Source: an optimization exercise on an open RTL-to-GDS flow (aim: small area and a short achievable clock period). Production flows keep margins and buffers that such runs may drop. RTL that was checked went through simulation tests only; none was proved equivalent to the original. Some runs may be left out. An edit can pass the tests and still lose a function that they never use. The RTL of runs 2 to 4 was laid out without a check of its function. No activity file was given, so power comes from the tool's default toggle rates.

[design/flow/config.mk]
export PLATFORM = sky130hd
export DESIGN_NAME = SPI_WRAPPER
export DESIGN_NICKNAME = SPI_WRAPPER
export VERILOG_FILES = /design/flow/design.v
export SDC_FILE = /design/flow/constraint.sdc
export NUM_CORES = 4
export LEC_CHECK = 0
export CAP_MARGIN = 40
export CORE_MARGIN = 2
export CORE_UTILIZATION = 40
export SLEW_MARGIN = 40
[design/flow/constraint.sdc]
create_clock -name core_clock -period 6.5 [get_ports {clk}]
set_input_delay 1.3000 -clock core_clock [delete_from_list [all_inputs] [get_ports {clk}]]
set_output_delay 1.3000 -clock core_clock [all_outputs]
set_load 0.01 [all_outputs]
[design/flow/design.v]
module SPI_SLAVE(
    input            clk,
    input            rst_n,
    input            MOSI,
    input            SS_n,
    input      [7:0] tx_data,
    input            tx_valid,
    output reg [9:0] rx_data,
    output reg       rx_valid,
    output reg       MISO
);
localparam IDLE      = 3'b000;
localparam CHK_CMD   = 3'b001;
localparam WRITE     = 3'b011;
localparam READ_ADD  = 3'b010;
localparam READ_DATA = 3'b110;
reg [2:0] cs, ns;
reg [7:0] tx_shift;
reg signed [3:0] counter;
reg       read_add_flg;
reg [9:0] P_rx_data;
always @(posedge clk or negedge rst_n) begin
    if (!rst_n)
        cs <= IDLE;
    else
        cs <= ns;
end
always @(*) begin
    case(cs)
        IDLE:      ns = (SS_n == 0) ? CHK_CMD : IDLE;
        CHK_CMD: begin
            if (SS_n == 0 && MOSI == 0)
                ns = WRITE;
            else if (SS_n == 0 && MOSI == 1 && !read_add_flg)
                ns = READ_ADD;
            else if (SS_n == 0 && MOSI == 1 && read_add_flg)
                ns = READ_DATA;
            else
                ns = IDLE;
        end
        WRITE:      ns = (SS_n == 0) ? WRITE : IDLE;
        READ_ADD:   ns = (SS_n == 0) ? READ_ADD : IDLE;
        READ_DATA:  ns = (SS_n == 0) ? READ_DATA : IDLE;
        default:    ns = IDLE;
    endcase
end
always @(posedge clk or negedge rst_n) begin
    if (!rst_n) begin
        rx_data      <= 0;
        rx_valid     <= 0;
        MISO         <= 0;
        counter      <= -1;
        read_add_flg <= 0;
        tx_shift     <= 0;
         P_rx_data <=0;
    end else begin
        rx_valid <= 0;    
        case (cs)
            IDLE: begin
                rx_data      <= 0;
                MISO         <= 0;
                counter      <= -1;
                rx_valid <= 0; 
                tx_shift     <= 0;
                 P_rx_data <=0;
            end
            WRITE: begin
                counter <= counter + 1;
                P_rx_data <= {P_rx_data[8:0], MOSI};
                if (counter == 4'd9) begin
                    rx_valid <= 1;
                    rx_data  <= P_rx_data;
                    counter  <= -1;
                end
            end
            READ_ADD: begin
                counter <= counter + 1;
                P_rx_data <= {P_rx_data[8:0], MOSI};
                if (counter == 4'd9) begin
                    rx_valid <= 1;
                    rx_data  <= P_rx_data;
                    counter  <= -1;
                    read_add_flg <= 1;
                end
            end
            READ_DATA: begin
                if (tx_valid) begin
                    rx_valid     <= 0;
                    if (counter == -1) begin
                        tx_shift <= tx_data;   
                        counter  <= 4'd7;
                    end else begin
                        MISO     <= tx_shift[0];
                        tx_shift <= tx_shift >> 1;
                        counter  <= counter - 1;
                    end
                end
                else begin 
                          counter <= counter + 1;
                P_rx_data <= {P_rx_data[8:0], MOSI};
                if (counter == 4'd9) begin
                    rx_valid     <= 1;
                    counter      <= -1;
                    read_add_flg <= 0;
                    rx_data  <= P_rx_data;
                end
            end
            end
        endcase
    end
end
endmodule
module RAM #(parameter ADDR_SIZE=8,
		    parameter MEM_DEPTH=256)(
    input            clk,
    input            rst_n,
    input      [9:0] din,
    input            rx_valid,
    output reg [7:0] dout,
    output reg       tx_valid
);
reg [ADDR_SIZE-1:0] MEM [0:MEM_DEPTH-1];
reg [ADDR_SIZE-1:0] ADDR;
always @(posedge clk or negedge rst_n)
begin 
    if (!rst_n) begin 
        dout     <= 0;
        ADDR     <= 0;
        tx_valid <= 0;
    end
    else begin 
        if(rx_valid) begin 
            if (din[9:8] == 2'b00) begin 
               ADDR <= din [7:0];
               tx_valid <= 0;
               dout <= 0;
            end
            else if (din [9:8] == 2'b01)
            begin 
            MEM[ADDR] <= din[7:0];
             tx_valid <= 0;
               dout <= 0;
            end 
            else if (din [9:8] == 2'b10)
            begin 
                ADDR <= din [7:0];
                 tx_valid <= 0;
               dout <= 0;
            end
            else if (din[9:8] == 2'b11)
           begin 
           dout <= MEM[ADDR];
           tx_valid <= 1;
          end
        end 
    end 
end
endmodule
module SPI_WRAPPER(
  input    MOSI,
  input    clk,
  input    rst_n,
  input    SS_n,
  output   MISO
);
wire        rx_valid, tx_valid;
wire [9:0]  rx_data;
wire [7:0]  tx_data;
SPI_SLAVE SPISLAVE (
    .clk(clk),
    .rst_n(rst_n),
    .MOSI(MOSI),
    .rx_data(rx_data),
    .tx_data(tx_data),
    .SS_n(SS_n),
    .rx_valid(rx_valid),
    .tx_valid(tx_valid),
    .MISO(MISO)
);
RAM #(
    .ADDR_SIZE(8),
    .MEM_DEPTH(256)
) ram_mem (
    .clk(clk),
    .rst_n(rst_n),
    .din(rx_data),
    .dout(tx_data),      
    .rx_valid(rx_valid),
    .tx_valid(tx_valid)
);
endmodule
[design/flow/run.sh]
#!/bin/bash
# synth_recipe.tcl (not shown) runs the flow's synth.tcl, then flattens the netlist and writes it again
# the make line also repeats each setting of config.mk as NAME=value (left out here)
make -C /OpenROAD-flow-scripts/flow DESIGN_CONFIG=/design/flow/config.mk WORK_HOME=/design/flow/orfs CLKGATE_MAP_FILE= SYNTH_SCRIPT=/design/flow/synth_recipe.tcl finish
### Cell classes on the final placement, run 1

Bar = 100 µm. Fill, decap, tap and diode cells in gray.
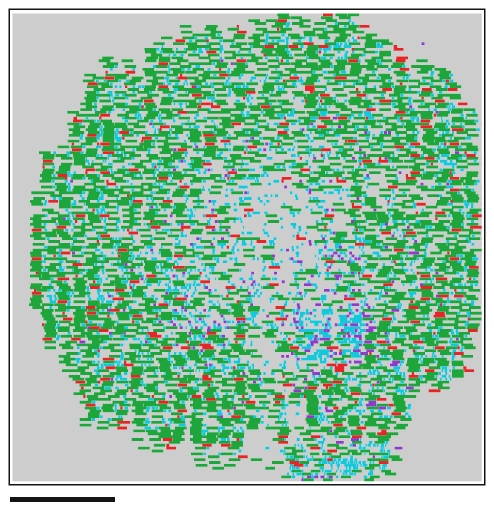
all other logic -> cyan  # cells 2312, share of their area 18%
clock drivers and dummy loads -> red  # cells 385, share of their area 7.7%
other buffers and delay cells -> purple  # cells 267, share of their area 2.7%
flip-flops -> green  # cells 2103, share of their area 71%
core area: 197000 µm²
finished layout cell area: 91700 µm²
final core utilization: 46.5%
share of the final layout cell area in sequential cells: 68.6%

### Met3 routing, run 1

Bar = 100 µm.
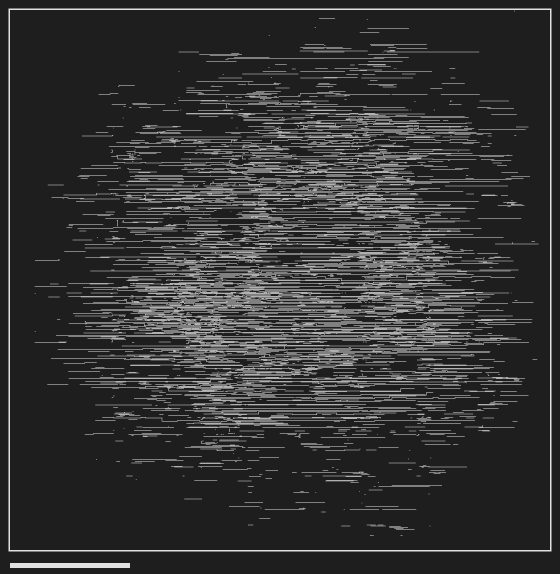
nets with wire on the layer = 1146
wire length on this layer = 52.3 mm
main direction = horizontal

### Routed metal, one color a layer, run 1

Two of the layers only.
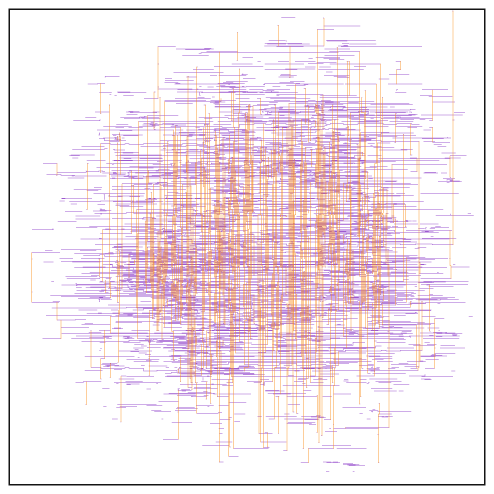
met4 -> orange  # wire length 27.6 mm
met3 -> purple  # wire length 52.3 mm

### A small window of the routed layout, run 1

Bar = 10 µm. Window x 212 to 237, y 122 to 147 µm. Cells in gray, sequential cells in the stronger gray; small squares are vias.
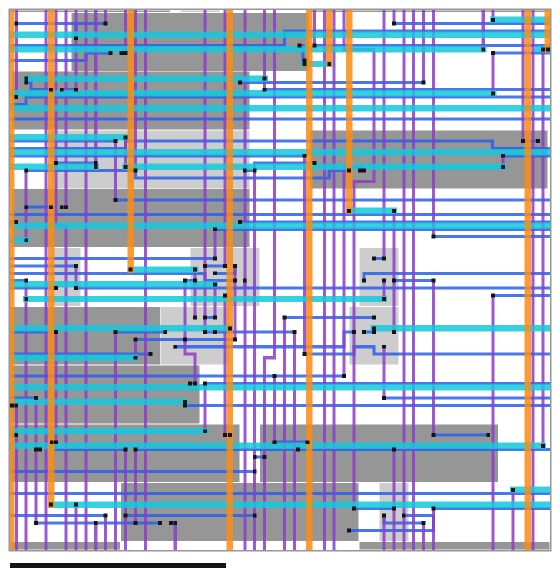
met4 -> orange
met3 -> cyan
met2 -> purple
met1 -> blue
netlist names of flops here include = ram_mem.MEM (9)
most frequent = edfxtp_1 (9), a32oi_1 (2)
sequential cells in the window = 9
cells with their middle in the window = 16

==> results.rst, run 1 <==
.. list-table::
   :header-rows: 1

   * - Metric
     - Value
   * - TritonCTS sink count
     - 2103
   * - Commonest cells after routing, fill and taps aside
     - sky130_fd_sc_hd__edfxtp_1, sky130_fd_sc_hd__a22oi_1, sky130_fd_sc_hd__clkbuf_16
   * - Period utilization
     - a little over 80%
   * - Actual transition at the worst max-transition pin
     - 1120 ps
   * - Count of buffering cells on the critical path with inverters included
     - 2
   * - Initial antenna violation count
     - 35
   * - Final slew viol count
     - 0
   * - Total leakage power
     - between 20 and 30 nW
   * - Min-Delay Endpoint
     - SPISLAVE.P_rx_data[5]$_DFFE_PN0P_
   * - Power Dens Cells
     - around 300 nW/µm²
   * - CP cell instances
     - buf_4 -> nand4bb_2 -> buf_4 -> nor2_1 -> a22oi_1 -> nand4_1 -> nor4_1 -> nand4_1 -> o31a_1
   * - Top Ports
     - 5
   * - Sum of negative setup slack
     - 0 ps
   * - Detail-routed via count per cell
     - 6.99
   * - Required time of the worst setup path
     - a little over 7000 ps
   * - Most common library cell in the layout ignoring fill and taps
     - sky130_fd_sc_hd__edfxtp_1
   * - Placer's final routability congestion estimate
     - 1.10
   * - Total gr overflow
     - 0
   * - Depth of the worst hold-timing path
     - 2
   * - Average wire length per cell after detail routing
     - between 40 and 50 µm
   * - Initial cell density of the core
     - 40.2%
   * - Post-synth cell types
     - 58
   * - Max rail drop VDD
     - 0.000251 V
   * - Cell count of the worst reg-to-reg path
     - 9
   * - Total number of nets in the final design
     - roughly 5k
   * - Top post-synthesis cells by count
     - sky130_fd_sc_hd__edfxtp_1, sky130_fd_sc_hd__a22oi_1, sky130_fd_sc_hd__nor2_1
   * - Total die area
     - 202000 µm²
   * - Clk pin slew, worst setup/hold paths
     - 60 ps
   * - Family with the most delay on the worst path
     - simple AND/OR/NAND/NOR gates
   * - Area Growth Syn to Fin
     - 15.5%
   * - Run status
     - no timing/DRC/antenna violations
   * - Top cells by area in the synthesized netlist
     - sky130_fd_sc_hd__edfxtp_1, sky130_fd_sc_hd__a22oi_1, sky130_fd_sc_hd__a32oi_1
   * - Part of the Yosys area used for sequential elements
     - 79.3%
   * - Final setup fails
     - 0
   * - Number of nets with antenna violations after routing
     - 0
   * - Post-synth design cell area
     - 79300 µm²
   * - Arrival time of the worst setup path
     - approximately 6100 ps
   * - Router iterations before antenna repair
     - 9
   * - Most used flip-flop cell after synthesis
     - sky130_fd_sc_hd__edfxtp_1
   * - Slowest stage cell on the critical path
     - sky130_fd_sc_hd__dfrtp_1
   * - Clock root buffer master
     - sky130_fd_sc_hd__clkbuf_16
   * - Max transition margin
     - about a quarter
   * - Width of the chip
     - 449 µm
   * - First-pass GRT wire length
     - 461000 µm
   * - Hold path startpoint
     - SPISLAVE.P_rx_data[5]$_DFFE_PN0P_
   * - Post-CTS setup-driven buffer insertion count
     - 0
   * - Level count of the clock H-tree
     - 4
   * - Hold Path Class
     - reg -> reg
   * - Post-synth EDFFs
     - 2048
   * - CP peak stage delay
     - 870 ps
   * - Pin count of the biggest net entering global routing
     - around 160
   * - Number of global-route vias before repair
     - 49.0k
   * - Reg-to-reg critical path startpoint
     - ram_mem.ADDR[6]$_DFFE_PN0P_
   * - Nets in the synthesized netlist
     - 4780
   * - Maximum operating frequency
     - approximately 0.19 GHz
   * - Most frequent cell after synthesis
     - sky130_fd_sc_hd__edfxtp_1
   * - Post-Route Skew
     - 45.7 ps
   * - Hold violation total from the final report
     - 0
   * - Dominant cell type by area after synthesis
     - sky130_fd_sc_hd__edfxtp_1
   * - Setup slack after placement
     - 1500 ps
   * - DR iter-0 viols
     - roughly 11k
   * - Setup crit start kind
     - flop
   * - Fraction of final layout cells sized beyond drive strength 1
     - 17.3%
   * - Total routing resource utilization after global routing
     - 33.9%
   * - Worst r2r dst
     - ram_mem.dout[0]$_DFFE_PN0P_
   * - Share of async-settable or async-resettable flops after synthesis
     - 2.62%
   * - Minimum setup slack among reg-to-reg paths
     - between 1000 and 1500 ps
   * - Max Cap Violations
     - 0
   * - CP endpoint kind
     - flop
   * - Final worst setup slack
     - between 1000 and 1500 ps
   * - Count of mapped cells out of synthesis
     - roughly 4.8k
   * - Setup repair after global routing missed its margin
     - no
   * - Clock network latency to the later pin of the worst-skew pair
     - 880 ps
   * - Min Clock Period, post-route
     - 5380 ps
   * - CTS tree
     - built
   * - Crit path depth
     - 9
   * - Top-area cell type share of the netlist area
     - 77.5%
   * - Post-DP HPWL
     - 234000 µm
   * - Gates resized, CTS repair
     - 0
   * - Core Rows
     - 163
   * - Worst Setup Path Type
     - reg -> reg
   * - Number of storage elements in the synthesis netlist
     - ~2.1k
   * - Die span in y
     - roughly 450 µm
   * - Average footprint of a synthesized cell
     - 16.6 µm²
   * - CTS hold repair buffers
     - 0
   * - Number of buffers between clock root and the deepest sink
     - 3
   * - Total CTS buffers
     - 211
   * - Warnings from Yosys
     - 3
   * - Port buffer count
     - 4
   * - Post-route DRC violation count
     - 0
   * - CP max FO
     - 24
   * - Routed wire length
     - 350000 µm
   * - Via count
     - roughly 54k
run 1: worst max-delay path by stage:
stage                                    startpoint                     endpoint  slack (ps)
global route            ram_mem.ADDR[6]$_DFFE_PN0P_  ram_mem.dout[0]$_DFFE_PN0P_        1340
detailed placement      ram_mem.ADDR[6]$_DFFE_PN0P_  ram_mem.dout[0]$_DFFE_PN0P_        1500
finish                  ram_mem.ADDR[6]$_DFFE_PN0P_  ram_mem.dout[0]$_DFFE_PN0P_        1120
floorplan           SPISLAVE.rx_data[1]$_DFFE_PN0P_  ram_mem.MEM[0][1]$_DFFE_PP_        2490
CTS                     ram_mem.ADDR[6]$_DFFE_PN0P_  ram_mem.dout[0]$_DFFE_PN0P_        1510
global placement        ram_mem.ADDR[2]$_DFFE_PN0P_  ram_mem.dout[7]$_DFFE_PN0P_        1450
run 1: area by class of cell:
class | instances | area, µm²
diodes | 18 | 45.0
clock buffers | 265 | 5690
clock inverters | 120 | 1120
fillers | 16800 | 106000
inverters | 6 | 22.5
multi-input cells | 2306 | 16200
flip-flops and latches | 2103 | 62900
well taps | 2640 | 3300
repair buffers | 267 | 2420
run 1: metal layers:
metal / global-route usage (%) / vias up / wire [µm]
li1: - / 20200 / -
met1: 43.1 / 27800 / 126000
met2: 47.3 / 4898 / 144000
met3: 15.1 / 1097 / 52300
met4: 21.1 / 28 / 27600
met5: 0 / - / 301
run 1: worst min-delay path, cell delays in order (launching register included):
cell and delay [ps]:
sky130_fd_sc_hd__dfrtp_1 340, sky130_fd_sc_hd__nand2_1 40, sky130_fd_sc_hd__o21ai_0 60
run 1: per-stage QoR:
stage | std cells | power (mW) | hold slack, ps | instance area (µm²)
final | 7725 | 27.2 | 481 | 91700
after global routing | 7709 | 27.8 | 512 | 91600
after CTS | 7688 | 27.2 | 483 | 91200
after detailed placement | 7303 | 15.4 | 469 | 84400
after global placement | 7291 | 15.4 | 475 | 83600
after floorplan | 4773 | 15.2 | 449 | 79300
run 1: where the power goes:
group          internal (mW)  leakage (nW)  switching (mW)
sequential              14.7          20.2          0.0330
combinational         0.0803          5.06           0.259
clock                   6.69          3.30            5.46
run 1: state kept, by name, summed over array words and instances, names as in the netlist:
| signal | flops |
|---|---|
| ram_mem.MEM | 2048 |
| SPISLAVE.P_rx_data | 10 |
| SPISLAVE.rx_data | 10 |
| SPISLAVE.tx_shift | 8 |
| ram_mem.ADDR | 8 |
| ram_mem.dout | 8 |
| SPISLAVE.counter | 4 |
| SPISLAVE.cs | 3 |
| SPISLAVE.MISO | 1 |
| SPISLAVE.read_add_flg | 1 |
| SPISLAVE.rx_valid | 1 |
| ram_mem.tx_valid | 1 |
run 1: logic make-up after synthesis:
group,Yosys count,share of synthesized area (%)
fa+ha+maj,3,0.0473
compound gates,1226,11.6
mux,15,0.202
flops,2103,79.3
xor+xnor,1,0.0110
simple gates,1061,6.90
buf+inv,364,1.98
==> run 2, diff against run 1 <==
==> design/flow/design.v (replaced) <==
module SPI_SLAVE(
    input            clk,
    input            rst_n,
    input            MOSI,
    input            SS_n,
    input      [7:0] tx_data,
    input            tx_valid,
    output     [9:0] rx_data,
    output reg       rx_valid,
    output reg       MISO
);
localparam IDLE      = 3'b000;
localparam CHK_CMD   = 3'b001;
localparam WRITE     = 3'b011;
localparam READ_ADD  = 3'b010;
localparam READ_DATA = 3'b110;
reg [2:0]  cs, ns;
reg [3:0]  counter;       
reg        read_add_flg;
reg        loaded;        
reg [10:0] sr;
assign rx_data = sr[10:1];
always @(posedge clk)
    sr <= {sr[9:0], MOSI};
always @(*) begin
    case (cs)
        IDLE:      ns = SS_n ? IDLE : CHK_CMD;
        CHK_CMD:   ns = SS_n ? IDLE : (!MOSI ? WRITE : (read_add_flg ? READ_DATA : READ_ADD));
        WRITE:     ns = SS_n ? IDLE : WRITE;
        READ_ADD:  ns = SS_n ? IDLE : READ_ADD;
        READ_DATA: ns = SS_n ? IDLE : READ_DATA;
        default:   ns = IDLE;
    endcase
end
always @(posedge clk or negedge rst_n) begin
    if (!rst_n)
        cs <= IDLE;
    else
        cs <= ns;
end
wire collect = (cs == WRITE) || (cs == READ_ADD) || (cs == READ_DATA && !tx_valid);
wire shift   = (cs == READ_DATA) && tx_valid;
always @(posedge clk or negedge rst_n) begin
    if (!rst_n) begin
        rx_valid     <= 1'b0;
        MISO         <= 1'b0;
        counter      <= 4'hf;
        read_add_flg <= 1'b0;
        loaded       <= 1'b0;
    end else begin
        rx_valid <= 1'b0;
        if (cs == IDLE) begin
            MISO    <= 1'b0;
            counter <= 4'hf;
            loaded  <= 1'b0;
        end
        if (collect) begin
            counter <= counter + 4'd1;
            if (counter == 4'd9) begin
                rx_valid <= 1'b1;
                counter  <= 4'hf;
                if (cs == READ_ADD)  read_add_flg <= 1'b1;
                if (cs == READ_DATA) read_add_flg <= 1'b0;
            end
        end
        if (shift) begin
            if (counter == 4'hf) begin
                loaded  <= 1'b1;
                counter <= 4'd7;
            end else begin
                MISO    <= loaded & tx_data[~counter[2:0]];
                counter <= counter - 4'd1;
            end
        end
    end
end
endmodule
module RAM (
    input            clk,
    input            rst_n,
    input      [9:0] din,
    input            rx_valid,
    output reg [7:0] dout,
    output reg       tx_valid
);
reg [2:0] phase;
reg [7:0] ADDR;
reg       addr_rst;
reg       dirty;
wire       match  = (phase == ADDR[7:5]);
wire       wr_now = dirty & match;
wire       ld     = rx_valid & ~din[8];
wire       wev    = rx_valid & ~din[9] & din[8];
wire [7:0] tap [0:31];
genvar g;
generate
    for (g = 0; g < 32; g = g + 1) begin : ring
        reg [63:0] r;
        wire we = wr_now & (ADDR[4:0] == g);
        always @(posedge clk)
            r <= {r[55:0], we ? dout : r[63:56]};
        assign tap[g] = r[63:56];
    end
endgenerate
always @(posedge clk)
    phase <= phase + 3'd1;
always @(posedge clk) begin
    if (ld)
        ADDR <= din[7:0];
    else if (addr_rst & (~dirty | match))
        ADDR <= 8'd0;
end
always @(posedge clk or negedge rst_n) begin
    if (!rst_n)
        addr_rst <= 1'b1;
    else if (ld | ~dirty | match)
        addr_rst <= 1'b0;
end
always @(posedge clk) begin
    if (wev)
        dirty <= 1'b1;
    else if (match)
        dirty <= 1'b0;
end
reg [7:0] mq;
reg       fq;
always @(posedge clk) begin
    mq <= tap[ADDR[4:0]];
    fq <= match & ~dirty & ~wev;
end
always @(posedge clk) begin
    if (wev)
        dout <= din[7:0];
    else if (fq)
        dout <= mq;
end
always @(posedge clk or negedge rst_n) begin
    if (!rst_n)
        tx_valid <= 1'b0;
    else if (rx_valid)
        tx_valid <= din[9] & din[8];
end
endmodule
module SPI_WRAPPER(
  input    MOSI,
  input    clk,
  input    rst_n,
  input    SS_n,
  output   MISO
);
wire        rx_valid, tx_valid;
wire [9:0]  rx_data;
wire [7:0]  tx_data;
SPI_SLAVE SPISLAVE (
    .clk(clk),
    .rst_n(rst_n),
    .MOSI(MOSI),
    .rx_data(rx_data),
    .tx_data(tx_data),
    .SS_n(SS_n),
    .rx_valid(rx_valid),
    .tx_valid(tx_valid),
    .MISO(MISO)
);
RAM ram_mem (
    .clk(clk),
    .rst_n(rst_n),
    .din(rx_data),
    .dout(tx_data),
    .rx_valid(rx_valid),
    .tx_valid(tx_valid)
);
endmodule
### Final layout, run 2

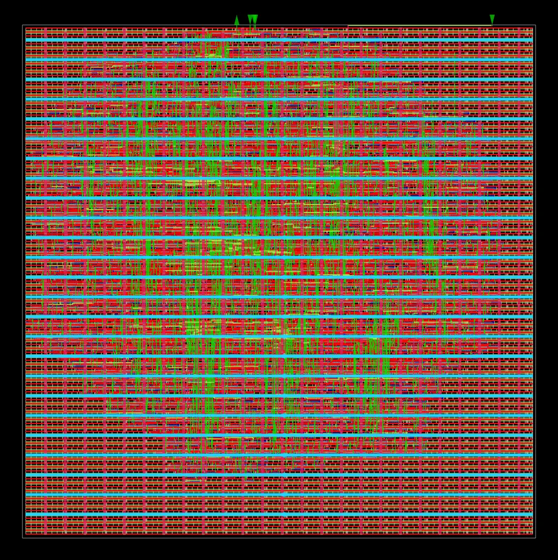
die span in y: 353 µm
routed wire length: 84400 µm
finished layout cell area: 56800 µm²

### Met3 routing, run 2

Bar = 100 µm.
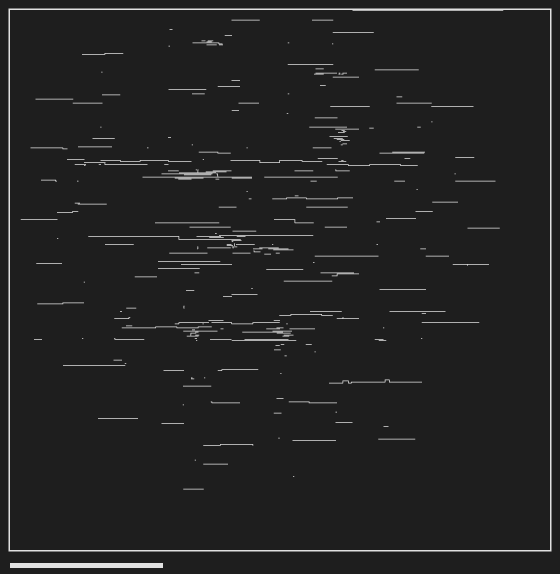
longest straight run = 98.2 µm
share of all routed wire = 4.2%
via count: 20.4k
met3 Usage GRT: 2.88%

==> results.rst, run 2 <==
.. list-table::
   :header-rows: 1

   * - Metric
     - Value
   * - Total number of nets in the final design
     - 3031
   * - Total gr overflow
     - 0
   * - Total CTS buffers
     - 181
   * - Count of buffering cells on the critical path with inverters included
     - 1
   * - Count of mapped cells out of synthesis
     - 2902
   * - Post-synth design cell area
     - 48700 µm²
   * - Power after layout
     - roughly 24 mW
   * - CP cell instances
     - buf_4 -> nand2b_1 -> nor2_1 -> a2111oi_1 -> nand4_1 -> o32a_1
   * - Slowest stage cell on the critical path
     - sky130_fd_sc_hd__a2111oi_1
   * - CP peak stage delay
     - 830 ps
   * - Port buffer count
     - 4
   * - Max transition margin
     - 41.3%
   * - Commonest cells after routing, fill and taps aside
     - sky130_fd_sc_hd__dfxtp_1, sky130_fd_sc_hd__mux2_2, sky130_fd_sc_hd__clkbuf_16
   * - Total leakage power
     - 22.8 nW
   * - Most used flip-flop cell after synthesis
     - sky130_fd_sc_hd__dfxtp_1
   * - Fraction of final layout cells sized beyond drive strength 1
     - 20.0%
   * - Regs by FF count
     - ram_mem.ring.r (2048), SPISLAVE.sr (11)
   * - Post-DP HPWL
     - 49800 µm
   * - Number of global-route vias before repair
     - 20.2k
   * - Power Dens Cells
     - 419 nW/µm²
   * - CP endpoint kind
     - flop
   * - First-pass GRT wire length
     - 126000 µm
   * - Width of the chip
     - 353 µm
   * - Post-Route Skew
     - 24.8 ps
   * - Setup repair after global routing missed its margin
     - no
   * - Number of nets with antenna violations after routing
     - 0
   * - CP max FO
     - 33
   * - Final setup fails
     - 0
   * - Clock root buffer master
     - sky130_fd_sc_hd__clkbuf_16
   * - Pin count of the biggest net entering global routing
     - 58
   * - Post-synth EDFFs
     - 16
   * - Final slew viol count
     - 0
   * - Period utilization
     - a little over half
   * - Required time of the worst setup path
     - 7160 ps
   * - Family with the most delay on the worst path
     - compound AO/OA/AOI/OAI gates
   * - Run status
     - no timing/DRC/antenna violations
   * - Hold violation total from the final report
     - 0
   * - Most common library cell in the layout ignoring fill and taps
     - sky130_fd_sc_hd__dfxtp_1
   * - Most frequent cell after synthesis
     - sky130_fd_sc_hd__dfxtp_1
   * - Sum of negative setup slack
     - 0 ps
   * - Router iterations before antenna repair
     - 5
   * - DR iter-0 viols
     - 1237
   * - CTS tree
     - built
   * - Nets in the synthesized netlist
     - between 2k and 3k
   * - Detail-routed via count per cell
     - roughly 4.3
   * - Top reg by flops
     - ram_mem.ring.r
   * - Top Ports
     - 5
   * - Setup crit start kind
     - flop
   * - Level count of the clock H-tree
     - 4
   * - Post-synth cell types
     - between 60 and 70
   * - Core Rows
     - around 130
   * - Count of inserted antenna diode cells
     - 0
   * - Min Clock Period, post-route
     - 3410 ps
   * - Worst hold slack across all endpoints
     - 305 ps
   * - Worst Setup Path Type
     - reg -> reg
   * - Initial antenna violation count
     - 0
   * - Average wire length per cell after detail routing
     - ~18 µm
   * - Part of the Yosys area used for sequential elements
     - around 87%
   * - Gates resized, CTS repair
     - 0
   * - Hold Path Class
     - reg -> reg
   * - Top-area cell type share of the netlist area
     - a little under nine tenths
   * - Post-CTS setup-driven buffer insertion count
     - 0
   * - Core area
     - 121000 µm²
   * - Warnings from Yosys
     - 2
   * - Number of storage elements in the synthesis netlist
     - ~2.1k
   * - Top post-synthesis cells by count
     - sky130_fd_sc_hd__dfxtp_1, sky130_fd_sc_hd__mux2_2, sky130_fd_sc_hd__clkbuf_1
   * - Max Cap Violations
     - 0
   * - Placer's final routability congestion estimate
     - slightly below 0.8
   * - Clk pin slew, worst setup/hold paths
     - 70 ps
   * - Top cells by area in the synthesized netlist
     - sky130_fd_sc_hd__dfxtp_1, sky130_fd_sc_hd__mux2_2, sky130_fd_sc_hd__edfxtp_1
   * - Number of buffers between clock root and the deepest sink
     - 3
   * - Total routing resource utilization after global routing
     - 13.5%
   * - Share of async-settable or async-resettable flops after synthesis
     - 0.619%
   * - Arrival time of the worst setup path
     - 4070 ps
   * - Clock network latency to the later pin of the worst-skew pair
     - 770 ps
   * - Area Growth Syn to Fin
     - 16.6%
   * - Fill cell count
     - 10.4k
   * - TritonCTS sink count
     - around 2.1k
   * - Max rail drop VDD
     - 0.000213 V
   * - Average footprint of a synthesized cell
     - 16.8 µm²
   * - Dominant cell type by area after synthesis
     - sky130_fd_sc_hd__dfxtp_1
   * - CTS hold repair buffers
     - 0
   * - Maximum operating frequency
     - 0.293 GHz
   * - Number of flip-flops under the largest register name
     - 2048
   * - Post-route DRC violation count
     - 0
   * - Total die area
     - roughly 120000 µm²
   * - Actual transition at the worst max-transition pin
     - 858 ps
   * - Initial cell density of the core
     - 40.1%
-- run 2: changes by cell type in the layout (fill, tap and decap cells not counted), sizes merged, moves of 166 or more --
cell and change:
edfxtp -2032, a22oi -509, a32oi -166, nor2 -282, mux2 +253, o22ai -166
dfxtp +2072, buf -237
-- run 2: power by group --
part	total (mW)	internal (mW)	switching (mW)
clock network	10.7	6.17	4.57
logic	0.100	0.0399	0.0601
registers	12.9	12.9	0.0283
-- run 2: final timing paths --
kind                       slack (ps)  depth (start not counted)                             end                      startpoint
max                              3090                          6           ram_mem.mq[1]$_DFF_P_   ram_mem.ADDR[0]$_SDFFCE_PN0P_
min                               310                          0  ram_mem.ring[31].r[19]$_DFF_P_  ram_mem.ring[31].r[11]$_DFF_P_
max reg2reg                      3090                          6           ram_mem.mq[1]$_DFF_P_   ram_mem.ADDR[0]$_SDFFCE_PN0P_
min reg2reg                       310                          0  ram_mem.ring[31].r[19]$_DFF_P_  ram_mem.ring[31].r[11]$_DFF_P_
max in group asynchronous        5200                          1    ram_mem.tx_valid$_DFFE_PN0P_                           rst_n
min in group asynchronous         920                          1         SPISLAVE.MISO$_DFF_PN0_                           rst_n
-- run 2: metrics by stage --
stage | instances | instance area, µm² | util [%] | setup slack [ps]
2_1_floorplan | 2902 | 48700 | - | 4440
3_3_place_gp | 4465 | 50600 | 41.7 | 2810
3_5_place_dp | 4465 | 50600 | 41.7 | 3110
4_1_cts | 4796 | 56800 | 46.8 | 3110
5_1_grt | 4796 | 56800 | 46.8 | 3100
6_report | 4796 | 56800 | 46.8 | 3090
-- run 2: routing by layer --
metal  up-vias  wire [µm]  track usage, %  share of wire [%]
met5         -          0               0                  0
met4         0       2350            5.29                2.8
met3       165       3510            2.88                4.2
met2       420      35300            19.6                 42
met1      9963      43300            19.6                 51
li1       9900          -               -                  -
-- run 2: layout make-up --
| class | instances | area (µm²) | share of cell area [%] |
|---|---|---|---|
| inverters | 11 | 41.3 | 0.0727 |
| repair buffers | 24 | 194 | 0.342 |
| multi-input cells | 704 | 6080 | 10.7 |
| well taps | 1625 | 2030 | 3.58 |
| clock inverters | 74 | 880 | 1.55 |
| flip-flops and latches | 2101 | 42300 | 74.5 |
| clock buffers | 257 | 5270 | 9.27 |
-- run 2: cell families after synthesis --
| kind of cell | count (synthesis) | synth area share [%] |
|---|---|---|
| flops | 2101 | 86.8 |
| xor+xnor | 4 | 0.0719 |
| compound gates | 140 | 2.10 |
| simple gates | 277 | 3.55 |
| mux | 279 | 6.48 |
| buf+inv | 97 | 0.889 |
| fa+ha+maj | 4 | 0.103 |
-- run 2: worst register-to-register path, delay by kind of cell (launching register included) --
kind            cells  cell delay [ps]
compound gates      2             1280
buf+inv             1              430
flops               1              320
simple gates        3             1280
==> run 3, diff against run 2 <==
--- a/design/flow/config.mk
+++ b/design/flow/config.mk
@@ -7,5 +7,6 @@
 export LEC_CHECK = 0
 export CAP_MARGIN = 40
 export CORE_MARGIN = 2
-export CORE_UTILIZATION = 40
+export CORE_UTILIZATION = 65
+export SETUP_SLACK_MARGIN = 4
 export SLEW_MARGIN = 40
==> results.rst, run 3 <==
.. list-table::
   :header-rows: 1

   * - Metric
     - Value
   * - Fraction of final layout cells sized beyond drive strength 1
     - 21.4%
   * - Pin count of the biggest net entering global routing
     - 39
   * - Sum of negative setup slack
     - 0 ps
   * - Post-synth cell types
     - between 60 and 70
   * - Top Ports
     - 5
   * - Die span in y
     - 278 µm
   * - Hold violation total from the final report
     - 0
   * - Min Clock Period, post-route
     - 2580 ps
   * - Final setup fails
     - 0
   * - Part of the Yosys area used for sequential elements
     - 86.8%
   * - Setup slack after placement
     - 3120 ps
   * - Share of async-settable or async-resettable flops after synthesis
     - less than 1%
   * - Total number of nets in the final design
     - 3064
   * - Worst setup path start
     - SPISLAVE.MISO$_DFF_PN0_
   * - Average footprint of a synthesized cell
     - 16.8 µm²
   * - Family with the most delay on the worst path
     - flip-flops
   * - Port buffer count
     - 4
   * - Total die area
     - around 77000 µm²
   * - Run status
     - no timing/DRC/antenna violations
   * - Number of flip-flops under the largest register name
     - 2048
   * - Total routing resource utilization after global routing
     - 23.2%
   * - Count of mapped cells out of synthesis
     - 2902
   * - Final slew viol count
     - 0
   * - Final worst setup slack
     - 3920 ps
   * - Post-Route Skew
     - 32.2 ps
   * - Top reg by flops
     - ram_mem.ring.r
   * - Hold path startpoint
     - ram_mem.ring[0].r[53]$_DFF_P_
   * - Total CTS buffers
     - 178
   * - Top post-synthesis cells by count
     - sky130_fd_sc_hd__dfxtp_1, sky130_fd_sc_hd__mux2_2, sky130_fd_sc_hd__clkbuf_1
   * - Via count
     - 21.0k
   * - Hold Path Class
     - reg -> reg
   * - Placer's final routability congestion estimate
     - ~0.9
   * - Top cells by area in the synthesized netlist
     - sky130_fd_sc_hd__dfxtp_1, sky130_fd_sc_hd__mux2_2, sky130_fd_sc_hd__edfxtp_1
   * - Power Dens Cells
     - 423 nW/µm²
   * - Post-DP HPWL
     - ~51000 µm
   * - Router iterations before antenna repair
     - 7
   * - Most frequent cell after synthesis
     - sky130_fd_sc_hd__dfxtp_1
   * - Worst hold slack across all endpoints
     - slightly above 300 ps
   * - Clock root buffer master
     - sky130_fd_sc_hd__clkbuf_16
   * - Post-synth design cell area
     - 48700 µm²
   * - Core Rows
     - 100
   * - TritonCTS sink count
     - approximately 2.1k
   * - CP peak stage delay
     - ~400 ps
   * - Final core utilization
     - 76.5%
   * - Power after layout
     - 24.0 mW
   * - Level count of the clock H-tree
     - 4
   * - Width of the chip
     - 278 µm
   * - Post-synth EDFFs
     - 16
   * - Most common library cell in the layout ignoring fill and taps
     - sky130_fd_sc_hd__dfxtp_1
   * - Required time of the worst setup path
     - 5200 ps
   * - CP max FO
     - 2
   * - Reg-to-reg critical path startpoint
     - ram_mem.ADDR[1]$_SDFFCE_PN0P_
   * - Setup repair after global routing missed its margin
     - yes
   * - Fill cell count
     - approximately 4.3k
   * - Routed wire length
     - around 89000 µm
   * - Clock network latency to the later pin of the worst-skew pair
     - 750 ps
   * - Number of buffers between clock root and the deepest sink
     - 3
   * - Commonest cells after routing, fill and taps aside
     - sky130_fd_sc_hd__dfxtp_1, sky130_fd_sc_hd__mux2_2, sky130_fd_sc_hd__clkbuf_16
   * - Number of global-route vias before repair
     - 21.5k
   * - Number of nets with antenna violations after routing
     - 0
   * - CTS tree
     - built
   * - Total leakage power
     - about 23 nW
   * - Max Cap Violations
     - 0
   * - Top-area cell type share of the netlist area
     - around 85%
   * - Max transition margin
     - 46.0%
-- run 3: cell counts after synthesis --
No cell type changed its count.
-- run 3: per-stage QoR --
| step | instances | area [µm²] |
|---|---|---|
| finish | 4173 | 56900 |
| global route | 4172 | 56900 |
| CTS | 4158 | 56500 |
| detailed placement | 3810 | 49800 |
| global placement | 3809 | 49800 |
| floorplan | 2902 | 48700 |
-- run 3: logic make-up after synthesis --
logic type | count (synthesis) | synth area share [%]
fa+ha+maj | 4 | 0.103
flops | 2101 | 86.8
mux | 279 | 6.48
simple gates | 277 | 3.55
compound gates | 140 | 2.10
xor+xnor | 4 | 0.0719
buf+inv | 97 | 0.889
-- run 3: cell type report --
type | count | area (µm²) | share of cell area [%]
antenna | 1 | 2.50 | 0.00440
tap | 969 | 1210 | 2.13
sequential | 2101 | 42300 | 74.4
clock inverter | 66 | 1030 | 1.80
multi-input combinational | 706 | 6390 | 11.2
inverter | 11 | 41.3 | 0.0726
clock buffer | 261 | 5240 | 9.21
timing repair buffer | 58 | 659 | 1.16
-- run 3: worst paths after layout --
kind                                                 endpoint  slack (ps)  cells after the start
worst max-delay path                                     MISO        3920                      1
worst min-delay path            ram_mem.ring[0].r[61]$_DFF_P_         310                      0
worst max register to register          ram_mem.mq[2]$_DFF_P_        3980                      7
worst min register to register  ram_mem.ring[0].r[61]$_DFF_P_         310                      0
max in group asynchronous        ram_mem.tx_valid$_DFFE_PN0P_        5170                      1
min in group asynchronous             SPISLAVE.MISO$_DFF_PN0_         920                      1
-- run 3: report_power, final --
part | total, mW | switching [mW] | internal [mW] | leakage, nW
logic | 0.119 | 0.0698 | 0.0489 | 3.18
clock network | 11.0 | 4.52 | 6.44 | 3.09
registers | 13.0 | 0.0303 | 12.9 | 17.0
total | 24.0 | 4.62 | 19.4 | 23.3
-- run 3: repair_timing --
action	4_1_cts	5_1_grt
pin swaps	13	17
buffers inserted	19	10
gates resized for setup	52	37
endpoints found under the setup margin	265	84
cloned	2	4
endpoints found under the hold margin	0	0
hold buffers	0	0
-- run 3: layer usage --
| layer | up-vias | global-route usage (%) | wire (µm) |
|---|---|---|---|
| met5 | - | 0 | 0 |
| met4 | 0 | 9.26 | 2990 |
| met3 | 182 | 4.61 | 4360 |
| met2 | 551 | 35.1 | 39300 |
| met1 | 10300 | 33.1 | 42400 |
| li1 | 9957 | - | - |
### A small window of the routed layout, run 3

Bar = 10 µm. Window x 126 to 151, y 71 to 96 µm. Cells in gray, sequential cells in the stronger gray; small squares are vias.
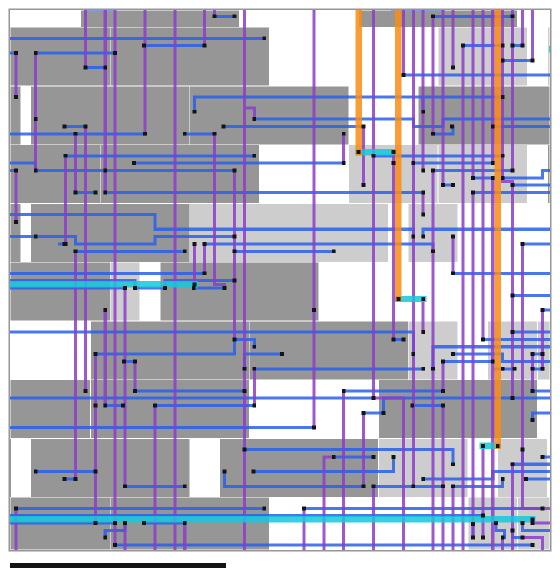
met1 -> blue
met4 -> orange
met3 -> cyan
met2 -> purple
netlist names of flops here include = ram_mem.ring.r (19)
most frequent = dfxtp_1 (19), nand4_1 (4), mux2_2 (4)
sequential cells in the window = 19
cells with their middle in the window = 31

### Cell classes on the final placement, run 3

Bar = 100 µm. Fill, decap, tap and diode cells in gray.
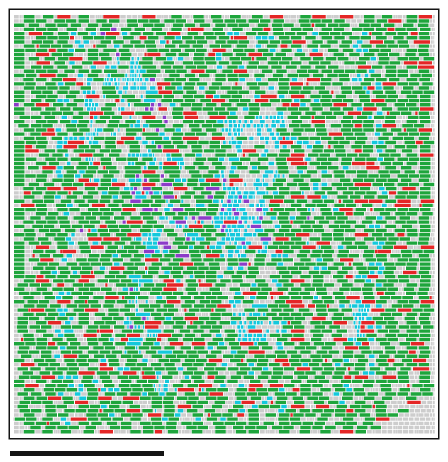
share of the final layout cell area in sequential cells: 74.4%
core area: 74300 µm²

==> run 4, diff against run 3 <==
--- a/design/flow/config.mk
+++ b/design/flow/config.mk
@@ -8,5 +8,7 @@
 export CAP_MARGIN = 40
 export CORE_MARGIN = 2
 export CORE_UTILIZATION = 65
+export CTS_CLUSTER_DIAMETER = 60
+export CTS_CLUSTER_SIZE = 25
 export SETUP_SLACK_MARGIN = 4
 export SLEW_MARGIN = 40
==> results.rst, run 4 <==
.. list-table::
   :header-rows: 1

   * - Metric
     - Value
   * - Run status
     - no timing/DRC/antenna violations
   * - Relative contribution of sequential cells to total power
     - 65.6%
   * - Dominant cell type by area after synthesis
     - sky130_fd_sc_hd__dfxtp_1
   * - Hold violation total from the final report
     - 0
   * - Worst hold slack across all endpoints
     - 316 ps
   * - Number of global-route vias before repair
     - between 20k and 25k
   * - Average wire length per cell after detail routing
     - 21.0 µm
   * - Cell-internal power
     - 15.9 mW
   * - Final setup fails
     - 0
   * - Most frequent cell after synthesis
     - sky130_fd_sc_hd__dfxtp_1
   * - Total routing resource utilization after global routing
     - 21.7%
   * - Pin count of the biggest net entering global routing
     - 39
   * - Post-synth EDFFs
     - 16
   * - Total leakage power
     - 21.6 nW
   * - CTS tree
     - built
   * - CP endpoint kind
     - flop
   * - Max Cap Violations
     - 0
   * - Period utilization
     - 39.5%
   * - Setup crit start kind
     - flop
   * - Number of nets with antenna violations after routing
     - 0
   * - Detail-routed via count per cell
     - roughly 5.1
   * - Finished layout cell area
     - 53400 µm²
   * - Required time of the worst setup path
     - a little over 7000 ps
   * - Core area
     - between 70000 and 80000 µm²
   * - Maximum operating frequency
     - 0.389 GHz
   * - DR iter-0 viols
     - 1399
   * - Clock network latency to the later pin of the worst-skew pair
     - 670 ps
   * - Share of async-settable or async-resettable flops after synthesis
     - less than 1%
   * - Most used flip-flop cell after synthesis
     - sky130_fd_sc_hd__dfxtp_1
   * - Nets in the synthesized netlist
     - slightly below 3k
   * - TritonCTS sink count
     - 2101
   * - Post-route DRC violation count
     - 0
   * - Warnings from Yosys
     - 2
   * - Number of buffers between clock root and the deepest sink
     - 3
   * - CTS hold repair buffers
     - 0
   * - Core Rows
     - 100
   * - Setup repair after global routing missed its margin
     - yes
   * - Count of inserted antenna diode cells
     - 0
   * - Switching share of total power
     - 19.4%
   * - Commonest cells after routing, fill and taps aside
     - sky130_fd_sc_hd__dfxtp_1, sky130_fd_sc_hd__mux2_2, sky130_fd_sc_hd__clkbuf_16
   * - Regs by FF count
     - ram_mem.ring.r (2048), SPISLAVE.sr (11)
   * - Count of mapped cells out of synthesis
     - between 2k and 3k
   * - Share of total power in the clock network
     - 33.8%
   * - CP max FO
     - 19
   * - Final slew viol count
     - 0
   * - Part of the Yosys area used for sequential elements
     - 86.8%
   * - Number of flip-flops under the largest register name
     - 2048
   * - Area Growth Syn to Fin
     - 9.59%
   * - Actual transition at the worst max-transition pin
     - 861 ps
   * - Post-Route Skew
     - 19.4 ps
   * - Top reg by flops
     - ram_mem.ring.r
   * - Top cells by area in the synthesized netlist
     - sky130_fd_sc_hd__dfxtp_1, sky130_fd_sc_hd__mux2_2, sky130_fd_sc_hd__edfxtp_1
   * - Post-DP HPWL
     - 51000 µm
   * - Fraction of final layout cells sized beyond drive strength 1
     - between 10% and 20%
   * - Top-area cell type share of the netlist area
     - 85.1%
   * - Post-synth cell types
     - 67
   * - Max transition margin
     - a little over two fifths
   * - Worst Setup Path Type
     - reg -> reg
   * - First-pass GRT wire length
     - 125000 µm
   * - Hold Path Class
     - reg -> reg
   * - Total CTS buffers
     - roughly 100
   * - Number of storage elements in the synthesis netlist
     - 2101
   * - Level count of the clock H-tree
     - 3
   * - Post-synth design cell area
     - 48700 µm²
   * - Sum of negative setup slack
     - 0 ps
   * - Initial antenna violation count
     - 2
   * - Average footprint of a synthesized cell
     - ~17 µm²
   * - Total number of nets in the final design
     - about 3k
   * - Post-Place Cell Area
     - 49800 µm²
   * - Clock root buffer master
     - sky130_fd_sc_hd__clkbuf_16
   * - Top post-synthesis cells by count
     - sky130_fd_sc_hd__dfxtp_1, sky130_fd_sc_hd__mux2_2, sky130_fd_sc_hd__clkbuf_1
   * - Arrival time of the worst setup path
     - 3130 ps
   * - Comb power frac
     - less than 1%
   * - Port buffer count
     - 4
   * - Power Dens Cells
     - 369 nW/µm²
   * - Most common library cell in the layout ignoring fill and taps
     - sky130_fd_sc_hd__dfxtp_1
run 4: cell counts after synthesis:
Identical to the previous run, type by type.
run 4: timing repair:
action | 4_1_cts | 5_1_grt
setup buffers | 17 | 10
gates resized for setup | 54 | 24
pin swaps | 19 | 11
gates cloned | 2 | 2
setup endpoints to repair | 265 | 92
run 4: worst paths after layout:
kind | slack (ps) | end | start | cells past startpoint
setup / recovery | 3930 | ram_mem.mq[2]$_DFF_P_ | ram_mem.ADDR[3]$_SDFFCE_PN0P_ | 7
hold / removal | 320 | ram_mem.ring[30].r[31]$_DFF_P_ | ram_mem.ring[30].r[23]$_DFF_P_ | 0
setup reg to reg | 3930 | ram_mem.mq[2]$_DFF_P_ | ram_mem.ADDR[3]$_SDFFCE_PN0P_ | 7
hold reg to reg | 320 | ram_mem.ring[30].r[31]$_DFF_P_ | ram_mem.ring[30].r[23]$_DFF_P_ | 0
max in group asynchronous | 5110 | ram_mem.tx_valid$_DFFE_PN0P_ | rst_n | 1
min in group asynchronous | 1000 | SPISLAVE.MISO$_DFF_PN0_ | rst_n | 1
run 4: power groups by stage:
stage	clock, mW	combinational (mW)	sequential [mW]
finish	6.67	0.114	12.9
detailed placement	0	0.101	13.2
floorplan	0	0.0763	13.2
global route	7.26	0.120	12.9
global placement	0	0.0907	13.2
CTS	6.81	0.108	12.9
run 4: cells by family (layout without fill, tap and decap cells):
logic type	count (synthesis)	after routing	share of synthesized area (%)
AO/OA/AOI/OAI	140	140	2.10
XOR/XNOR	4	4	0.0719
adder cells (fa/ha/maj)	4	4	0.103
buffers and inverters	97	201	0.889
flip-flops	2101	2101	86.8
multiplexers	279	279	6.48
AND/OR/NAND/NOR	277	279	3.55
run 4: cell type report:
class	count	area, µm²
clock inverters	24	267
inverters	11	41.3
multi-input cells	706	6400
clock buffers	112	2590
repair buffers	54	596
fillers	4774	20900
flip-flops and latches	2101	42300
well taps	969	1210
run 4: metal layers:
layer  vias up  global-route usage [%]  share of wire (%)
met4         0                    6.89                3.0
met1      9888                    32.7                 50
met3       142                    3.36                3.9
li1       9684                       -                  -
met2       405                    32.7                 43
met5         -                       0                  0
run 4: critical path: stages, from the launching register on:
cell                       delay, ps
sky130_fd_sc_hd__edfxtp_1        480
sky130_fd_sc_hd__buf_12          200
sky130_fd_sc_hd__and3_1          180
sky130_fd_sc_hd__buf_8           170
sky130_fd_sc_hd__a22o_4          260
sky130_fd_sc_hd__a221oi_4        310
sky130_fd_sc_hd__nand4_1         390
sky130_fd_sc_hd__o32a_1          470
run 4: metrics by stage:
stage | worst slack, ps | std cells | util (%) | power (mW)
4_1_cts | 3940 | 3965 | 71.5 | 19.9
6_report | 3930 | 3977 | 71.8 | 19.7
2_1_floorplan | 4440 | 2902 | - | 13.3
3_3_place_gp | 3120 | 3809 | 66.9 | 13.3
5_1_grt | 3910 | 3977 | 71.8 | 20.3
3_5_place_dp | 3120 | 3810 | 67.1 | 13.3
### Met3 routing, run 4

Bar = 100 µm.
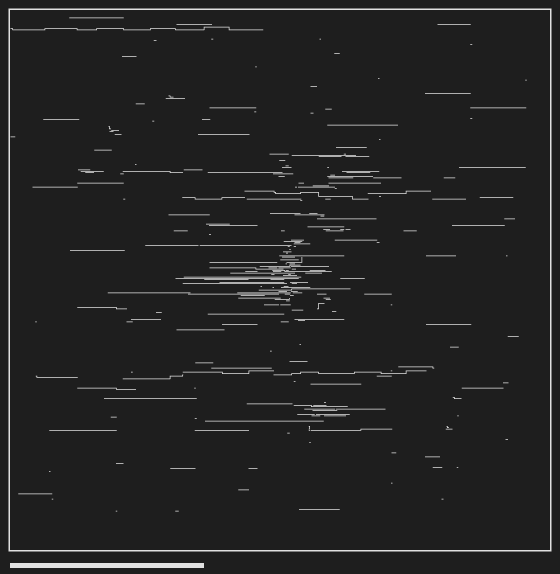
via count: 20.1k
met3 Usage GRT: 3.36%
routed wire length: 83500 µm

### Final layout, run 4

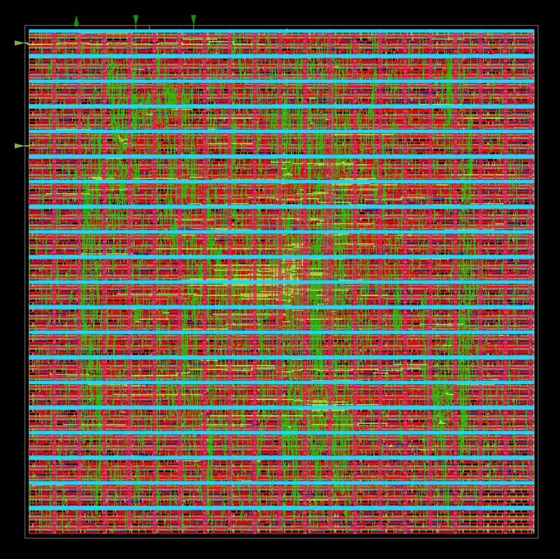
width of the chip: 278 µm
total die area: 77200 µm²
Top Ports: 5

### Cell classes on the final placement, run 4

Bar = 100 µm. Fill, decap, tap and diode cells in gray.
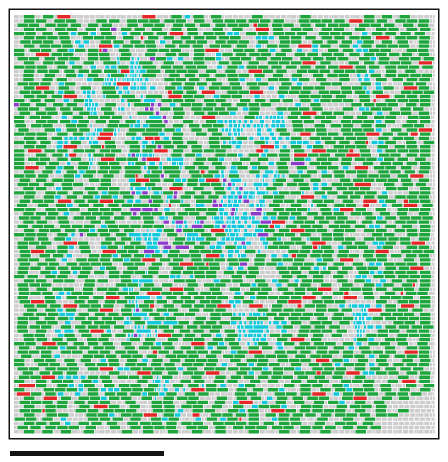

==> run 5, diff against run 4 <==
--- a/design/flow/design.v
+++ b/design/flow/design.v
@@ -122,17 +122,11 @@
     else if (match)
         dirty <= 1'b0;
 end
-reg [7:0] mq;
-reg       fq;
-always @(posedge clk) begin
-    mq <= tap[ADDR[4:0]];
-    fq <= match & ~dirty & ~wev;
-end
 always @(posedge clk) begin
     if (wev)
         dout <= din[7:0];
-    else if (fq)
-        dout <= mq;
+    else if (match & ~dirty)
+        dout <= tap[ADDR[4:0]];
 end
 always @(posedge clk or negedge rst_n) begin
     if (!rst_n)
--- a/design/flow/config.mk
+++ b/design/flow/config.mk
@@ -7,8 +7,5 @@
 export LEC_CHECK = 0
 export CAP_MARGIN = 40
 export CORE_MARGIN = 2
-export CORE_UTILIZATION = 65
-export CTS_CLUSTER_DIAMETER = 60
-export CTS_CLUSTER_SIZE = 25
-export SETUP_SLACK_MARGIN = 4
+export CORE_UTILIZATION = 40
 export SLEW_MARGIN = 40
### Cell classes on the final placement, run 5

Bar = 100 µm. Fill, decap, tap and diode cells in gray.
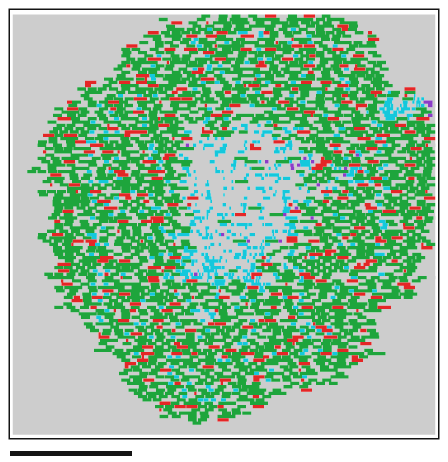
share of the final layout cell area in sequential cells: 73.9%
core area: 120000 µm²
finished layout cell area: 57000 µm²

### Routed metal, one color a layer, run 5

Two of the layers only.
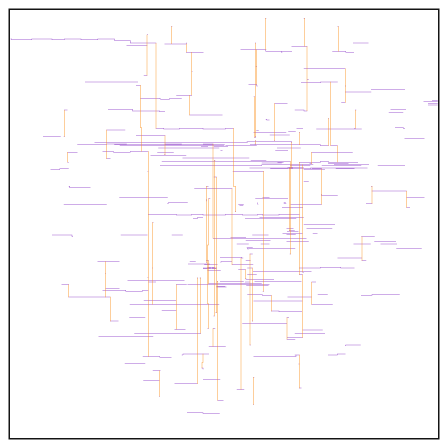
average wire length per cell after detail routing: 20.3 µm
total routing resource utilization after global routing: 15.6%
via count: 20.5k
routed wire length: 96600 µm

==> results.rst, run 5 <==
.. list-table::
   :header-rows: 1

   * - Metric
     - Value
   * - Warnings from Yosys
     - 2
   * - CTS hold repair buffers
     - 0
   * - CP peak stage delay
     - 680 ps
   * - Depth of the worst hold-timing path
     - 0
   * - Max transition margin
     - 39.6%
   * - Commonest cells after routing, fill and taps aside
     - sky130_fd_sc_hd__dfxtp_1, sky130_fd_sc_hd__mux2_2, sky130_fd_sc_hd__clkbuf_16
   * - Post-route DRC violation count
     - 0
   * - Hold path startpoint
     - ram_mem.ring[13].r[19]$_DFF_P_
   * - Max rail drop VDD
     - 0.000223 V
   * - CP cell instances
     - buf_4 -> nand3b_1 -> nor2_1 -> a22oi_1 -> nand4_1 -> a2111oi_0 -> a21oi_1
   * - Placer's final routability congestion estimate
     - 0.876
   * - DR iter-0 viols
     - 1353
   * - Reg-to-reg critical path startpoint
     - ram_mem.ADDR[2]$_SDFFCE_PN0P_
   * - Core Rows
     - 127
   * - Post-synth EDFFs
     - 16
   * - Post-synth cell types
     - 65
   * - Detail-routed via count per cell
     - 4.30
   * - Relative contribution of sequential cells to total power
     - 52.8%
   * - Power Dens Cells
     - 429 nW/µm²
   * - Share of total power in the clock network
     - roughly 47%
   * - Arrival time of the worst setup path
     - 3870 ps
   * - Initial antenna violation count
     - 6
   * - CTS tree
     - built
   * - Number of storage elements in the synthesis netlist
     - ~2.1k
   * - Actual transition at the worst max-transition pin
     - approximately 910 ps
   * - Sum of negative setup slack
     - 0 ps
   * - First-pass GRT wire length
     - 139000 µm
   * - Maximum operating frequency
     - approximately 0.30 GHz
   * - CP max FO
     - 34
   * - Total CTS buffers
     - 187
   * - Area Growth Syn to Fin
     - 17.7%
   * - Power after layout
     - 24.4 mW
   * - Number of buffers between clock root and the deepest sink
     - 3
   * - Run status
     - no timing/DRC/antenna violations
   * - Total leakage power
     - 22.8 nW
   * - Clock network latency to the later pin of the worst-skew pair
     - between 700 and 800 ps
   * - Minimum setup slack among reg-to-reg paths
     - 3140 ps
   * - Hold violation total from the final report
     - 0
   * - Clk pin slew, worst setup/hold paths
     - 70 ps
   * - Most used flip-flop cell after synthesis
     - sky130_fd_sc_hd__dfxtp_1
   * - Min-Delay Endpoint
     - ram_mem.ring[13].r[27]$_DFF_P_
   * - Top post-synthesis cells by count
     - sky130_fd_sc_hd__dfxtp_1, sky130_fd_sc_hd__mux2_2, sky130_fd_sc_hd__a22oi_1
   * - Regs by FF count
     - ram_mem.ring.r (2048), SPISLAVE.sr (11)
   * - Top-area cell type share of the netlist area
     - a little under nine tenths
   * - Most frequent cell after synthesis
     - sky130_fd_sc_hd__dfxtp_1
   * - Final slew viol count
     - 0
   * - Final worst setup slack
     - 3140 ps
   * - Worst r2r dst
     - ram_mem.dout[1]$_DFFE_PP_
   * - Top Ports
     - 5
   * - Die span in y
     - 352 µm
   * - Sw Pwr
     - between 4 and 5 mW
   * - Total die area
     - around 120000 µm²
   * - Setup repair after global routing missed its margin
     - no
   * - Required time of the worst setup path
     - between 7000 and 8000 ps
   * - Worst hold slack across all endpoints
     - 287 ps
   * - Worst Setup Path Type
     - reg -> reg
   * - Number of flip-flops under the largest register name
     - slightly above 2k
   * - Number of nets with antenna violations after routing
     - 0
   * - Gates resized, CTS repair
     - 0
   * - Family with the most delay on the worst path
     - simple AND/OR/NAND/NOR gates
   * - Count of mapped cells out of synthesis
     - 2853
   * - Post-DP HPWL
     - 62400 µm
   * - Post-Route Skew
     - 60.2 ps
   * - Fill cell count
     - between 10k and 15k
   * - Setup crit start kind
     - flop
   * - Final setup fails
     - 0
   * - Period utilization
     - 51.7%
   * - Width of the chip
     - 352 µm
   * - Post-CTS setup-driven buffer insertion count
     - 0
   * - Setup slack after placement
     - 3260 ps
   * - Post-synth design cell area
     - 48400 µm²
   * - Min Clock Period, post-route
     - 3360 ps
   * - Max Cap Violations
     - 0
   * - Router iterations before antenna repair
     - 5
   * - Top cells by area in the synthesized netlist
     - sky130_fd_sc_hd__dfxtp_1, sky130_fd_sc_hd__mux2_2, sky130_fd_sc_hd__edfxtp_1
   * - CP endpoint kind
     - flop
   * - Top reg by flops
     - ram_mem.ring.r
   * - Pin count of the biggest net entering global routing
     - 38
   * - Total number of nets in the final design
     - 3005
   * - Part of the Yosys area used for sequential elements
     - 87.0%
   * - Slowest stage cell on the critical path
     - sky130_fd_sc_hd__nand3b_1
   * - Initial cell density of the core
     - 40.4%
   * - Hold Path Class
     - reg -> reg
   * - Fraction of final layout cells sized beyond drive strength 1
     - 21.0%
   * - Level count of the clock H-tree
     - 4
   * - Clock root buffer master
     - sky130_fd_sc_hd__clkbuf_16
   * - Comb power frac
     - less than 1%
[run 5: cell types whose count changed after synthesis, sizes merged, moves of 11 or more]
cell    change
nor3       +16
a22oi      +32
and3       -45
nor2       +23
clkbuf     -25
nand3      -20
a32oi      +11
[run 5: worst max-delay path by stage]
stage | start | to | slack, ps | cells after the start
after floorplan | ram_mem.ADDR[3]$_SDFFCE_PN0P_ | ram_mem.dout[2]$_DFFE_PP_ | 4530 | 8
after global placement | ram_mem.ADDR[2]$_SDFFCE_PN0P_ | ram_mem.dout[1]$_DFFE_PP_ | 3400 | 7
after detailed placement | ram_mem.ADDR[2]$_SDFFCE_PN0P_ | ram_mem.dout[1]$_DFFE_PP_ | 3260 | 7
after CTS | ram_mem.ADDR[2]$_SDFFCE_PN0P_ | ram_mem.dout[1]$_DFFE_PP_ | 3260 | 7
after global routing | ram_mem.ADDR[2]$_SDFFCE_PN0P_ | ram_mem.dout[7]$_DFFE_PP_ | 3090 | 7
final | ram_mem.ADDR[2]$_SDFFCE_PN0P_ | ram_mem.dout[1]$_DFFE_PP_ | 3140 | 7
[run 5: power groups by stage]
| stage | Sequential (mW) | Combinational, mW | Clock [mW] |
|---|---|---|---|
| after detailed placement | 13.2 | 0.104 | 0 |
| after CTS | 12.9 | 0.104 | 11.7 |
| after global placement | 13.2 | 0.102 | 0 |
| after global routing | 12.9 | 0.114 | 12.2 |
| final | 12.9 | 0.105 | 11.4 |
| after floorplan | 13.2 | 0.0732 | 0 |
[run 5: cell type report]
type / instances / area (µm²) / share of cell area [%]
repair buffers: 22 / 175 / 0.307
well taps: 1612 / 2020 / 3.54
clock inverters: 83 / 1100 / 1.94
inverters: 9 / 33.8 / 0.0593
flip-flops and latches: 2092 / 42100 / 73.9
diodes: 2 / 5.00 / 0.00878
clock buffers: 265 / 5590 / 9.81
multi-input cells: 685 / 5950 / 10.4
[run 5: worst reg2reg max path, cell delays in order, from the launching register on]
cell	delay [ps]
sky130_fd_sc_hd__edfxtp_1	560
sky130_fd_sc_hd__buf_4	450
sky130_fd_sc_hd__nand3b_1	690
sky130_fd_sc_hd__nor2_1	380
sky130_fd_sc_hd__a22oi_1	260
sky130_fd_sc_hd__nand4_1	100
sky130_fd_sc_hd__a2111oi_0	530
sky130_fd_sc_hd__a21oi_1	140
[run 5: through the flow]
step,cells,area (µm²),utilization [%]
2_1_floorplan,2853,48400,-
3_3_place_gp,4420,50300,41.9
3_5_place_dp,4420,50300,41.9
4_1_cts,4768,57000,47.5
5_1_grt,4768,57000,47.5
6_report,4770,57000,47.5
[run 5: kinds of logic after synthesis]
family / share of synthesized area (%)
flops: 87.0
mux: 6.49
simple gates: 3.05
compound gates: 2.51
buf+inv: 0.791
xor+xnor: 0.0724
fa+ha+maj: 0.103
[run 5: per-layer routing]
| layer | global-route usage, % | vias to the layer above | part of all wire (%) |
|---|---|---|---|
| li1 | - | 9818 | - |
| met1 | 22.3 | 10100 | 50 |
| met2 | 22.8 | 453 | 43 |
| met3 | 3.48 | 164 | 4.8 |
| met4 | 6.17 | 0 | 3.0 |
| met5 | 0 | - | 0 |
==> run 6, diff against run 5 <==
--- a/design/flow/design.v
+++ b/design/flow/design.v
@@ -84,31 +84,48 @@
     output reg       tx_valid
 );
 reg [2:0] phase;
-reg [7:0] ADDR;
+reg [2:0] slot;
+reg [3:0] sel_lo;
+reg [7:0] sel_hi;
 reg       addr_rst;
 reg       dirty;
-wire       match  = (phase == ADDR[7:5]);
-wire       wr_now = dirty & match;
-wire       ld     = rx_valid & ~din[8];
-wire       wev    = rx_valid & ~din[9] & din[8];
-wire [7:0] tap [0:31];
-genvar g;
+wire match = (phase == slot);
+wire wr    = dirty & match;
+wire ld    = rx_valid & ~din[8];
+wire wev   = rx_valid & ~din[9] & din[8];
+wire clr   = addr_rst & (~dirty | match);
+wire [7:0] grp [0:7];
+genvar g, h;
 generate
-    for (g = 0; g < 32; g = g + 1) begin : ring
-        reg [63:0] r;
-        wire we = wr_now & (ADDR[4:0] == g);
-        always @(posedge clk)
-            r <= {r[55:0], we ? dout : r[63:56]};
-        assign tap[g] = r[63:56];
+    for (h = 0; h < 8; h = h + 1) begin : bank
+        wire [7:0] tap [0:3];
+        for (g = 0; g < 4; g = g + 1) begin : ring
+            reg [63:0] r;
+            wire we = wr & sel_hi[h] & sel_lo[g];
+            always @(posedge clk)
+                r <= {r[55:0], we ? dout : r[63:56]};
+            assign tap[g] = r[63:56];
+        end
+        assign grp[h] = ({8{sel_lo[0]}} & tap[0]) | ({8{sel_lo[1]}} & tap[1])
+                      | ({8{sel_lo[2]}} & tap[2]) | ({8{sel_lo[3]}} & tap[3]);
     end
 endgenerate
+wire [7:0] rd = ({8{sel_hi[0]}} & grp[0]) | ({8{sel_hi[1]}} & grp[1])
+              | ({8{sel_hi[2]}} & grp[2]) | ({8{sel_hi[3]}} & grp[3])
+              | ({8{sel_hi[4]}} & grp[4]) | ({8{sel_hi[5]}} & grp[5])
+              | ({8{sel_hi[6]}} & grp[6]) | ({8{sel_hi[7]}} & grp[7]);
 always @(posedge clk)
     phase <= phase + 3'd1;
 always @(posedge clk) begin
-    if (ld)
-        ADDR <= din[7:0];
-    else if (addr_rst & (~dirty | match))
-        ADDR <= 8'd0;
+    if (ld) begin
+        slot   <= din[7:5];
+        sel_hi <= 8'd1 << din[4:2];
+        sel_lo <= 4'd1 << din[1:0];
+    end else if (clr) begin
+        slot   <= 3'd0;
+        sel_hi <= 8'd1;
+        sel_lo <= 4'd1;
+    end
 end
 always @(posedge clk or negedge rst_n) begin
     if (!rst_n)
@@ -122,11 +139,17 @@
     else if (match)
         dirty <= 1'b0;
 end
+reg [7:0] mq;
+reg       fq;
+always @(posedge clk) begin
+    mq <= rd;
+    fq <= match & ~dirty & ~wev;
+end
 always @(posedge clk) begin
     if (wev)
         dout <= din[7:0];
-    else if (match & ~dirty)
-        dout <= tap[ADDR[4:0]];
+    else if (fq)
+        dout <= mq;
 end
 always @(posedge clk or negedge rst_n) begin
     if (!rst_n)
--- a/design/flow/config.mk
+++ b/design/flow/config.mk
@@ -7,5 +7,8 @@
 export LEC_CHECK = 0
 export CAP_MARGIN = 40
 export CORE_MARGIN = 2
-export CORE_UTILIZATION = 40
+export CORE_UTILIZATION = 65
+export CTS_CLUSTER_DIAMETER = 60
+export CTS_CLUSTER_SIZE = 25
+export SETUP_SLACK_MARGIN = 5
 export SLEW_MARGIN = 40
==> results.rst, run 6 <==
.. list-table::
   :header-rows: 1

   * - Metric
     - Value
   * - Width of the chip
     - 280 µm
   * - Hold Path Class
     - reg -> reg
   * - Total number of nets in the final design
     - 2931
   * - Fill cell count
     - between 4k and 5k
   * - Min Clock Period, post-route
     - 2530 ps
   * - Post-Route Skew
     - 19.7 ps
   * - Sw Pwr
     - 3.98 mW
   * - Share of synthesized area spent on multiplexers
     - between 7 and 8%
   * - Share of total power in the clock network
     - 35.3%
   * - Warnings from Yosys
     - 2
   * - Core Rows
     - 101
   * - Initial cell density of the core
     - 65.5%
   * - Fraction of final layout cells sized beyond drive strength 1
     - 22.5%
   * - Routed wire length
     - roughly 85000 µm
   * - Sum of negative setup slack
     - 0 ps
   * - CTS tree
     - built
   * - Setup repair after global routing missed its margin
     - yes
   * - Detail-routed via count per cell
     - 4.96
   * - Average wire length per cell after detail routing
     - between 20 and 25 µm
   * - Run status
     - no timing/DRC/antenna violations
   * - Register Area
     - between 40000 and 50000 µm²
   * - Actual transition at the worst max-transition pin
     - 843 ps
   * - Max rail drop VDD
     - between 0.0003 and 0.0004 V
   * - Number of storage elements in the synthesis netlist
     - around 2.1k
   * - Relative contribution of sequential cells to total power
     - around 64%
   * - Total CTS buffers
     - 102
   * - Final core utilization
     - 72.8%
   * - Post-route DRC violation count
     - 0
   * - Most frequent cell after synthesis
     - sky130_fd_sc_hd__dfxtp_1
   * - Number of flip-flops under the largest register name
     - 2048
   * - Total leakage power
     - 22.0 nW
   * - Maximum operating frequency
     - approximately 0.40 GHz
   * - Most used flip-flop cell after synthesis
     - sky130_fd_sc_hd__dfxtp_1
   * - Number of nets with antenna violations after routing
     - 0
   * - Final setup fails
     - 0
   * - Comb power frac
     - 1.0%
   * - Regs by FF count
     - ram_mem.bank.ring.r (2048), SPISLAVE.sr (11)
   * - Required time of the worst setup path
     - approximately 5200 ps
   * - DR iter-0 viols
     - 1146
   * - Via count
     - roughly 20k
   * - CP cell instances
     - buf_2
   * - Hold violation total from the final report
     - 0
   * - CTS hold repair buffers
     - 0
   * - Max transition margin
     - 43.8%
   * - Clk pin slew, worst setup/hold paths
     - 90 ps
   * - Post-DP HPWL
     - 45400 µm
   * - Family with the most delay on the worst path
     - flip-flops
   * - Count of buffering cells on the critical path with inverters included
     - 1
   * - Part of the Yosys area used for sequential elements
     - 85.6%
   * - Worst r2r dst
     - ram_mem.bank[5].ring[0].r[4]$_DFF_P_
   * - Crit path depth
     - 1
   * - Slowest stage cell on the critical path
     - sky130_fd_sc_hd__dfrtp_1
   * - CP max FO
     - 2
   * - Clock root buffer master
     - sky130_fd_sc_hd__clkbuf_16
   * - Arrival time of the worst setup path
     - 1230 ps
   * - Area Growth Syn to Fin
     - 11.1%
   * - Router iterations before antenna repair
     - 5
   * - Total gr overflow
     - 0
   * - Level count of the clock H-tree
     - 3
   * - Basic-gate share of the synthesized area counting and, or, nand and nor cells
     - roughly 2.0%
   * - Count of mapped cells out of synthesis
     - ~2.8k
   * - Dominant cell type by area after synthesis
     - sky130_fd_sc_hd__dfxtp_1
   * - Worst setup path endpoint
     - MISO
   * - Max Cap Violations
     - 0
   * - Reg-to-reg critical path startpoint
     - ram_mem.slot[2]$_SDFFCE_PN0P_
   * - Fraction of the mapped netlist area in compound gates
     - 2.66%
   * - Combinational family with the most area after synthesis
     - multiplexers
   * - Area share of xor/xnor cells in the synthesized design
     - 0.0882%
   * - Most common library cell in the layout ignoring fill and taps
     - sky130_fd_sc_hd__dfxtp_1
   * - Worst Setup Path Type
     - reg -> out
   * - CP endpoint kind
     - primary output
   * - Cell-internal power
     - 16.4 mW
   * - Setup crit start kind
     - flop
   * - Worst setup path start
     - SPISLAVE.MISO$_DFF_PN0_
   * - Total routing resource utilization after global routing
     - 21.5%
   * - Post-synth EDFFs
     - 23
   * - Power Dens Cells
     - about 370 nW/µm²
   * - Cell count of the worst reg-to-reg path
     - 7
   * - First-pass GRT wire length
     - between 100000 and 150000 µm
   * - Multi-input gate area
     - about 7100 µm²
   * - Top Ports
     - 5
   * - Port buffer count
     - 4
   * - Average footprint of a synthesized cell
     - approximately 18 µm²
   * - Pin count of the biggest net entering global routing
     - 39
   * - Placer's final routability congestion estimate
     - 0.813
   * - Switching share of total power
     - 19.5%
   * - Nets in the synthesized netlist
     - 2845
   * - Core area
     - 75800 µm²
   * - Top post-synthesis cells by count
     - sky130_fd_sc_hd__dfxtp_1, sky130_fd_sc_hd__mux2_4, sky130_fd_sc_hd__a22oi_1
   * - Top cells by area in the synthesized netlist
     - sky130_fd_sc_hd__dfxtp_1, sky130_fd_sc_hd__mux2_4, sky130_fd_sc_hd__a22oi_1
   * - Initial antenna violation count
     - 0
   * - Share of async-settable or async-resettable flops after synthesis
     - 0.617%
   * - Top-area cell type share of the netlist area
     - between 80% and 90%
   * - Post-synth cell types
     - 44
   * - Arithmetic-cell share of the synthesized area counting full adders, half adders and majority gates
     - 0.101%
   * - Commonest cells after routing, fill and taps aside
     - sky130_fd_sc_hd__dfxtp_1, sky130_fd_sc_hd__mux2_4, sky130_fd_sc_hd__clkbuf_16
   * - Final slew viol count
     - 0
   * - Number of global-route vias before repair
     - 19.8k
   * - Period utilization
     - 38.9%
   * - Count of inserted antenna diode cells
     - 0
   * - Top reg by flops
     - ram_mem.bank.ring.r
   * - TritonCTS sink count
     - 2108
   * - Clock network latency to the later pin of the worst-skew pair
     - 670 ps
   * - Number of buffers between clock root and the deepest sink
     - 3
   * - CP peak stage delay
     - 410 ps
   * - Post-synth design cell area
     - between 40000 and 50000 µm²
   * - Total die area
     - 78600 µm²
   * - Minimum setup slack among reg-to-reg paths
     - 4500 ps
   * - Depth of the worst hold-timing path
     - 0
-- run 6: changes by cell type after synthesis, moves of 33 or more --
cell and change:
sky130_fd_sc_hd__a22oi_1 +111, sky130_fd_sc_hd__mux2_2 -209, sky130_fd_sc_hd__mux2_4 +216, sky130_fd_sc_hd__nand2_1 +44, sky130_fd_sc_hd__nor2_1 -33
-- run 6: final cells by class --
cell class	instances	share of cell area (%)
flip-flops and latches	2108	77.0
multi-input cells	627	12.9
clock buffers	113	4.83
well taps	978	2.22
repair buffers	80	2.07
clock inverters	32	0.898
inverters	4	0.0272
-- run 6: how the worst min path moves through the flow --
stage | end | slack [ps] | start
floorplan | SPISLAVE.sr[1]$_DFF_P_ | 310 | SPISLAVE.sr[0]$_DFF_P_
global placement | ram_mem.bank[5].ring[2].r[55]$_DFF_P_ | 310 | ram_mem.bank[5].ring[2].r[47]$_DFF_P_
detailed placement | ram_mem.bank[1].ring[1].r[58]$_DFF_P_ | 310 | ram_mem.bank[1].ring[1].r[50]$_DFF_P_
CTS | ram_mem.bank[6].ring[1].r[34]$_DFF_P_ | 320 | ram_mem.bank[6].ring[1].r[26]$_DFF_P_
global route | ram_mem.bank[6].ring[1].r[34]$_DFF_P_ | 320 | ram_mem.bank[6].ring[1].r[26]$_DFF_P_
finish | ram_mem.bank[6].ring[1].r[34]$_DFF_P_ | 320 | ram_mem.bank[6].ring[1].r[26]$_DFF_P_
-- run 6: kinds of logic after synthesis --
logic type | after synthesis
AOI/OAI and AO/OA | 179
xor gates and xnor gates | 5
buffers and inverters | 103
and+or+nand+nor | 170
muxes | 268
DFF | 2108
adders and majority gates | 4
-- run 6: power groups by stage --
stage / Clock, mW / Sequential, mW / Combinational, mW
after CTS: 7.33 / 13.0 / 0.155
after global placement: 0 / 13.3 / 0.0900
final: 7.18 / 13.0 / 0.199
after floorplan: 0 / 13.3 / 0.0793
after global routing: 7.79 / 13.0 / 0.208
after detailed placement: 0 / 13.3 / 0.0952
-- run 6: routing by layer --
| layer | up-vias | track usage [%] | routed length, µm |
|---|---|---|---|
| met4 | 0 | 6.72 | 2570 |
| met1 | 9692 | 32.7 | 43200 |
| met5 | - | 0 | 0 |
| met2 | 288 | 32.0 | 36500 |
| li1 | 9420 | - | - |
| met3 | 146 | 2.83 | 2370 |
-- run 6: timing repair --
item	in CTS	in global routing
gates resized for setup	202	64
buffers inserted	35	9
cloned	11	3
pin swaps	60	47
endpoints found under the setup margin	308	298
-- run 6: metrics by stage --
stage | worst slack (ps) | total power [mW] | hold WS (ps) | cell area (µm²) | instances
2_1_floorplan | 4780 | 13.3 | 310 | 49700 | 2837
3_3_place_gp | 3860 | 13.4 | 309 | 50200 | 3738
4_1_cts | 3920 | 20.5 | 318 | 54700 | 3929
3_5_place_dp | 3820 | 13.4 | 312 | 50200 | 3738
5_1_grt | 3910 | 21.0 | 318 | 55200 | 3942
6_report | 3970 | 20.4 | 321 | 55200 | 3942
### Met3 routing, run 6

Bar = 100 µm.
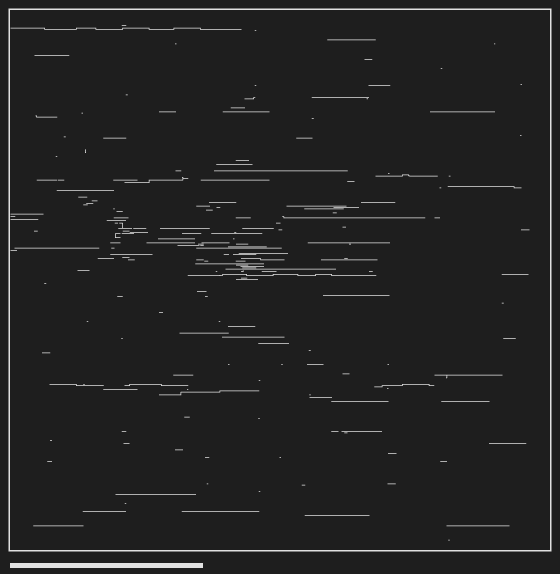
nets with wire on the layer = 81
longest straight run = 73.4 µm
share of all routed wire = 2.8%
main direction = horizontal
wire length on this layer = 2370 µm

### Final layout, run 6

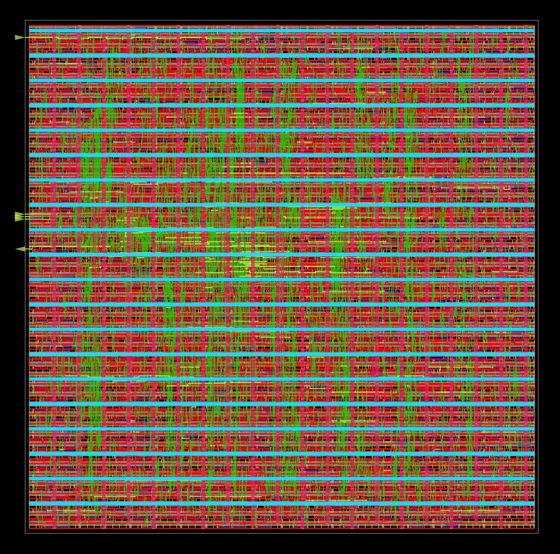
die span in y: 280 µm
finished layout cell area: 55200 µm²

==> run 7, diff against run 6 <==
--- a/design/flow/config.mk
+++ b/design/flow/config.mk
@@ -5,10 +5,11 @@
 export SDC_FILE = /design/flow/constraint.sdc
 export NUM_CORES = 4
 export LEC_CHECK = 0
+export ABC_AREA = 1
 export CAP_MARGIN = 40
 export CORE_MARGIN = 2
 export CORE_UTILIZATION = 65
 export CTS_CLUSTER_DIAMETER = 60
 export CTS_CLUSTER_SIZE = 25
-export SETUP_SLACK_MARGIN = 5
+export SETUP_SLACK_MARGIN = 4
 export SLEW_MARGIN = 40
==> results.rst, run 7 <==
.. list-table::
   :header-rows: 1

   * - Metric
     - Value
   * - CP max FO
     - 2
   * - Area Growth Syn to Fin
     - 7.88%
   * - Setup repair after global routing missed its margin
     - yes
   * - Router iterations before antenna repair
     - 6
   * - Most common library cell in the layout ignoring fill and taps
     - sky130_fd_sc_hd__dfxtp_1
   * - Average footprint of a synthesized cell
     - between 10 and 15 µm²
   * - Reg-to-reg critical path startpoint
     - ram_mem.slot[0]$_SDFFCE_PN0P_
   * - Final core utilization
     - 70.8%
   * - Top reg by flops
     - ram_mem.bank.ring.r
   * - Clock root buffer master
     - sky130_fd_sc_hd__clkbuf_16
   * - Cell-internal power
     - 16.2 mW
   * - Post-synth design cell area
     - 49800 µm²
   * - Hold violation total from the final report
     - 0
   * - Top cells by area in the synthesized netlist
     - sky130_fd_sc_hd__dfxtp_1, sky130_fd_sc_hd__nand2_1, sky130_fd_sc_hd__nand4_1
   * - Clock network latency to the later pin of the worst-skew pair
     - 680 ps
   * - Slowest stage cell on the critical path
     - sky130_fd_sc_hd__dfrtp_1
   * - Finished layout cell area
     - 53700 µm²
   * - Warnings from Yosys
     - 2
   * - Final worst setup slack
     - 3940 ps
   * - Setup crit start kind
     - flop
   * - Post-Place Cell Area
     - 50500 µm²
   * - Top-area cell type share of the netlist area
     - 83.3%
   * - Part of the Yosys area used for sequential elements
     - 85.4%
   * - Nets in the synthesized netlist
     - 3663
   * - Relative contribution of sequential cells to total power
     - 64.4%
   * - Post-DP HPWL
     - 50600 µm
   * - Maximum operating frequency
     - just under 0.4 GHz
   * - Dominant cell type by area after synthesis
     - sky130_fd_sc_hd__dfxtp_1
   * - Port buffer count
     - 4
   * - Top post-synthesis cells by count
     - sky130_fd_sc_hd__dfxtp_1, sky130_fd_sc_hd__nand2_1, sky130_fd_sc_hd__nand4_1
   * - TritonCTS sink count
     - around 2.1k
   * - Core Rows
     - 101
   * - Sw Pwr
     - 3.97 mW
   * - CTS hold repair buffers
     - 0
   * - CP cell instances
     - buf_2
   * - Via count
     - ~24k
   * - CTS tree
     - built
   * - Count of buffering cells on the critical path with inverters included
     - 1
   * - Switching share of total power
     - approximately a fifth
   * - Commonest cells after routing, fill and taps aside
     - sky130_fd_sc_hd__dfxtp_1, sky130_fd_sc_hd__nand2_1, sky130_fd_sc_hd__nand4_1
   * - Routed met2 length
     - between 30000 and 40000 µm
   * - Number of buffers between clock root and the deepest sink
     - 3
   * - Post-synth cell types
     - 30
   * - Required time of the worst setup path
     - around 5200 ps
   * - Die span in y
     - 281 µm
   * - Final cell count without fillers
     - 4659
   * - # placed instances
     - 4505
   * - Max rail drop VDD
     - 0.000298 V
   * - Final setup fails
     - 0
   * - First-pass GRT wire length
     - 132000 µm
   * - Final slew viol count
     - 0
   * - Total routing resource utilization after global routing
     - between 20% and 30%
   * - CP endpoint kind
     - primary output
   * - Initial antenna violation count
     - 1
   * - Top routing layer in use
     - met4
   * - Most frequent cell after synthesis
     - sky130_fd_sc_hd__dfxtp_1
   * - Max Cap Violations
     - 0
   * - Top Ports
     - 5
   * - Comb power frac
     - 0.9%
   * - CP peak stage delay
     - 440 ps
   * - Count of mapped cells out of synthesis
     - 3655
   * - Number of global-route vias before repair
     - 22.9k
   * - Number of storage elements in the synthesis netlist
     - about 2.1k
   * - Power Dens Cells
     - 375 nW/µm²
   * - Arrival time of the worst setup path
     - about 1300 ps
   * - Total leakage power
     - 22.0 nW
   * - Setup slack after placement
     - 4120 ps
   * - Post-route DRC violation count
     - 0
   * - Worst setup path start
     - SPISLAVE.MISO$_DFF_PN0_
   * - Share of total power in the clock network
     - 34.7%
   * - Family with the most delay on the worst path
     - flip-flops
   * - Max transition margin
     - 42.3%
   * - Level count of the clock H-tree
     - 3
   * - Core area
     - 75800 µm²
   * - DR iter-0 viols
     - around 1.9k
   * - Detailed-routed wire length on met3
     - 3780 µm
   * - Hold path startpoint
     - ram_mem.bank[5].ring[0].r[1]$_DFF_P_
   * - Width of the chip
     - 281 µm
   * - Actual transition at the worst max-transition pin
     - 866 ps
   * - Fill cell count
     - around 5.2k
   * - Total gr overflow
     - 0
   * - Total CTS buffers
     - 101
   * - Period utilization
     - 39.5%
   * - Share of async-settable or async-resettable flops after synthesis
     - 0.617%
   * - Clk pin slew, worst setup/hold paths
     - 90 ps
   * - Number of nets with antenna violations after routing
     - 0
   * - Hold Path Class
     - reg -> reg
   * - Sum of negative setup slack
     - 0 ps
   * - Regs by FF count
     - ram_mem.bank.ring.r (2048), SPISLAVE.sr (11)
   * - Worst Setup Path Type
     - reg -> out
   * - Initial cell density of the core
     - about 66%
   * - Pin count of the biggest net entering global routing
     - 151
   * - Min Clock Period, post-route
     - 2560 ps
   * - Placer's final routability congestion estimate
     - ~0.79
   * - Fraction of final layout cells sized beyond drive strength 1
     - 5.90%
   * - Total number of nets in the final design
     - 3640
   * - Number of flip-flops under the largest register name
     - 2048
   * - Post-synth EDFFs
     - 23
   * - Most used flip-flop cell after synthesis
     - sky130_fd_sc_hd__dfxtp_1
   * - Post-Route Skew
     - around 19 ps
   * - Routed length on met1
     - roughly 43000 µm
   * - Run status
     - no timing/DRC/antenna violations
   * - Detail-routed via count per cell
     - 5.10
   * - Average wire length per cell after detail routing
     - 18.6 µm
==> run 7: cell count changes in the layout (fill, tap and decap cells not counted), moves of 24 or more <==
cell                      before  now
sky130_fd_sc_hd__a22oi_1      73    0
sky130_fd_sc_hd__nand2_1      50  899
sky130_fd_sc_hd__and3_4       32    0
sky130_fd_sc_hd__nand2_2      24    0
sky130_fd_sc_hd__nor2_1        7   31
sky130_fd_sc_hd__inv_1         3   27
sky130_fd_sc_hd__a22oi_2      87    0
sky130_fd_sc_hd__mux2_4      257    0
sky130_fd_sc_hd__nand4_1       9  321
==> run 7: cell type report <==
cell class,count,area [µm²],share of cell area (%)
clock inverters,34,382,0.711
inverters,27,101,0.189
multi-input cells,1355,6400,11.9
clock buffers,117,2710,5.05
well taps,978,1220,2.28
repair buffers,39,370,0.690
diodes,1,2.50,0.00466
flip-flops and latches,2108,42500,79.2
==> run 7: power groups by stage <==
stage	clock network [mW]	logic (mW)	registers, mW
6_report	6.99	0.185	13.0
3_5_place_dp	0	0.177	13.3
3_3_place_gp	0	0.163	13.3
5_1_grt	7.62	0.198	13.0
4_1_cts	7.16	0.177	13.0
2_1_floorplan	0	0.135	13.3
==> run 7: cells by family after synthesis <==
| family | count (synthesis) | share of synthesized area (%) |
|---|---|---|
| AOI/OAI and AO/OA | 26 | 0.277 |
| DFF | 2108 | 85.4 |
| and+or+nand+nor | 1319 | 12.4 |
| xor gates and xnor gates | 6 | 0.106 |
| adders and majority gates | 4 | 0.101 |
| buffers and inverters | 192 | 1.74 |
==> run 7: what timing repair did <==
item	in CTS	in global routing
setup buffers	0	0
setup endpoints to repair	1	15
pin swaps	0	0
resized for setup	4	2
cloned	0	1
==> run 7: worst paths after layout <==
check,end,slack [ps],depth (start not counted)
max,MISO,3940,1
min,ram_mem.bank[5].ring[0].r[9]$_DFF_P_,320,0
max reg2reg,ram_mem.bank[1].ring[3].r[5]$_DFF_P_,4130,8
min reg2reg,ram_mem.bank[5].ring[0].r[9]$_DFF_P_,320,0
max in group asynchronous,SPISLAVE.rx_valid$_DFF_PN0_,5070,1
min in group asynchronous,SPISLAVE.cs[2]$_DFF_PN0_,1020,1
==> run 7: stage by stage <==
stage	hold WS, ps	total power, mW
finish	321	20.2
global route	324	20.8
CTS	322	20.3
detailed placement	312	13.5
global placement	309	13.4
floorplan	310	13.4
==> run 7: metal layers <==
metal	vias up	track usage (%)
li1	11600	-
met3	171	2.98
met2	548	32.7
met4	0	7.95
met1	11400	32.9
met5	-	0
### Final layout, run 7

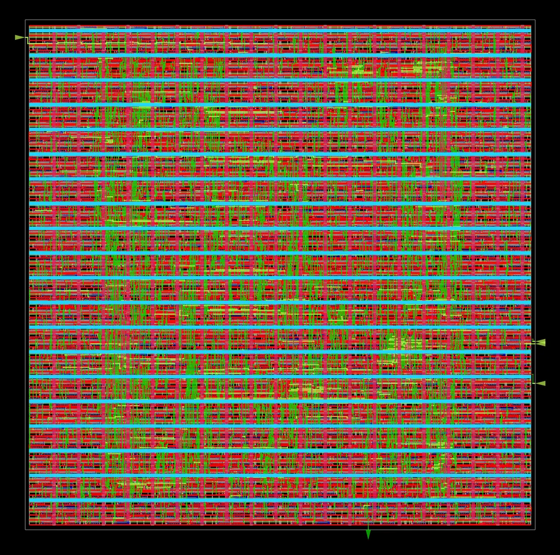
routed wire length: 86800 µm
total die area: 78800 µm²

### Met3 routing, run 7

Bar = 100 µm.
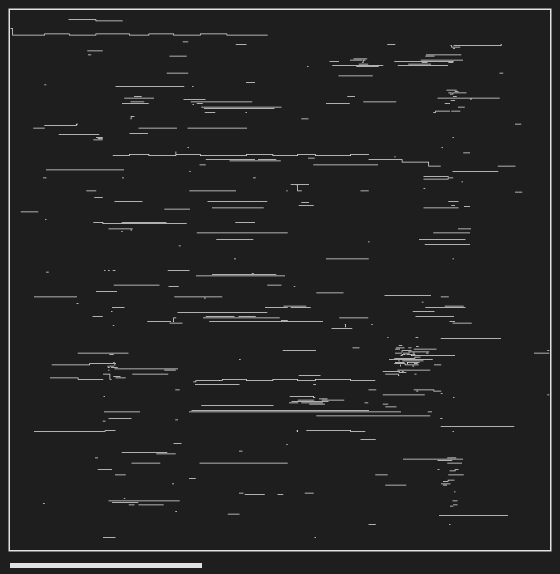
longest straight run = 110 µm
main direction = horizontal
nets with wire on the layer = 152
share of all routed wire = 4.4%
wire length on this layer = 3780 µm

==> run 8, diff against run 7 <==
--- a/design/flow/config.mk
+++ b/design/flow/config.mk
@@ -5,7 +5,6 @@
 export SDC_FILE = /design/flow/constraint.sdc
 export NUM_CORES = 4
 export LEC_CHECK = 0
-export ABC_AREA = 1
 export CAP_MARGIN = 40
 export CORE_MARGIN = 2
 export CORE_UTILIZATION = 65
### Met3 routing, run 8

Bar = 100 µm.
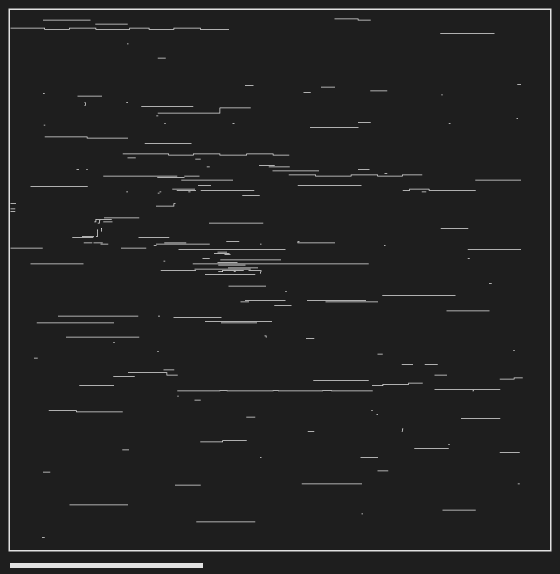
met3 Usage GRT: 3.13%
routed wire length: 79500 µm
via count: 19.2k

### Routed metal, one color a layer, run 8

Two of the layers only.
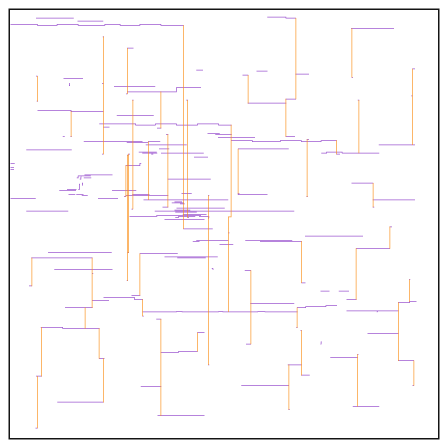
met3 -> purple  # wire length 2490 µm
met4 -> orange  # wire length 1830 µm
total routing resource utilization after global routing: 20.6%
average wire length per cell after detail routing: 20.5 µm

==> results.rst, run 8 <==
.. list-table::
   :header-rows: 1

   * - Metric
     - Value
   * - Total CTS buffers
     - ~100
   * - Max transition margin
     - 46.5%
   * - Share of async-settable or async-resettable flops after synthesis
     - 0.617%
   * - Sum of negative setup slack
     - 0 ps
   * - Total number of nets in the final design
     - 2875
   * - Final setup fails
     - 0
   * - Maximum operating frequency
     - 0.396 GHz
   * - Total gr overflow
     - 0
   * - Fraction of final layout cells sized beyond drive strength 1
     - ~16%
   * - Setup crit start kind
     - flop
   * - Post-synth cell types
     - between 40 and 50
   * - Pin count of the biggest net entering global routing
     - 41
   * - Core Rows
     - between 100 and 150
   * - Actual transition at the worst max-transition pin
     - 802 ps
   * - Detail-routed via count per cell
     - 4.94
   * - Count of buffering cells on the critical path with inverters included
     - 1
   * - CTS tree
     - built
   * - Post-DP HPWL
     - roughly 46000 µm
   * - Post-synth EDFFs
     - 23
   * - Total leakage power
     - 21.3 nW
   * - Initial cell density of the core
     - 65.5%
   * - Port buffer count
     - 4
   * - Core area
     - 75800 µm²
   * - Family with the most delay on the worst path
     - flip-flops
   * - Total die area
     - 78600 µm²
   * - Top-area cell type share of the netlist area
     - 83.5%
   * - CP cell instances
     - buf_6
   * - Hold violation total from the final report
     - 0
   * - Most frequent cell after synthesis
     - sky130_fd_sc_hd__dfxtp_1
   * - Setup slack after placement
     - ~3600 ps
   * - Post-route DRC violation count
     - 0
   * - Slowest stage cell on the critical path
     - sky130_fd_sc_hd__dfrtp_1
   * - Regs by FF count
     - ram_mem.bank.ring.r (2048), SPISLAVE.sr (11)
   * - Arrival time of the worst setup path
     - 1230 ps
   * - Warnings from Yosys
     - 2
   * - Most common library cell in the layout ignoring fill and taps
     - sky130_fd_sc_hd__dfxtp_1
   * - Die span in y
     - 280 µm
   * - Most used flip-flop cell after synthesis
     - sky130_fd_sc_hd__dfxtp_1
   * - Average footprint of a synthesized cell
     - 17.5 µm²
   * - Top Ports
     - 5
   * - Placer's final routability congestion estimate
     - between 0.7 and 0.8
   * - Number of storage elements in the synthesis netlist
     - 2108
   * - Met1 global-route usage
     - 32.0%
   * - CP endpoint kind
     - primary output
   * - Required time of the worst setup path
     - 5200 ps
   * - Final worst setup slack
     - a little under 4000 ps
   * - Top post-synthesis cells by count
     - sky130_fd_sc_hd__dfxtp_1, sky130_fd_sc_hd__mux2_4, sky130_fd_sc_hd__a22oi_1
   * - Nets in the synthesized netlist
     - 2845
   * - DR iter-0 viols
     - about 1.3k
   * - Hold Path Class
     - reg -> reg
   * - Min Clock Period, post-route
     - 2530 ps
   * - Finished layout cell area
     - 53200 µm²
   * - Number of buffers between clock root and the deepest sink
     - 3
   * - CP max FO
     - 2
   * - Met2 Use GR
     - 30.0%
   * - Post-Route Skew
     - 22.4 ps
   * - Level count of the clock H-tree
     - 3
   * - First-pass GRT wire length
     - 120000 µm
   * - Initial antenna violation count
     - 0
   * - Number of flip-flops under the largest register name
     - about 2.0k
   * - Part of the Yosys area used for sequential elements
     - 85.6%
   * - Top cells by area in the synthesized netlist
     - sky130_fd_sc_hd__dfxtp_1, sky130_fd_sc_hd__mux2_4, sky130_fd_sc_hd__a22oi_1
   * - Number of global-route vias before repair
     - 19.7k
   * - Max rail drop VDD
     - 0.000302 V
   * - Count of mapped cells out of synthesis
     - 2837
   * - Width of the chip
     - 280 µm
   * - Setup repair after global routing missed its margin
     - yes
   * - Final slew viol count
     - 0
   * - Post-Place Cell Area
     - about 50000 µm²
   * - Commonest cells after routing, fill and taps aside
     - sky130_fd_sc_hd__dfxtp_1, sky130_fd_sc_hd__mux2_4, sky130_fd_sc_hd__a22oi_1
   * - Top reg by flops
     - ram_mem.bank.ring.r
   * - Post-synth design cell area
     - a little under 50000 µm²
   * - CTS hold repair buffers
     - 0
   * - Worst hold slack across all endpoints
     - 317 ps
   * - Clock network latency to the later pin of the worst-skew pair
     - approximately 680 ps
   * - Power Dens Cells
     - 376 nW/µm²
   * - Router iterations before antenna repair
     - 7
   * - Max Cap Violations
     - 0
   * - # placed instances
     - 3738
   * - CP peak stage delay
     - around 420 ps
   * - TritonCTS sink count
     - between 2k and 2.5k
   * - Count of inserted antenna diode cells
     - 0
   * - Dominant cell type by area after synthesis
     - sky130_fd_sc_hd__dfxtp_1
   * - Final cell count without fillers
     - 3880
   * - Fill cell count
     - approximately 5k
   * - Clock root buffer master
     - sky130_fd_sc_hd__clkbuf_16
   * - Number of nets with antenna violations after routing
     - 0
   * - GRT busiest layer
     - met1
   * - Area Growth Syn to Fin
     - 7.23%
   * - Run status
     - no timing/DRC/antenna violations
   * - Worst Setup Path Type
     - reg -> out
   * - Clk pin slew, worst setup/hold paths
     - roughly 90 ps
   * - Period utilization
     - 38.8%
-- run 8: through the flow --
step / util, % / power [mW]
floorplan: - / 13.3
global placement: 66.2 / 13.4
detailed placement: 66.2 / 13.4
CTS: 70.2 / 20.2
global route: 70.2 / 20.6
finish: 70.2 / 20.0
-- run 8: metal layers --
layer	vias up	wire length [µm]	part of all wire, %
met5	-	0	0
met3	119	2490	3.1
li1	9302	-	-
met1	9479	41700	52
met4	0	1830	2.3
met2	261	33500	42
-- run 8: where the power goes --
part / switching (mW) / internal, mW
Combinational: 0.0676 / 0.0365
Clock: 3.79 / 3.14
Sequential: 0.0378 / 13.0
-- run 8: cell families after synthesis --
family | count (synthesis) | synth area share, %
AO/OA/AOI/OAI | 179 | 2.66
XOR/XNOR | 5 | 0.0882
adder cells (fa/ha/maj) | 4 | 0.101
buffers and inverters | 103 | 1.75
flip-flops | 2108 | 85.6
multiplexers | 268 | 7.79
AND/OR/NAND/NOR | 170 | 2.01
-- run 8: final timing paths --
check / startpoint / endpoint / slack [ps] / cells past startpoint
worst max register to register: ram_mem.slot[0]$_SDFFCE_PN0P_ / ram_mem.bank[7].ring[1].r[5]$_DFF_P_ / 4130 / 5
worst max-delay path: SPISLAVE.MISO$_DFF_PN0_ / MISO / 3970 / 1
max in group asynchronous: rst_n / SPISLAVE.cs[2]$_DFF_PN0_ / 5050 / 1
worst min register to register: ram_mem.bank[0].ring[3].r[51]$_DFF_P_ / ram_mem.bank[0].ring[3].r[59]$_DFF_P_ / 320 / 0
min in group asynchronous: rst_n / SPISLAVE.read_add_flg$_DFFE_PN0P_ / 1030 / 1
worst min-delay path: ram_mem.bank[0].ring[3].r[51]$_DFF_P_ / ram_mem.bank[0].ring[3].r[59]$_DFF_P_ / 320 / 0
-- run 8: layout make-up --
cell class / count / area (µm²) / area share (%)
sequential: 2108 / 42500 / 79.8
clock inverter: 27 / 334 / 0.627
multi-input combinational: 626 / 6290 / 11.8
timing repair buffer: 26 / 218 / 0.409
inverter: 4 / 15.0 / 0.0282
clock buffer: 111 / 2660 / 5.00
tap: 978 / 1220 / 2.30
-- run 8: repair_timing --
item	in CTS	in global routing
endpoints found under the setup margin	144	45
resized for setup	13	2
buffers inserted	0	4
==> run 9, diff against run 8 <==
==> design/flow/flow/run.sh (new file) <==
#!/bin/bash
# Standard layout with custom clock-tree-synthesis arguments.
set -euo pipefail
export CTS_ARGS="-sink_clustering_enable -repair_clock_nets -dont_use_dummy_load -sink_clustering_size 25 -sink_clustering_max_diameter 60"
bash standard.sh > standard.log 2>&1
==> design/flow/standard.sh (new file) <==
#!/bin/bash
# synth_recipe.tcl (not shown) runs the flow's synth.tcl, then flattens the netlist and writes it again
# the make line also repeats each setting of config.mk as NAME=value (left out here)
make -C /OpenROAD-flow-scripts/flow DESIGN_CONFIG=/design/flow/config.mk WORK_HOME=/design/flow/orfs CLKGATE_MAP_FILE= SYNTH_SCRIPT=/design/flow/synth_recipe.tcl "${@:-finish}"
--- a/design/flow/config.mk
+++ b/design/flow/config.mk
@@ -8,7 +8,5 @@
 export CAP_MARGIN = 40
 export CORE_MARGIN = 2
 export CORE_UTILIZATION = 65
-export CTS_CLUSTER_DIAMETER = 60
-export CTS_CLUSTER_SIZE = 25
 export SETUP_SLACK_MARGIN = 4
 export SLEW_MARGIN = 40
removed: design/flow/run.sh
### Routed metal, one color a layer, run 9

Two of the layers only.
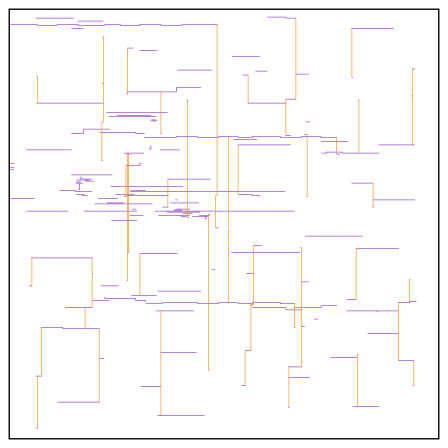
met3 -> purple  # wire length 2480 µm
met4 -> orange  # wire length 1700 µm
total routing resource utilization after global routing: 20.5%
via count: 19.0k
routed wire length: 79200 µm

### Met3 routing, run 9

Bar = 100 µm.
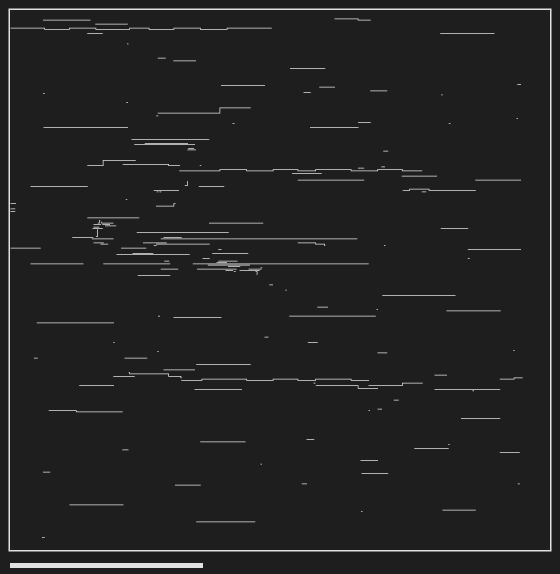
longest straight run = 102 µm
share of all routed wire = 3.1%
wire length on this layer = 2480 µm
main direction = horizontal
met3 Usage GRT: 3.14%

==> results.rst, run 9 <==
.. list-table::
   :header-rows: 1

   * - Metric
     - Value
   * - CP endpoint kind
     - primary output
   * - # placed instances
     - approximately 3.7k
   * - Number of flip-flops under the largest register name
     - ~2k
   * - Dominant cell type by area after synthesis
     - sky130_fd_sc_hd__dfxtp_1
   * - CTS tree
     - built
   * - Nets in the synthesized netlist
     - about 2.8k
   * - Run status
     - no timing/DRC/antenna violations
   * - Sum of negative setup slack
     - 0 ps
   * - Port buffer count
     - 4
   * - Power after layout
     - around 19 mW
   * - Number of global-route vias before repair
     - approximately 20k
   * - CP cell instances
     - clkbuf_2
   * - Average wire length per cell after detail routing
     - 20.6 µm
   * - Top reg by flops
     - ram_mem.bank.ring.r
   * - CP max FO
     - 2
   * - Most frequent cell after synthesis
     - sky130_fd_sc_hd__dfxtp_1
   * - Post-synth EDFFs
     - 23
   * - Area Growth Syn to Fin
     - 6.27%
   * - Number of buffers between clock root and the deepest sink
     - 3
   * - Cell count of the worst reg-to-reg path
     - 4
   * - Depth of the worst hold-timing path
     - 0
   * - Post-route DRC violation count
     - 0
   * - Warnings from Yosys
     - 2
   * - Final core utilization
     - 69.6%
   * - Commonest cells after routing, fill and taps aside
     - sky130_fd_sc_hd__dfxtp_1, sky130_fd_sc_hd__mux2_4, sky130_fd_sc_hd__a22oi_1
   * - Final worst setup slack
     - around 4000 ps
   * - Register Area
     - 42500 µm²
   * - Hold path startpoint
     - ram_mem.bank[5].ring[3].r[54]$_DFF_P_
   * - Average footprint of a synthesized cell
     - between 15 and 20 µm²
   * - Final slew viol count
     - 0
   * - Core area
     - 75800 µm²
   * - Crit path depth
     - 1
   * - Regs by FF count
     - ram_mem.bank.ring.r (2048), SPISLAVE.sr (11)
   * - Fraction of the mapped netlist area in compound gates
     - roughly 2.7%
   * - Count of buffering cells on the critical path with inverters included
     - 1
   * - Clock network latency to the later pin of the worst-skew pair
     - 670 ps
   * - Top cells by area in the synthesized netlist
     - sky130_fd_sc_hd__dfxtp_1, sky130_fd_sc_hd__mux2_4, sky130_fd_sc_hd__a22oi_1
   * - Final cell count without fillers
     - 3843
   * - Minimum setup slack among reg-to-reg paths
     - approximately 4000 ps
   * - Worst hold slack across all endpoints
     - 287 ps
   * - Width of the chip
     - 280 µm
   * - Placer's final routability congestion estimate
     - 0.795
   * - Die span in y
     - between 200 and 300 µm
   * - Min-Delay Endpoint
     - ram_mem.bank[5].ring[3].r[62]$_DFF_P_
   * - Router iterations before antenna repair
     - 5
   * - Part of the Yosys area used for sequential elements
     - a little under nine tenths
   * - Share of async-settable or async-resettable flops after synthesis
     - 0.617%
   * - Setup slack after placement
     - 3640 ps
   * - Level count of the clock H-tree
     - 3
   * - Worst r2r dst
     - ram_mem.bank[7].ring[2].r[2]$_DFF_P_
   * - Maximum operating frequency
     - roughly 0.40 GHz
   * - Detail-routed via count per cell
     - 4.94
   * - Basic-gate share of the synthesized area counting and, or, nand and nor cells
     - about 2.0%
   * - Min Clock Period, post-route
     - 2520 ps
   * - Initial antenna violation count
     - 0
   * - Family with the most delay on the worst path
     - flip-flops
   * - Total die area
     - 78600 µm²
   * - Total leakage power
     - 21.1 nW
   * - Arithmetic-cell share of the synthesized area counting full adders, half adders and majority gates
     - 0.101%
   * - Slowest stage cell on the critical path
     - sky130_fd_sc_hd__dfrtp_1
   * - Core Rows
     - ~100
   * - Top post-synthesis cells by count
     - sky130_fd_sc_hd__dfxtp_1, sky130_fd_sc_hd__mux2_4, sky130_fd_sc_hd__a22oi_1
   * - Worst Setup Path Type
     - reg -> out
   * - Most common library cell in the layout ignoring fill and taps
     - sky130_fd_sc_hd__dfxtp_1
   * - Number of storage elements in the synthesis netlist
     - 2108
   * - Required time of the worst setup path
     - between 5000 and 6000 ps
   * - Max Cap Violations
     - 0
   * - Max rail drop VDD
     - 0.000284 V
   * - Clk pin slew, worst setup/hold paths
     - 90 ps
   * - Setup repair after global routing missed its margin
     - yes
   * - DR iter-0 viols
     - 1181
   * - Max transition margin
     - 44.3%
   * - Count of inserted antenna diode cells
     - 0
   * - Hold Path Class
     - reg -> reg
   * - Actual transition at the worst max-transition pin
     - approximately 840 ps
   * - First-pass GRT wire length
     - 120000 µm
   * - Total number of nets in the final design
     - 2875
   * - Finished layout cell area
     - 52800 µm²
   * - Reg-to-reg critical path startpoint
     - ram_mem.sel_lo[2]$_SDFFCE_PN0P_
   * - CP peak stage delay
     - 410 ps
   * - Fill cell count
     - 4996
   * - Post-synth cell types
     - 44
   * - Total CTS buffers
     - approximately 100
   * - Count of mapped cells out of synthesis
     - approximately 2.8k
   * - Clock root buffer master
     - sky130_fd_sc_hd__clkbuf_16
   * - Top Ports
     - 5
   * - Power Dens Cells
     - about 370 nW/µm²
   * - TritonCTS sink count
     - about 2.1k
   * - Final setup fails
     - 0
   * - Post-synth design cell area
     - 49700 µm²
-- run 9: cell counts after synthesis --
No cell type changed its count.
-- run 9: kinds of logic after synthesis --
group           after synthesis
flops                      2108
mux                         268
compound gates              179
simple gates                170
buf+inv                     103
xor+xnor                      5
fa+ha+maj                     4
-- run 9: how the worst max path moves through the flow --
stage                                    startpoint                              endpoint
global placement    ram_mem.sel_lo[1]$_SDFFCE_PP0P_  ram_mem.bank[7].ring[1].r[4]$_DFF_P_
detailed placement  ram_mem.sel_lo[1]$_SDFFCE_PP0P_  ram_mem.bank[7].ring[1].r[5]$_DFF_P_
finish                      SPISLAVE.MISO$_DFF_PN0_                                  MISO
CTS                         SPISLAVE.MISO$_DFF_PN0_                                  MISO
floorplan             ram_mem.slot[0]$_SDFFCE_PN0P_       ram_mem.sel_hi[0]$_SDFFCE_PN1P_
global route                SPISLAVE.MISO$_DFF_PN0_                                  MISO
-- run 9: where the power goes --
part / switching [mW] / total (mW) / internal, mW / leakage, nW
registers: 0.0376 / 13.0 / 13.0 / 17.0
clock network: 3.58 / 6.35 / 2.77 / 1.24
logic: 0.0677 / 0.104 / 0.0363 / 2.84
total: 3.69 / 19.4 / 15.8 / 21.1
-- run 9: repair_timing --
action / in CTS / in global routing
gates resized for setup: 9 / 2
gates cloned: 0 / 0
buffers inserted: 0 / 4
setup endpoints to repair: 144 / 39
-- run 9: per-layer routing --
layer  vias to the layer above  GRT usage [%]  wire length, µm  share of wire [%]
met2                       252           30.2            33400                 42
met4                         0           5.14             1700                2.1
met3                       106           3.14             2480                3.1
li1                       9261              -                -                  -
met1                      9361           31.9            41600                 53
met5                         -              0                0                  0
-- run 9: final cells by class --
type | count | area share (%)
inverter | 4 | 0.0285
clock buffer | 101 | 4.79
timing repair buffer | 26 | 0.401
multi-input combinational | 626 | 11.9
tap | 978 | 2.32
sequential | 2108 | 80.6
==> run 10, diff against run 9 <==
--- a/design/flow/config.mk
+++ b/design/flow/config.mk
@@ -7,6 +7,6 @@
 export LEC_CHECK = 0
 export CAP_MARGIN = 40
 export CORE_MARGIN = 2
-export CORE_UTILIZATION = 65
+export CORE_UTILIZATION = 80
 export SETUP_SLACK_MARGIN = 4
 export SLEW_MARGIN = 40
==> results.rst, run 10 <==
.. list-table::
   :header-rows: 1

   * - Metric
     - Value
   * - Run status
     - no timing/DRC/antenna violations
   * - Top reg by flops
     - ram_mem.bank.ring.r
   * - Regs by FF count
     - ram_mem.bank.ring.r (2048), SPISLAVE.sr (11)
   * - CTS hold repair buffers
     - 0
   * - Max transition margin
     - around two fifths
   * - Final slew viol count
     - 0
   * - Total gr overflow
     - 0
   * - Final setup fails
     - 0
   * - Share of async-settable or async-resettable flops after synthesis
     - 0.617%
   * - Top cells by area in the synthesized netlist
     - sky130_fd_sc_hd__dfxtp_1, sky130_fd_sc_hd__mux2_4, sky130_fd_sc_hd__a22oi_1
   * - Hold Path Class
     - reg -> reg
   * - DR iter-0 viols
     - 1600
   * - Setup repair after global routing missed its margin
     - no
   * - Commonest cells after routing, fill and taps aside
     - sky130_fd_sc_hd__dfxtp_1, sky130_fd_sc_hd__mux2_4, sky130_fd_sc_hd__a22oi_1
   * - Detailed-routed wire length on met3
     - between 4000 and 5000 µm
   * - Number of nets with antenna violations after routing
     - 0
   * - Clk pin slew, worst setup/hold paths
     - 90 ps
   * - Average footprint of a synthesized cell
     - 17.5 µm²
   * - Power after layout
     - around 19 mW
   * - Total CTS buffers
     - 94
   * - Reg-to-reg critical path startpoint
     - ram_mem.sel_lo[0]$_SDFFCE_PN1P_
   * - Top Ports
     - 5
   * - Part of the Yosys area used for sequential elements
     - 85.6%
   * - Port buffer count
     - 4
   * - Top routing layer in use
     - met5
   * - Warnings from Yosys
     - 2
   * - CTS tree
     - built
   * - Dominant cell type by area after synthesis
     - sky130_fd_sc_hd__dfxtp_1
   * - Worst Setup Path Type
     - reg -> reg
   * - Most common library cell in the layout ignoring fill and taps
     - sky130_fd_sc_hd__dfxtp_1
   * - Count of mapped cells out of synthesis
     - 2837
   * - Max Cap Violations
     - 0
   * - Clock root buffer master
     - sky130_fd_sc_hd__clkbuf_16
   * - Post-synth design cell area
     - 49700 µm²
   * - Arrival time of the worst setup path
     - 3030 ps
   * - Worst setup path start
     - ram_mem.sel_lo[0]$_SDFFCE_PN1P_
   * - Setup slack after placement
     - 3910 ps
   * - Total leakage power
     - around 21 nW
   * - Total routing resource utilization after global routing
     - 30.6%
   * - Period utilization
     - 38.3%
   * - Router iterations before antenna repair
     - 7
   * - Level count of the clock H-tree
     - 3
   * - Most used flip-flop cell after synthesis
     - sky130_fd_sc_hd__dfxtp_1
   * - TritonCTS sink count
     - 2108
   * - Core Rows
     - 91
   * - Min Clock Period, post-route
     - ~2500 ps
   * - Most frequent cell after synthesis
     - sky130_fd_sc_hd__dfxtp_1
   * - Top-area cell type share of the netlist area
     - 83.5%
   * - Nets in the synthesized netlist
     - between 2k and 3k
   * - Sum of negative setup slack
     - 0 ps
   * - Width of the chip
     - 253 µm
   * - Maximum operating frequency
     - 0.401 GHz
   * - Setup crit start kind
     - flop
   * - Post-Place Cell Area
     - 50000 µm²
   * - Routed met2 length
     - about 47000 µm
   * - Post-DP HPWL
     - 49800 µm
   * - Post-route DRC violation count
     - 0
   * - Initial antenna violation count
     - 3
   * - Power Dens Cells
     - 370 nW/µm²
   * - Max rail drop VDD
     - around 0.00036 V
   * - Hold path startpoint
     - ram_mem.bank[6].ring[1].r[54]$_DFF_P_
   * - Clock network latency to the later pin of the worst-skew pair
     - 670 ps
   * - Hold violation total from the final report
     - 0
   * - Count of inserted antenna diode cells
     - 0
   * - CP endpoint kind
     - flop
   * - Core area
     - 61500 µm²
   * - Top post-synthesis cells by count
     - sky130_fd_sc_hd__dfxtp_1, sky130_fd_sc_hd__mux2_4, sky130_fd_sc_hd__a22oi_1
   * - Pin count of the biggest net entering global routing
     - 47
   * - Number of flip-flops under the largest register name
     - 2048
   * - Number of global-route vias before repair
     - 22.1k
   * - Die span in y
     - 253 µm
   * - Routed length on met1
     - ~42000 µm
   * - Number of buffers between clock root and the deepest sink
     - 3
   * - Actual transition at the worst max-transition pin
     - 874 ps
   * - Fraction of final layout cells sized beyond drive strength 1
     - 14.7%
   * - Detail-routed via count per cell
     - 5.58
   * - Placer's final routability congestion estimate
     - 0.818
   * - Post-Route Skew
     - 38.7 ps
   * - First-pass GRT wire length
     - 142000 µm
   * - Fill cell count
     - 2458
   * - Post-synth EDFFs
     - 23
   * - Post-synth cell types
     - 44
   * - Number of storage elements in the synthesis netlist
     - 2108
   * - Total number of nets in the final design
     - 2868
   * - Area Growth Syn to Fin
     - 5.46%
   * - Initial cell density of the core
     - 80.8%
   * - CP max FO
     - 11
   * - Final worst setup slack
     - 4010 ps
   * - Required time of the worst setup path
     - approximately 7000 ps
## run 10: cell counts after synthesis
No cell type changed its count.
## run 10: report_power, final
group          switching [mW]  internal, mW  leakage (nW)
logic                  0.0810        0.0373          2.84
registers              0.0497          13.0          17.0
clock network            3.68          2.60          1.16
total                    3.81          15.6          21.0
## run 10: kinds of logic after synthesis
family,after synthesis,share of synthesized area [%]
mux,268,7.79
compound gates,179,2.66
buf+inv,103,1.75
fa+ha+maj,4,0.101
simple gates,170,2.01
flops,2108,85.6
xor+xnor,5,0.0882
## run 10: worst max-delay path: stages, from the launching register on
cell and delay, ps:
sky130_fd_sc_hd__edfxtp_1 710, sky130_fd_sc_hd__and2_1 790, sky130_fd_sc_hd__and3_1 490, sky130_fd_sc_hd__mux2_2 390
## run 10: path summary, 6_finish.rpt
kind,slack (ps),cells after the start,to
max in group asynchronous,4970,1,SPISLAVE.cs[0]$_DFF_PN0_
min in group asynchronous,1070,1,SPISLAVE.loaded$_DFF_PN0_
max,4010,3,ram_mem.bank[7].ring[0].r[7]$_DFF_P_
max reg2reg,4010,3,ram_mem.bank[7].ring[0].r[7]$_DFF_P_
min,300,0,ram_mem.bank[6].ring[1].r[62]$_DFF_P_
min reg2reg,300,0,ram_mem.bank[6].ring[1].r[62]$_DFF_P_
## run 10: area by class of cell
cell class	instances	area (µm²)	share of cell area (%)
sequential	2108	42500	81.2
tap	790	988	1.89
timing repair buffer	26	223	0.425
multi-input combinational	626	6280	12.0
inverter	4	15.0	0.0287
clock buffer	94	2350	4.49
## run 10: what timing repair did
item / in CTS / in global routing
buffers inserted: 0 / 0
setup endpoints to repair: 37 / 1
gates resized for setup: 5 / 1
## run 10: metal layers
layer  vias up  track usage (%)
li1       9239                -
met1     10300             42.0
met2       600             51.0
met3       205             3.65
met4         2             11.0
met5         -                0
## run 10: through the flow
step	instances	hold WS, ps	utilization [%]
floorplan	2837	310	-
global placement	3549	310	81.2
detailed placement	3553	312	81.3
CTS	3647	303	85.2
global route	3648	311	85.2
finish	3648	300	85.2
### Routed metal, one color a layer, run 10

Two of the layers only.
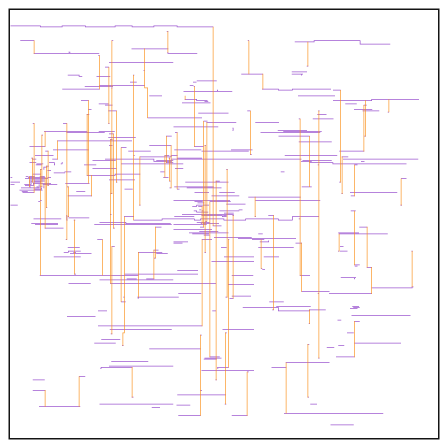
average wire length per cell after detail routing: 26.3 µm
routed wire length: 96000 µm
via count: 20.4k

### Final layout, run 10

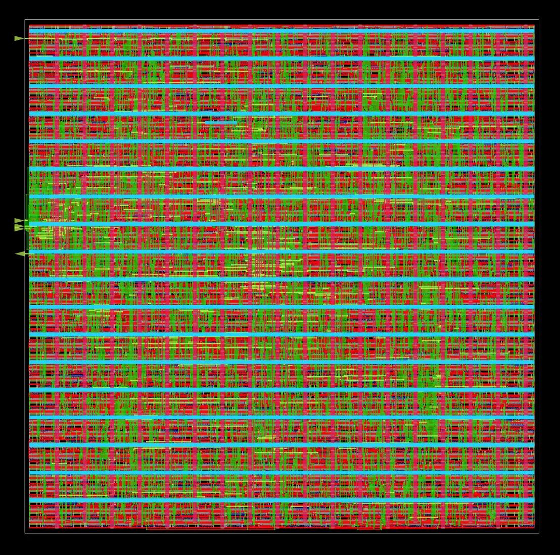
total die area: 64100 µm²
finished layout cell area: 52400 µm²

==> run 11, diff against run 10 <==
==> design/flow/flow/run.sh (replaced) <==
#!/bin/bash
# Standard layout with custom clock-tree-synthesis arguments.
set -euo pipefail
export CTS_ARGS="-sink_clustering_enable -repair_clock_nets -dont_use_dummy_load -sink_clustering_size 30 -sink_clustering_max_diameter 50"
bash standard.sh > standard.log 2>&1
--- a/design/flow/config.mk
+++ b/design/flow/config.mk
@@ -7,6 +7,6 @@
 export LEC_CHECK = 0
 export CAP_MARGIN = 40
 export CORE_MARGIN = 2
-export CORE_UTILIZATION = 80
+export CORE_UTILIZATION = 65
 export SETUP_SLACK_MARGIN = 4
 export SLEW_MARGIN = 40
### Routed metal, one color a layer, run 11

Two of the layers only.
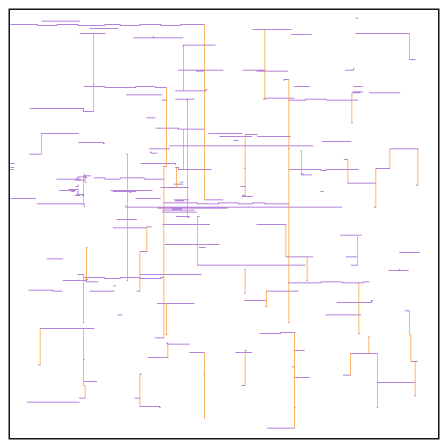
via count: 19.3k
average wire length per cell after detail routing: 20.6 µm
total routing resource utilization after global routing: 20.9%

==> results.rst, run 11 <==
.. list-table::
   :header-rows: 1

   * - Metric
     - Value
   * - Number of flip-flops under the largest register name
     - 2048
   * - Required time of the worst setup path
     - 5200 ps
   * - DR iter-0 viols
     - between 1k and 1.5k
   * - Top reg by flops
     - ram_mem.bank.ring.r
   * - Minimum setup slack among reg-to-reg paths
     - 4100 ps
   * - Port buffer count
     - 4
   * - Total number of nets in the final design
     - 2912
   * - Total gr overflow
     - 0
   * - Clk pin slew, worst setup/hold paths
     - 80 ps
   * - Width of the chip
     - 280 µm
   * - Hold violation total from the final report
     - 0
   * - Area share of xor/xnor cells in the synthesized design
     - 0.0882%
   * - Cell count of the worst reg-to-reg path
     - 4
   * - Routed wire length
     - approximately 80000 µm
   * - Level count of the clock H-tree
     - 4
   * - CP endpoint kind
     - primary output
   * - Post-synth cell types
     - 44
   * - Router iterations before antenna repair
     - 5
   * - Post-route DRC violation count
     - 0
   * - Warnings from Yosys
     - 2
   * - Regs by FF count
     - ram_mem.bank.ring.r (2048), SPISLAVE.sr (11)
   * - # placed instances
     - ~3.7k
   * - Count of buffering cells on the critical path with inverters included
     - 1
   * - Min-Delay Endpoint
     - ram_mem.bank[6].ring[3].r[27]$_DFF_P_
   * - Worst hold slack across all endpoints
     - between 200 and 300 ps
   * - Placer's final routability congestion estimate
     - between 0.7 and 0.8
   * - Pin count of the biggest net entering global routing
     - 41
   * - Share of synthesized area spent on multiplexers
     - 7.79%
   * - Initial antenna violation count
     - 0
   * - Family with the most delay on the worst path
     - flip-flops
   * - CTS hold repair buffers
     - 0
   * - Total die area
     - 78600 µm²
   * - Period utilization
     - between 30% and 40%
   * - Number of nets with antenna violations after routing
     - 0
   * - Dominant cell type by area after synthesis
     - sky130_fd_sc_hd__dfxtp_1
   * - Worst r2r dst
     - ram_mem.bank[7].ring[3].r[7]$_DFF_P_
   * - Nets in the synthesized netlist
     - about 2.8k
   * - Arithmetic-cell share of the synthesized area counting full adders, half adders and majority gates
     - less than 1%
   * - Share of async-settable or async-resettable flops after synthesis
     - less than 1%
   * - Post-DP HPWL
     - approximately 46000 µm
   * - Sum of negative setup slack
     - 0 ps
   * - Setup crit start kind
     - flop
   * - Number of storage elements in the synthesis netlist
     - roughly 2.1k
   * - Post-synth EDFFs
     - 23
   * - Finished layout cell area
     - 53700 µm²
   * - Depth of the worst hold-timing path
     - 0
   * - Post-synth design cell area
     - 49700 µm²
   * - Final slew viol count
     - 0
   * - Final cell count without fillers
     - 3880
   * - Fraction of final layout cells sized beyond drive strength 1
     - 16.1%
   * - Post-Place Cell Area
     - 50200 µm²
   * - Most common library cell in the layout ignoring fill and taps
     - sky130_fd_sc_hd__dfxtp_1
   * - Final worst setup slack
     - 3970 ps
   * - Arrival time of the worst setup path
     - ~1200 ps
   * - Reg-to-reg critical path startpoint
     - ram_mem.sel_lo[3]$_SDFFCE_PN0P_
   * - Count of mapped cells out of synthesis
     - 2837
   * - Clock network latency to the later pin of the worst-skew pair
     - 730 ps
   * - Post-Route Skew
     - between 60 and 70 ps
   * - Combinational family with the most area after synthesis
     - multiplexers
   * - Worst Setup Path Type
     - reg -> out
   * - Average footprint of a synthesized cell
     - between 15 and 20 µm²
   * - Detail-routed via count per cell
     - 4.97
   * - Register Area
     - 42500 µm²
   * - Setup slack after placement
     - 3640 ps
   * - Min Clock Period, post-route
     - 2530 ps
   * - Number of global-route vias before repair
     - 20.0k
   * - CP max FO
     - 2
   * - Top Ports
     - 5
   * - Fill cell count
     - approximately 5k
   * - Maximum operating frequency
     - 0.395 GHz
   * - Most used flip-flop cell after synthesis
     - sky130_fd_sc_hd__dfxtp_1
   * - Part of the Yosys area used for sequential elements
     - between 80% and 90%
   * - Count of inserted antenna diode cells
     - 0
   * - CP cell instances
     - buf_6
   * - Total leakage power
     - 21.6 nW
   * - Setup repair after global routing missed its margin
     - yes
   * - Initial cell density of the core
     - ~65%
   * - Most frequent cell after synthesis
     - sky130_fd_sc_hd__dfxtp_1
   * - TritonCTS sink count
     - 2108
   * - Basic-gate share of the synthesized area counting and, or, nand and nor cells
     - 2.01%
   * - Actual transition at the worst max-transition pin
     - between 700 and 800 ps
   * - Commonest cells after routing, fill and taps aside
     - sky130_fd_sc_hd__dfxtp_1, sky130_fd_sc_hd__mux2_4, sky130_fd_sc_hd__a22oi_1
   * - Top cells by area in the synthesized netlist
     - sky130_fd_sc_hd__dfxtp_1, sky130_fd_sc_hd__mux2_4, sky130_fd_sc_hd__a22oi_1
   * - Run status
     - no timing/DRC/antenna violations
   * - Final setup fails
     - 0
   * - Top-area cell type share of the netlist area
     - 83.5%
   * - Max rail drop VDD
     - 0.000284 V
   * - Die span in y
     - 280 µm
   * - Max transition margin
     - 48.1%
   * - Top post-synthesis cells by count
     - sky130_fd_sc_hd__dfxtp_1, sky130_fd_sc_hd__mux2_4, sky130_fd_sc_hd__a22oi_1
   * - CTS tree
     - built
   * - Slowest stage cell on the critical path
     - sky130_fd_sc_hd__dfrtp_1
   * - Clock root buffer master
     - sky130_fd_sc_hd__clkbuf_16
   * - Area Growth Syn to Fin
     - 8.15%
   * - Power Dens Cells
     - 384 nW/µm²
   * - CP peak stage delay
     - 410 ps
   * - Core area
     - ~76000 µm²
   * - Multi-input gate area
     - between 6000 and 7000 µm²
   * - Hold path startpoint
     - ram_mem.bank[6].ring[3].r[19]$_DFF_P_
   * - Max Cap Violations
     - 0
   * - Total CTS buffers
     - ~140
   * - Number of buffers between clock root and the deepest sink
     - 3
   * - Core Rows
     - 101
   * - Fraction of the mapped netlist area in compound gates
     - 2.66%
   * - Hold Path Class
     - reg -> reg
   * - First-pass GRT wire length
     - ~120000 µm
### Met3 routing, run 11

Bar = 100 µm.
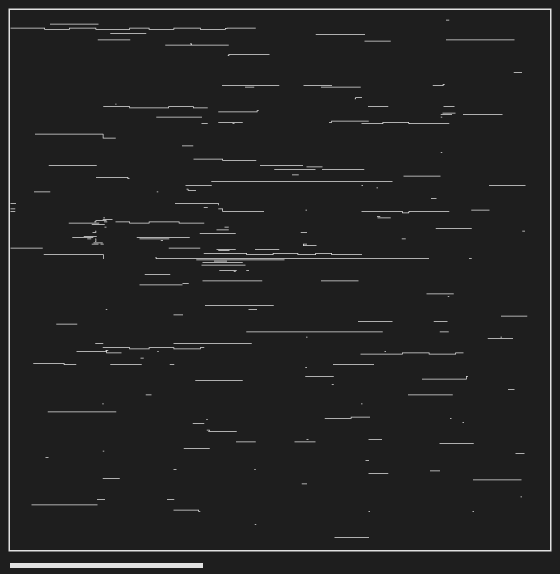
main direction = horizontal
wire length on this layer = 2660 µm
share of all routed wire = 3.3%
nets with wire on the layer = 74

-- run 11: cell type report --
class,count,share of cell area [%]
timing repair buffer,26,0.405
tap,978,2.28
multi-input combinational,626,11.7
inverter,4,0.0280
sequential,2108,79.2
clock buffer,138,6.43
-- run 11: what timing repair did --
action / in CTS / in global routing
resized for setup: 12 / 2
hold endpoints to repair: 0 / 0
setup endpoints to repair: 144 / 41
setup buffers: 0 / 4
-- run 11: logic make-up after synthesis --
| logic type | count (synthesis) |
|---|---|
| and+or+nand+nor | 170 |
| xor gates and xnor gates | 5 |
| adders and majority gates | 4 |
| buffers and inverters | 103 |
| AOI/OAI and AO/OA | 179 |
| DFF | 2108 |
| muxes | 268 |
-- run 11: worst max path at each step --
stage / start / to / slack [ps] / cells after the start
after global routing: SPISLAVE.MISO$_DFF_PN0_ / MISO / 3920 / 1
final: SPISLAVE.MISO$_DFF_PN0_ / MISO / 3970 / 1
after floorplan: ram_mem.slot[0]$_SDFFCE_PN0P_ / ram_mem.sel_hi[0]$_SDFFCE_PN1P_ / 4600 / 5
after global placement: ram_mem.sel_lo[1]$_SDFFCE_PP0P_ / ram_mem.bank[7].ring[1].r[4]$_DFF_P_ / 3690 / 4
after CTS: SPISLAVE.MISO$_DFF_PN0_ / MISO / 3910 / 1
after detailed placement: ram_mem.sel_lo[1]$_SDFFCE_PP0P_ / ram_mem.bank[7].ring[1].r[5]$_DFF_P_ / 3640 / 4
-- run 11: per-layer routing --
| layer | wire, µm | global-route usage, % |
|---|---|---|
| met1 | 41500 | 31.8 |
| met2 | 34100 | 30.7 |
| met3 | 2660 | 3.91 |
| met4 | 1580 | 5.99 |
| met5 | 0 | 0 |
-- run 11: metrics by stage --
stage	util, %	power, mW
2_1_floorplan	-	13.3
3_3_place_gp	66.2	13.4
3_5_place_dp	66.2	13.4
4_1_cts	70.8	20.8
5_1_grt	70.8	21.3
6_report	70.8	20.6
-- run 11: where the power goes --
group          switching (mW)  leakage, nW  internal, mW  total, mW
combinational          0.0668         2.84        0.0362      0.103
sequential             0.0375         17.0          13.0       13.0
clock                    3.77         1.70          3.75       7.52
total                    3.87         21.6          16.7       20.6

==> gallery <==
A small window of the routed layout.
(a)
Bar = 10 µm. Window x 128 to 153, y 72 to 97 µm. Cells in gray, sequential cells in the stronger gray; small squares are vias.
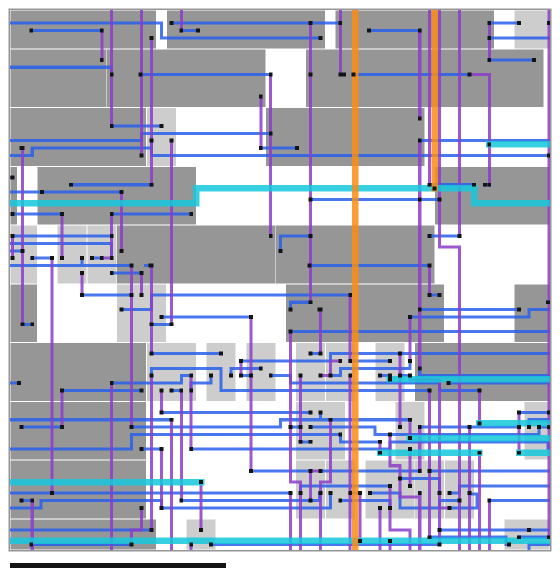
(b)
Bar = 10 µm. Window x 163 to 188, y 93 to 118 µm. Cells in gray, sequential cells in the stronger gray; small squares are vias.
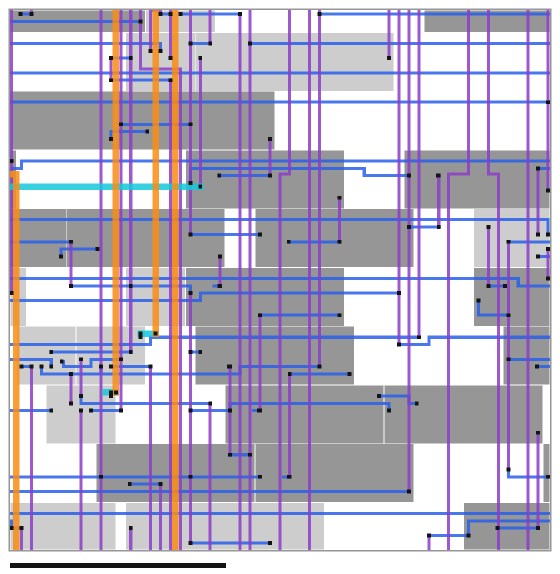
(c)
Bar = 10 µm. Window x 128 to 153, y 72 to 97 µm. Cells in gray, sequential cells in the stronger gray; small squares are vias.
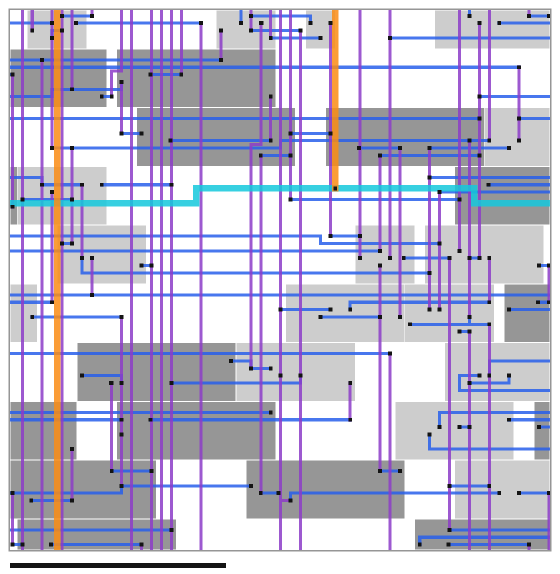
(d)
Bar = 10 µm. Window x 128 to 153, y 72 to 97 µm. Cells in gray, sequential cells in the stronger gray; small squares are vias.
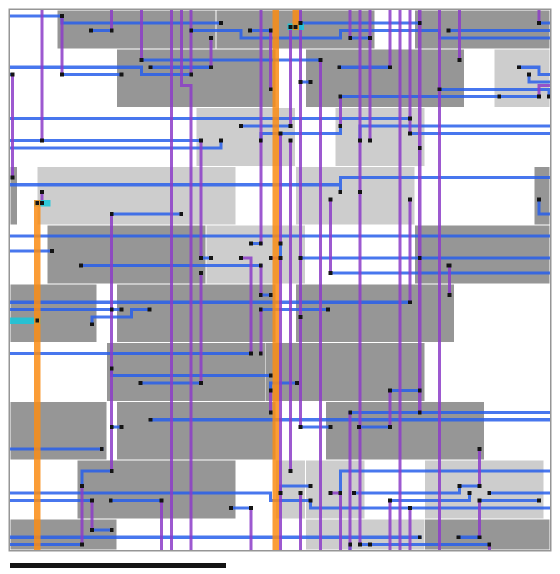
(e)
Bar = 10 µm. Window x 126 to 151, y 71 to 96 µm. Cells in gray, sequential cells in the stronger gray; small squares are vias.
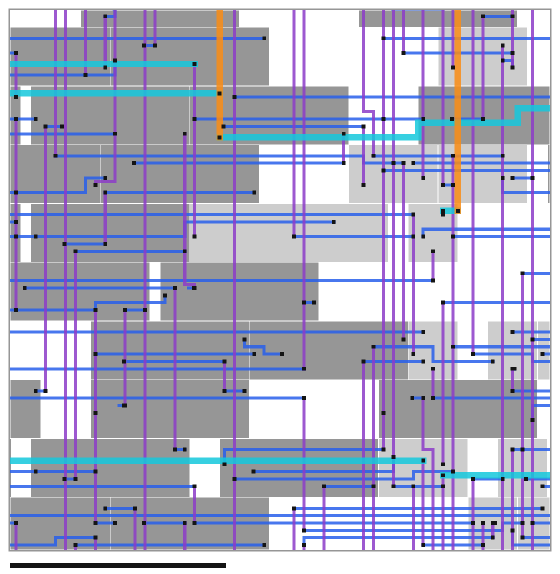
(f)
Bar = 10 µm. Window x 164 to 189, y 93 to 118 µm. Cells in gray, sequential cells in the stronger gray; small squares are vias.
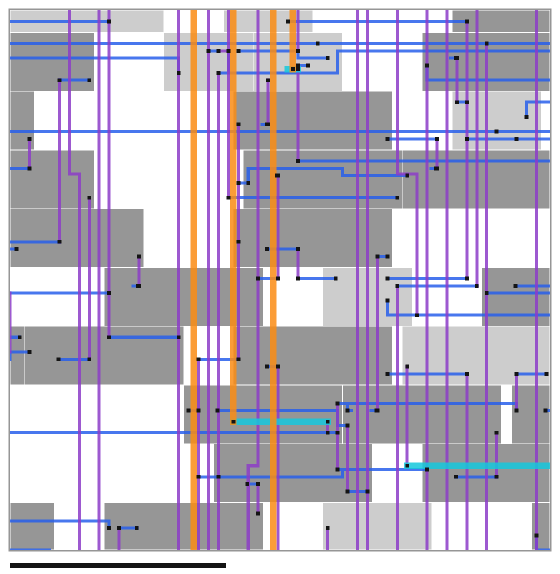
- run 5 = (b)
- run 2 = (f)
- run 7 = (a)
- run 4 = (e)
- run 6 = (d)
- run 9 = (c)

Key to (e):
met1 -> blue
met3 -> cyan
met4 -> orange
met2 -> purple
cells with their middle in the window = 29
netlist names of flops here include = ram_mem.ring.r (18)
sequential cells in the window = 18
most frequent = dfxtp_1 (18), nand4_1 (4), mux2_2 (4)

==> separate check: timing with driven ports <==
No port has a modelled driver above. Below, the same layouts with a new extraction and two added sets of constraints.
Step 1 (the two cells are an assumption about what drives the block):
set clk [get_ports {clk}]
set_driving_cell -lib_cell sky130_fd_sc_hd__clkbuf_16 $clk
set_driving_cell -lib_cell sky130_fd_sc_hd__buf_2 [delete_from_list [all_inputs] $clk]
Step 2 moves the port delays by t, midway between the first and last clock arrival at a register: inputs arrive t later, outputs are due t later. That takes back most of the time a late clock gives input paths.
Three values: ideal, step 1, step 2; two values: the first two.
run | t (ns) | slack for setup (ns) | cell pins on the clock port's net
run 1 | 0.970 | 1.124 / 1.124 / 1.124 | 1
run 2 | 0.825 | 3.087 / 3.087 / 3.087 | 1
run 3 | 0.804 | 3.919 / 3.853 / 3.976 | 1
run 4 | 0.726 | 3.931 / 3.914 / 3.931 | 1
run 5 | 0.828 | 3.137 / 3.137 / 3.137 | 1
run 6 | 0.726 | 3.971 / 3.904 / 4.315 | 1
run 7 | 0.734 | 3.935 / 3.870 / 4.130 | 1
run 8 | 0.732 | 3.975 / 3.907 / 4.131 | 1
run 9 | 0.714 | 3.980 / 3.912 / 4.033 | 1
run 10 | 0.712 | 4.009 / 3.954 / 3.939 | 1
run 11 | 0.772 | 3.968 / 3.901 / 4.104 | 1
After both steps every run listed still meets setup and hold. For run 10, which loses most, drivers alone change the setup slack by -0.055 ns; drivers and shift together by -0.070 ns.
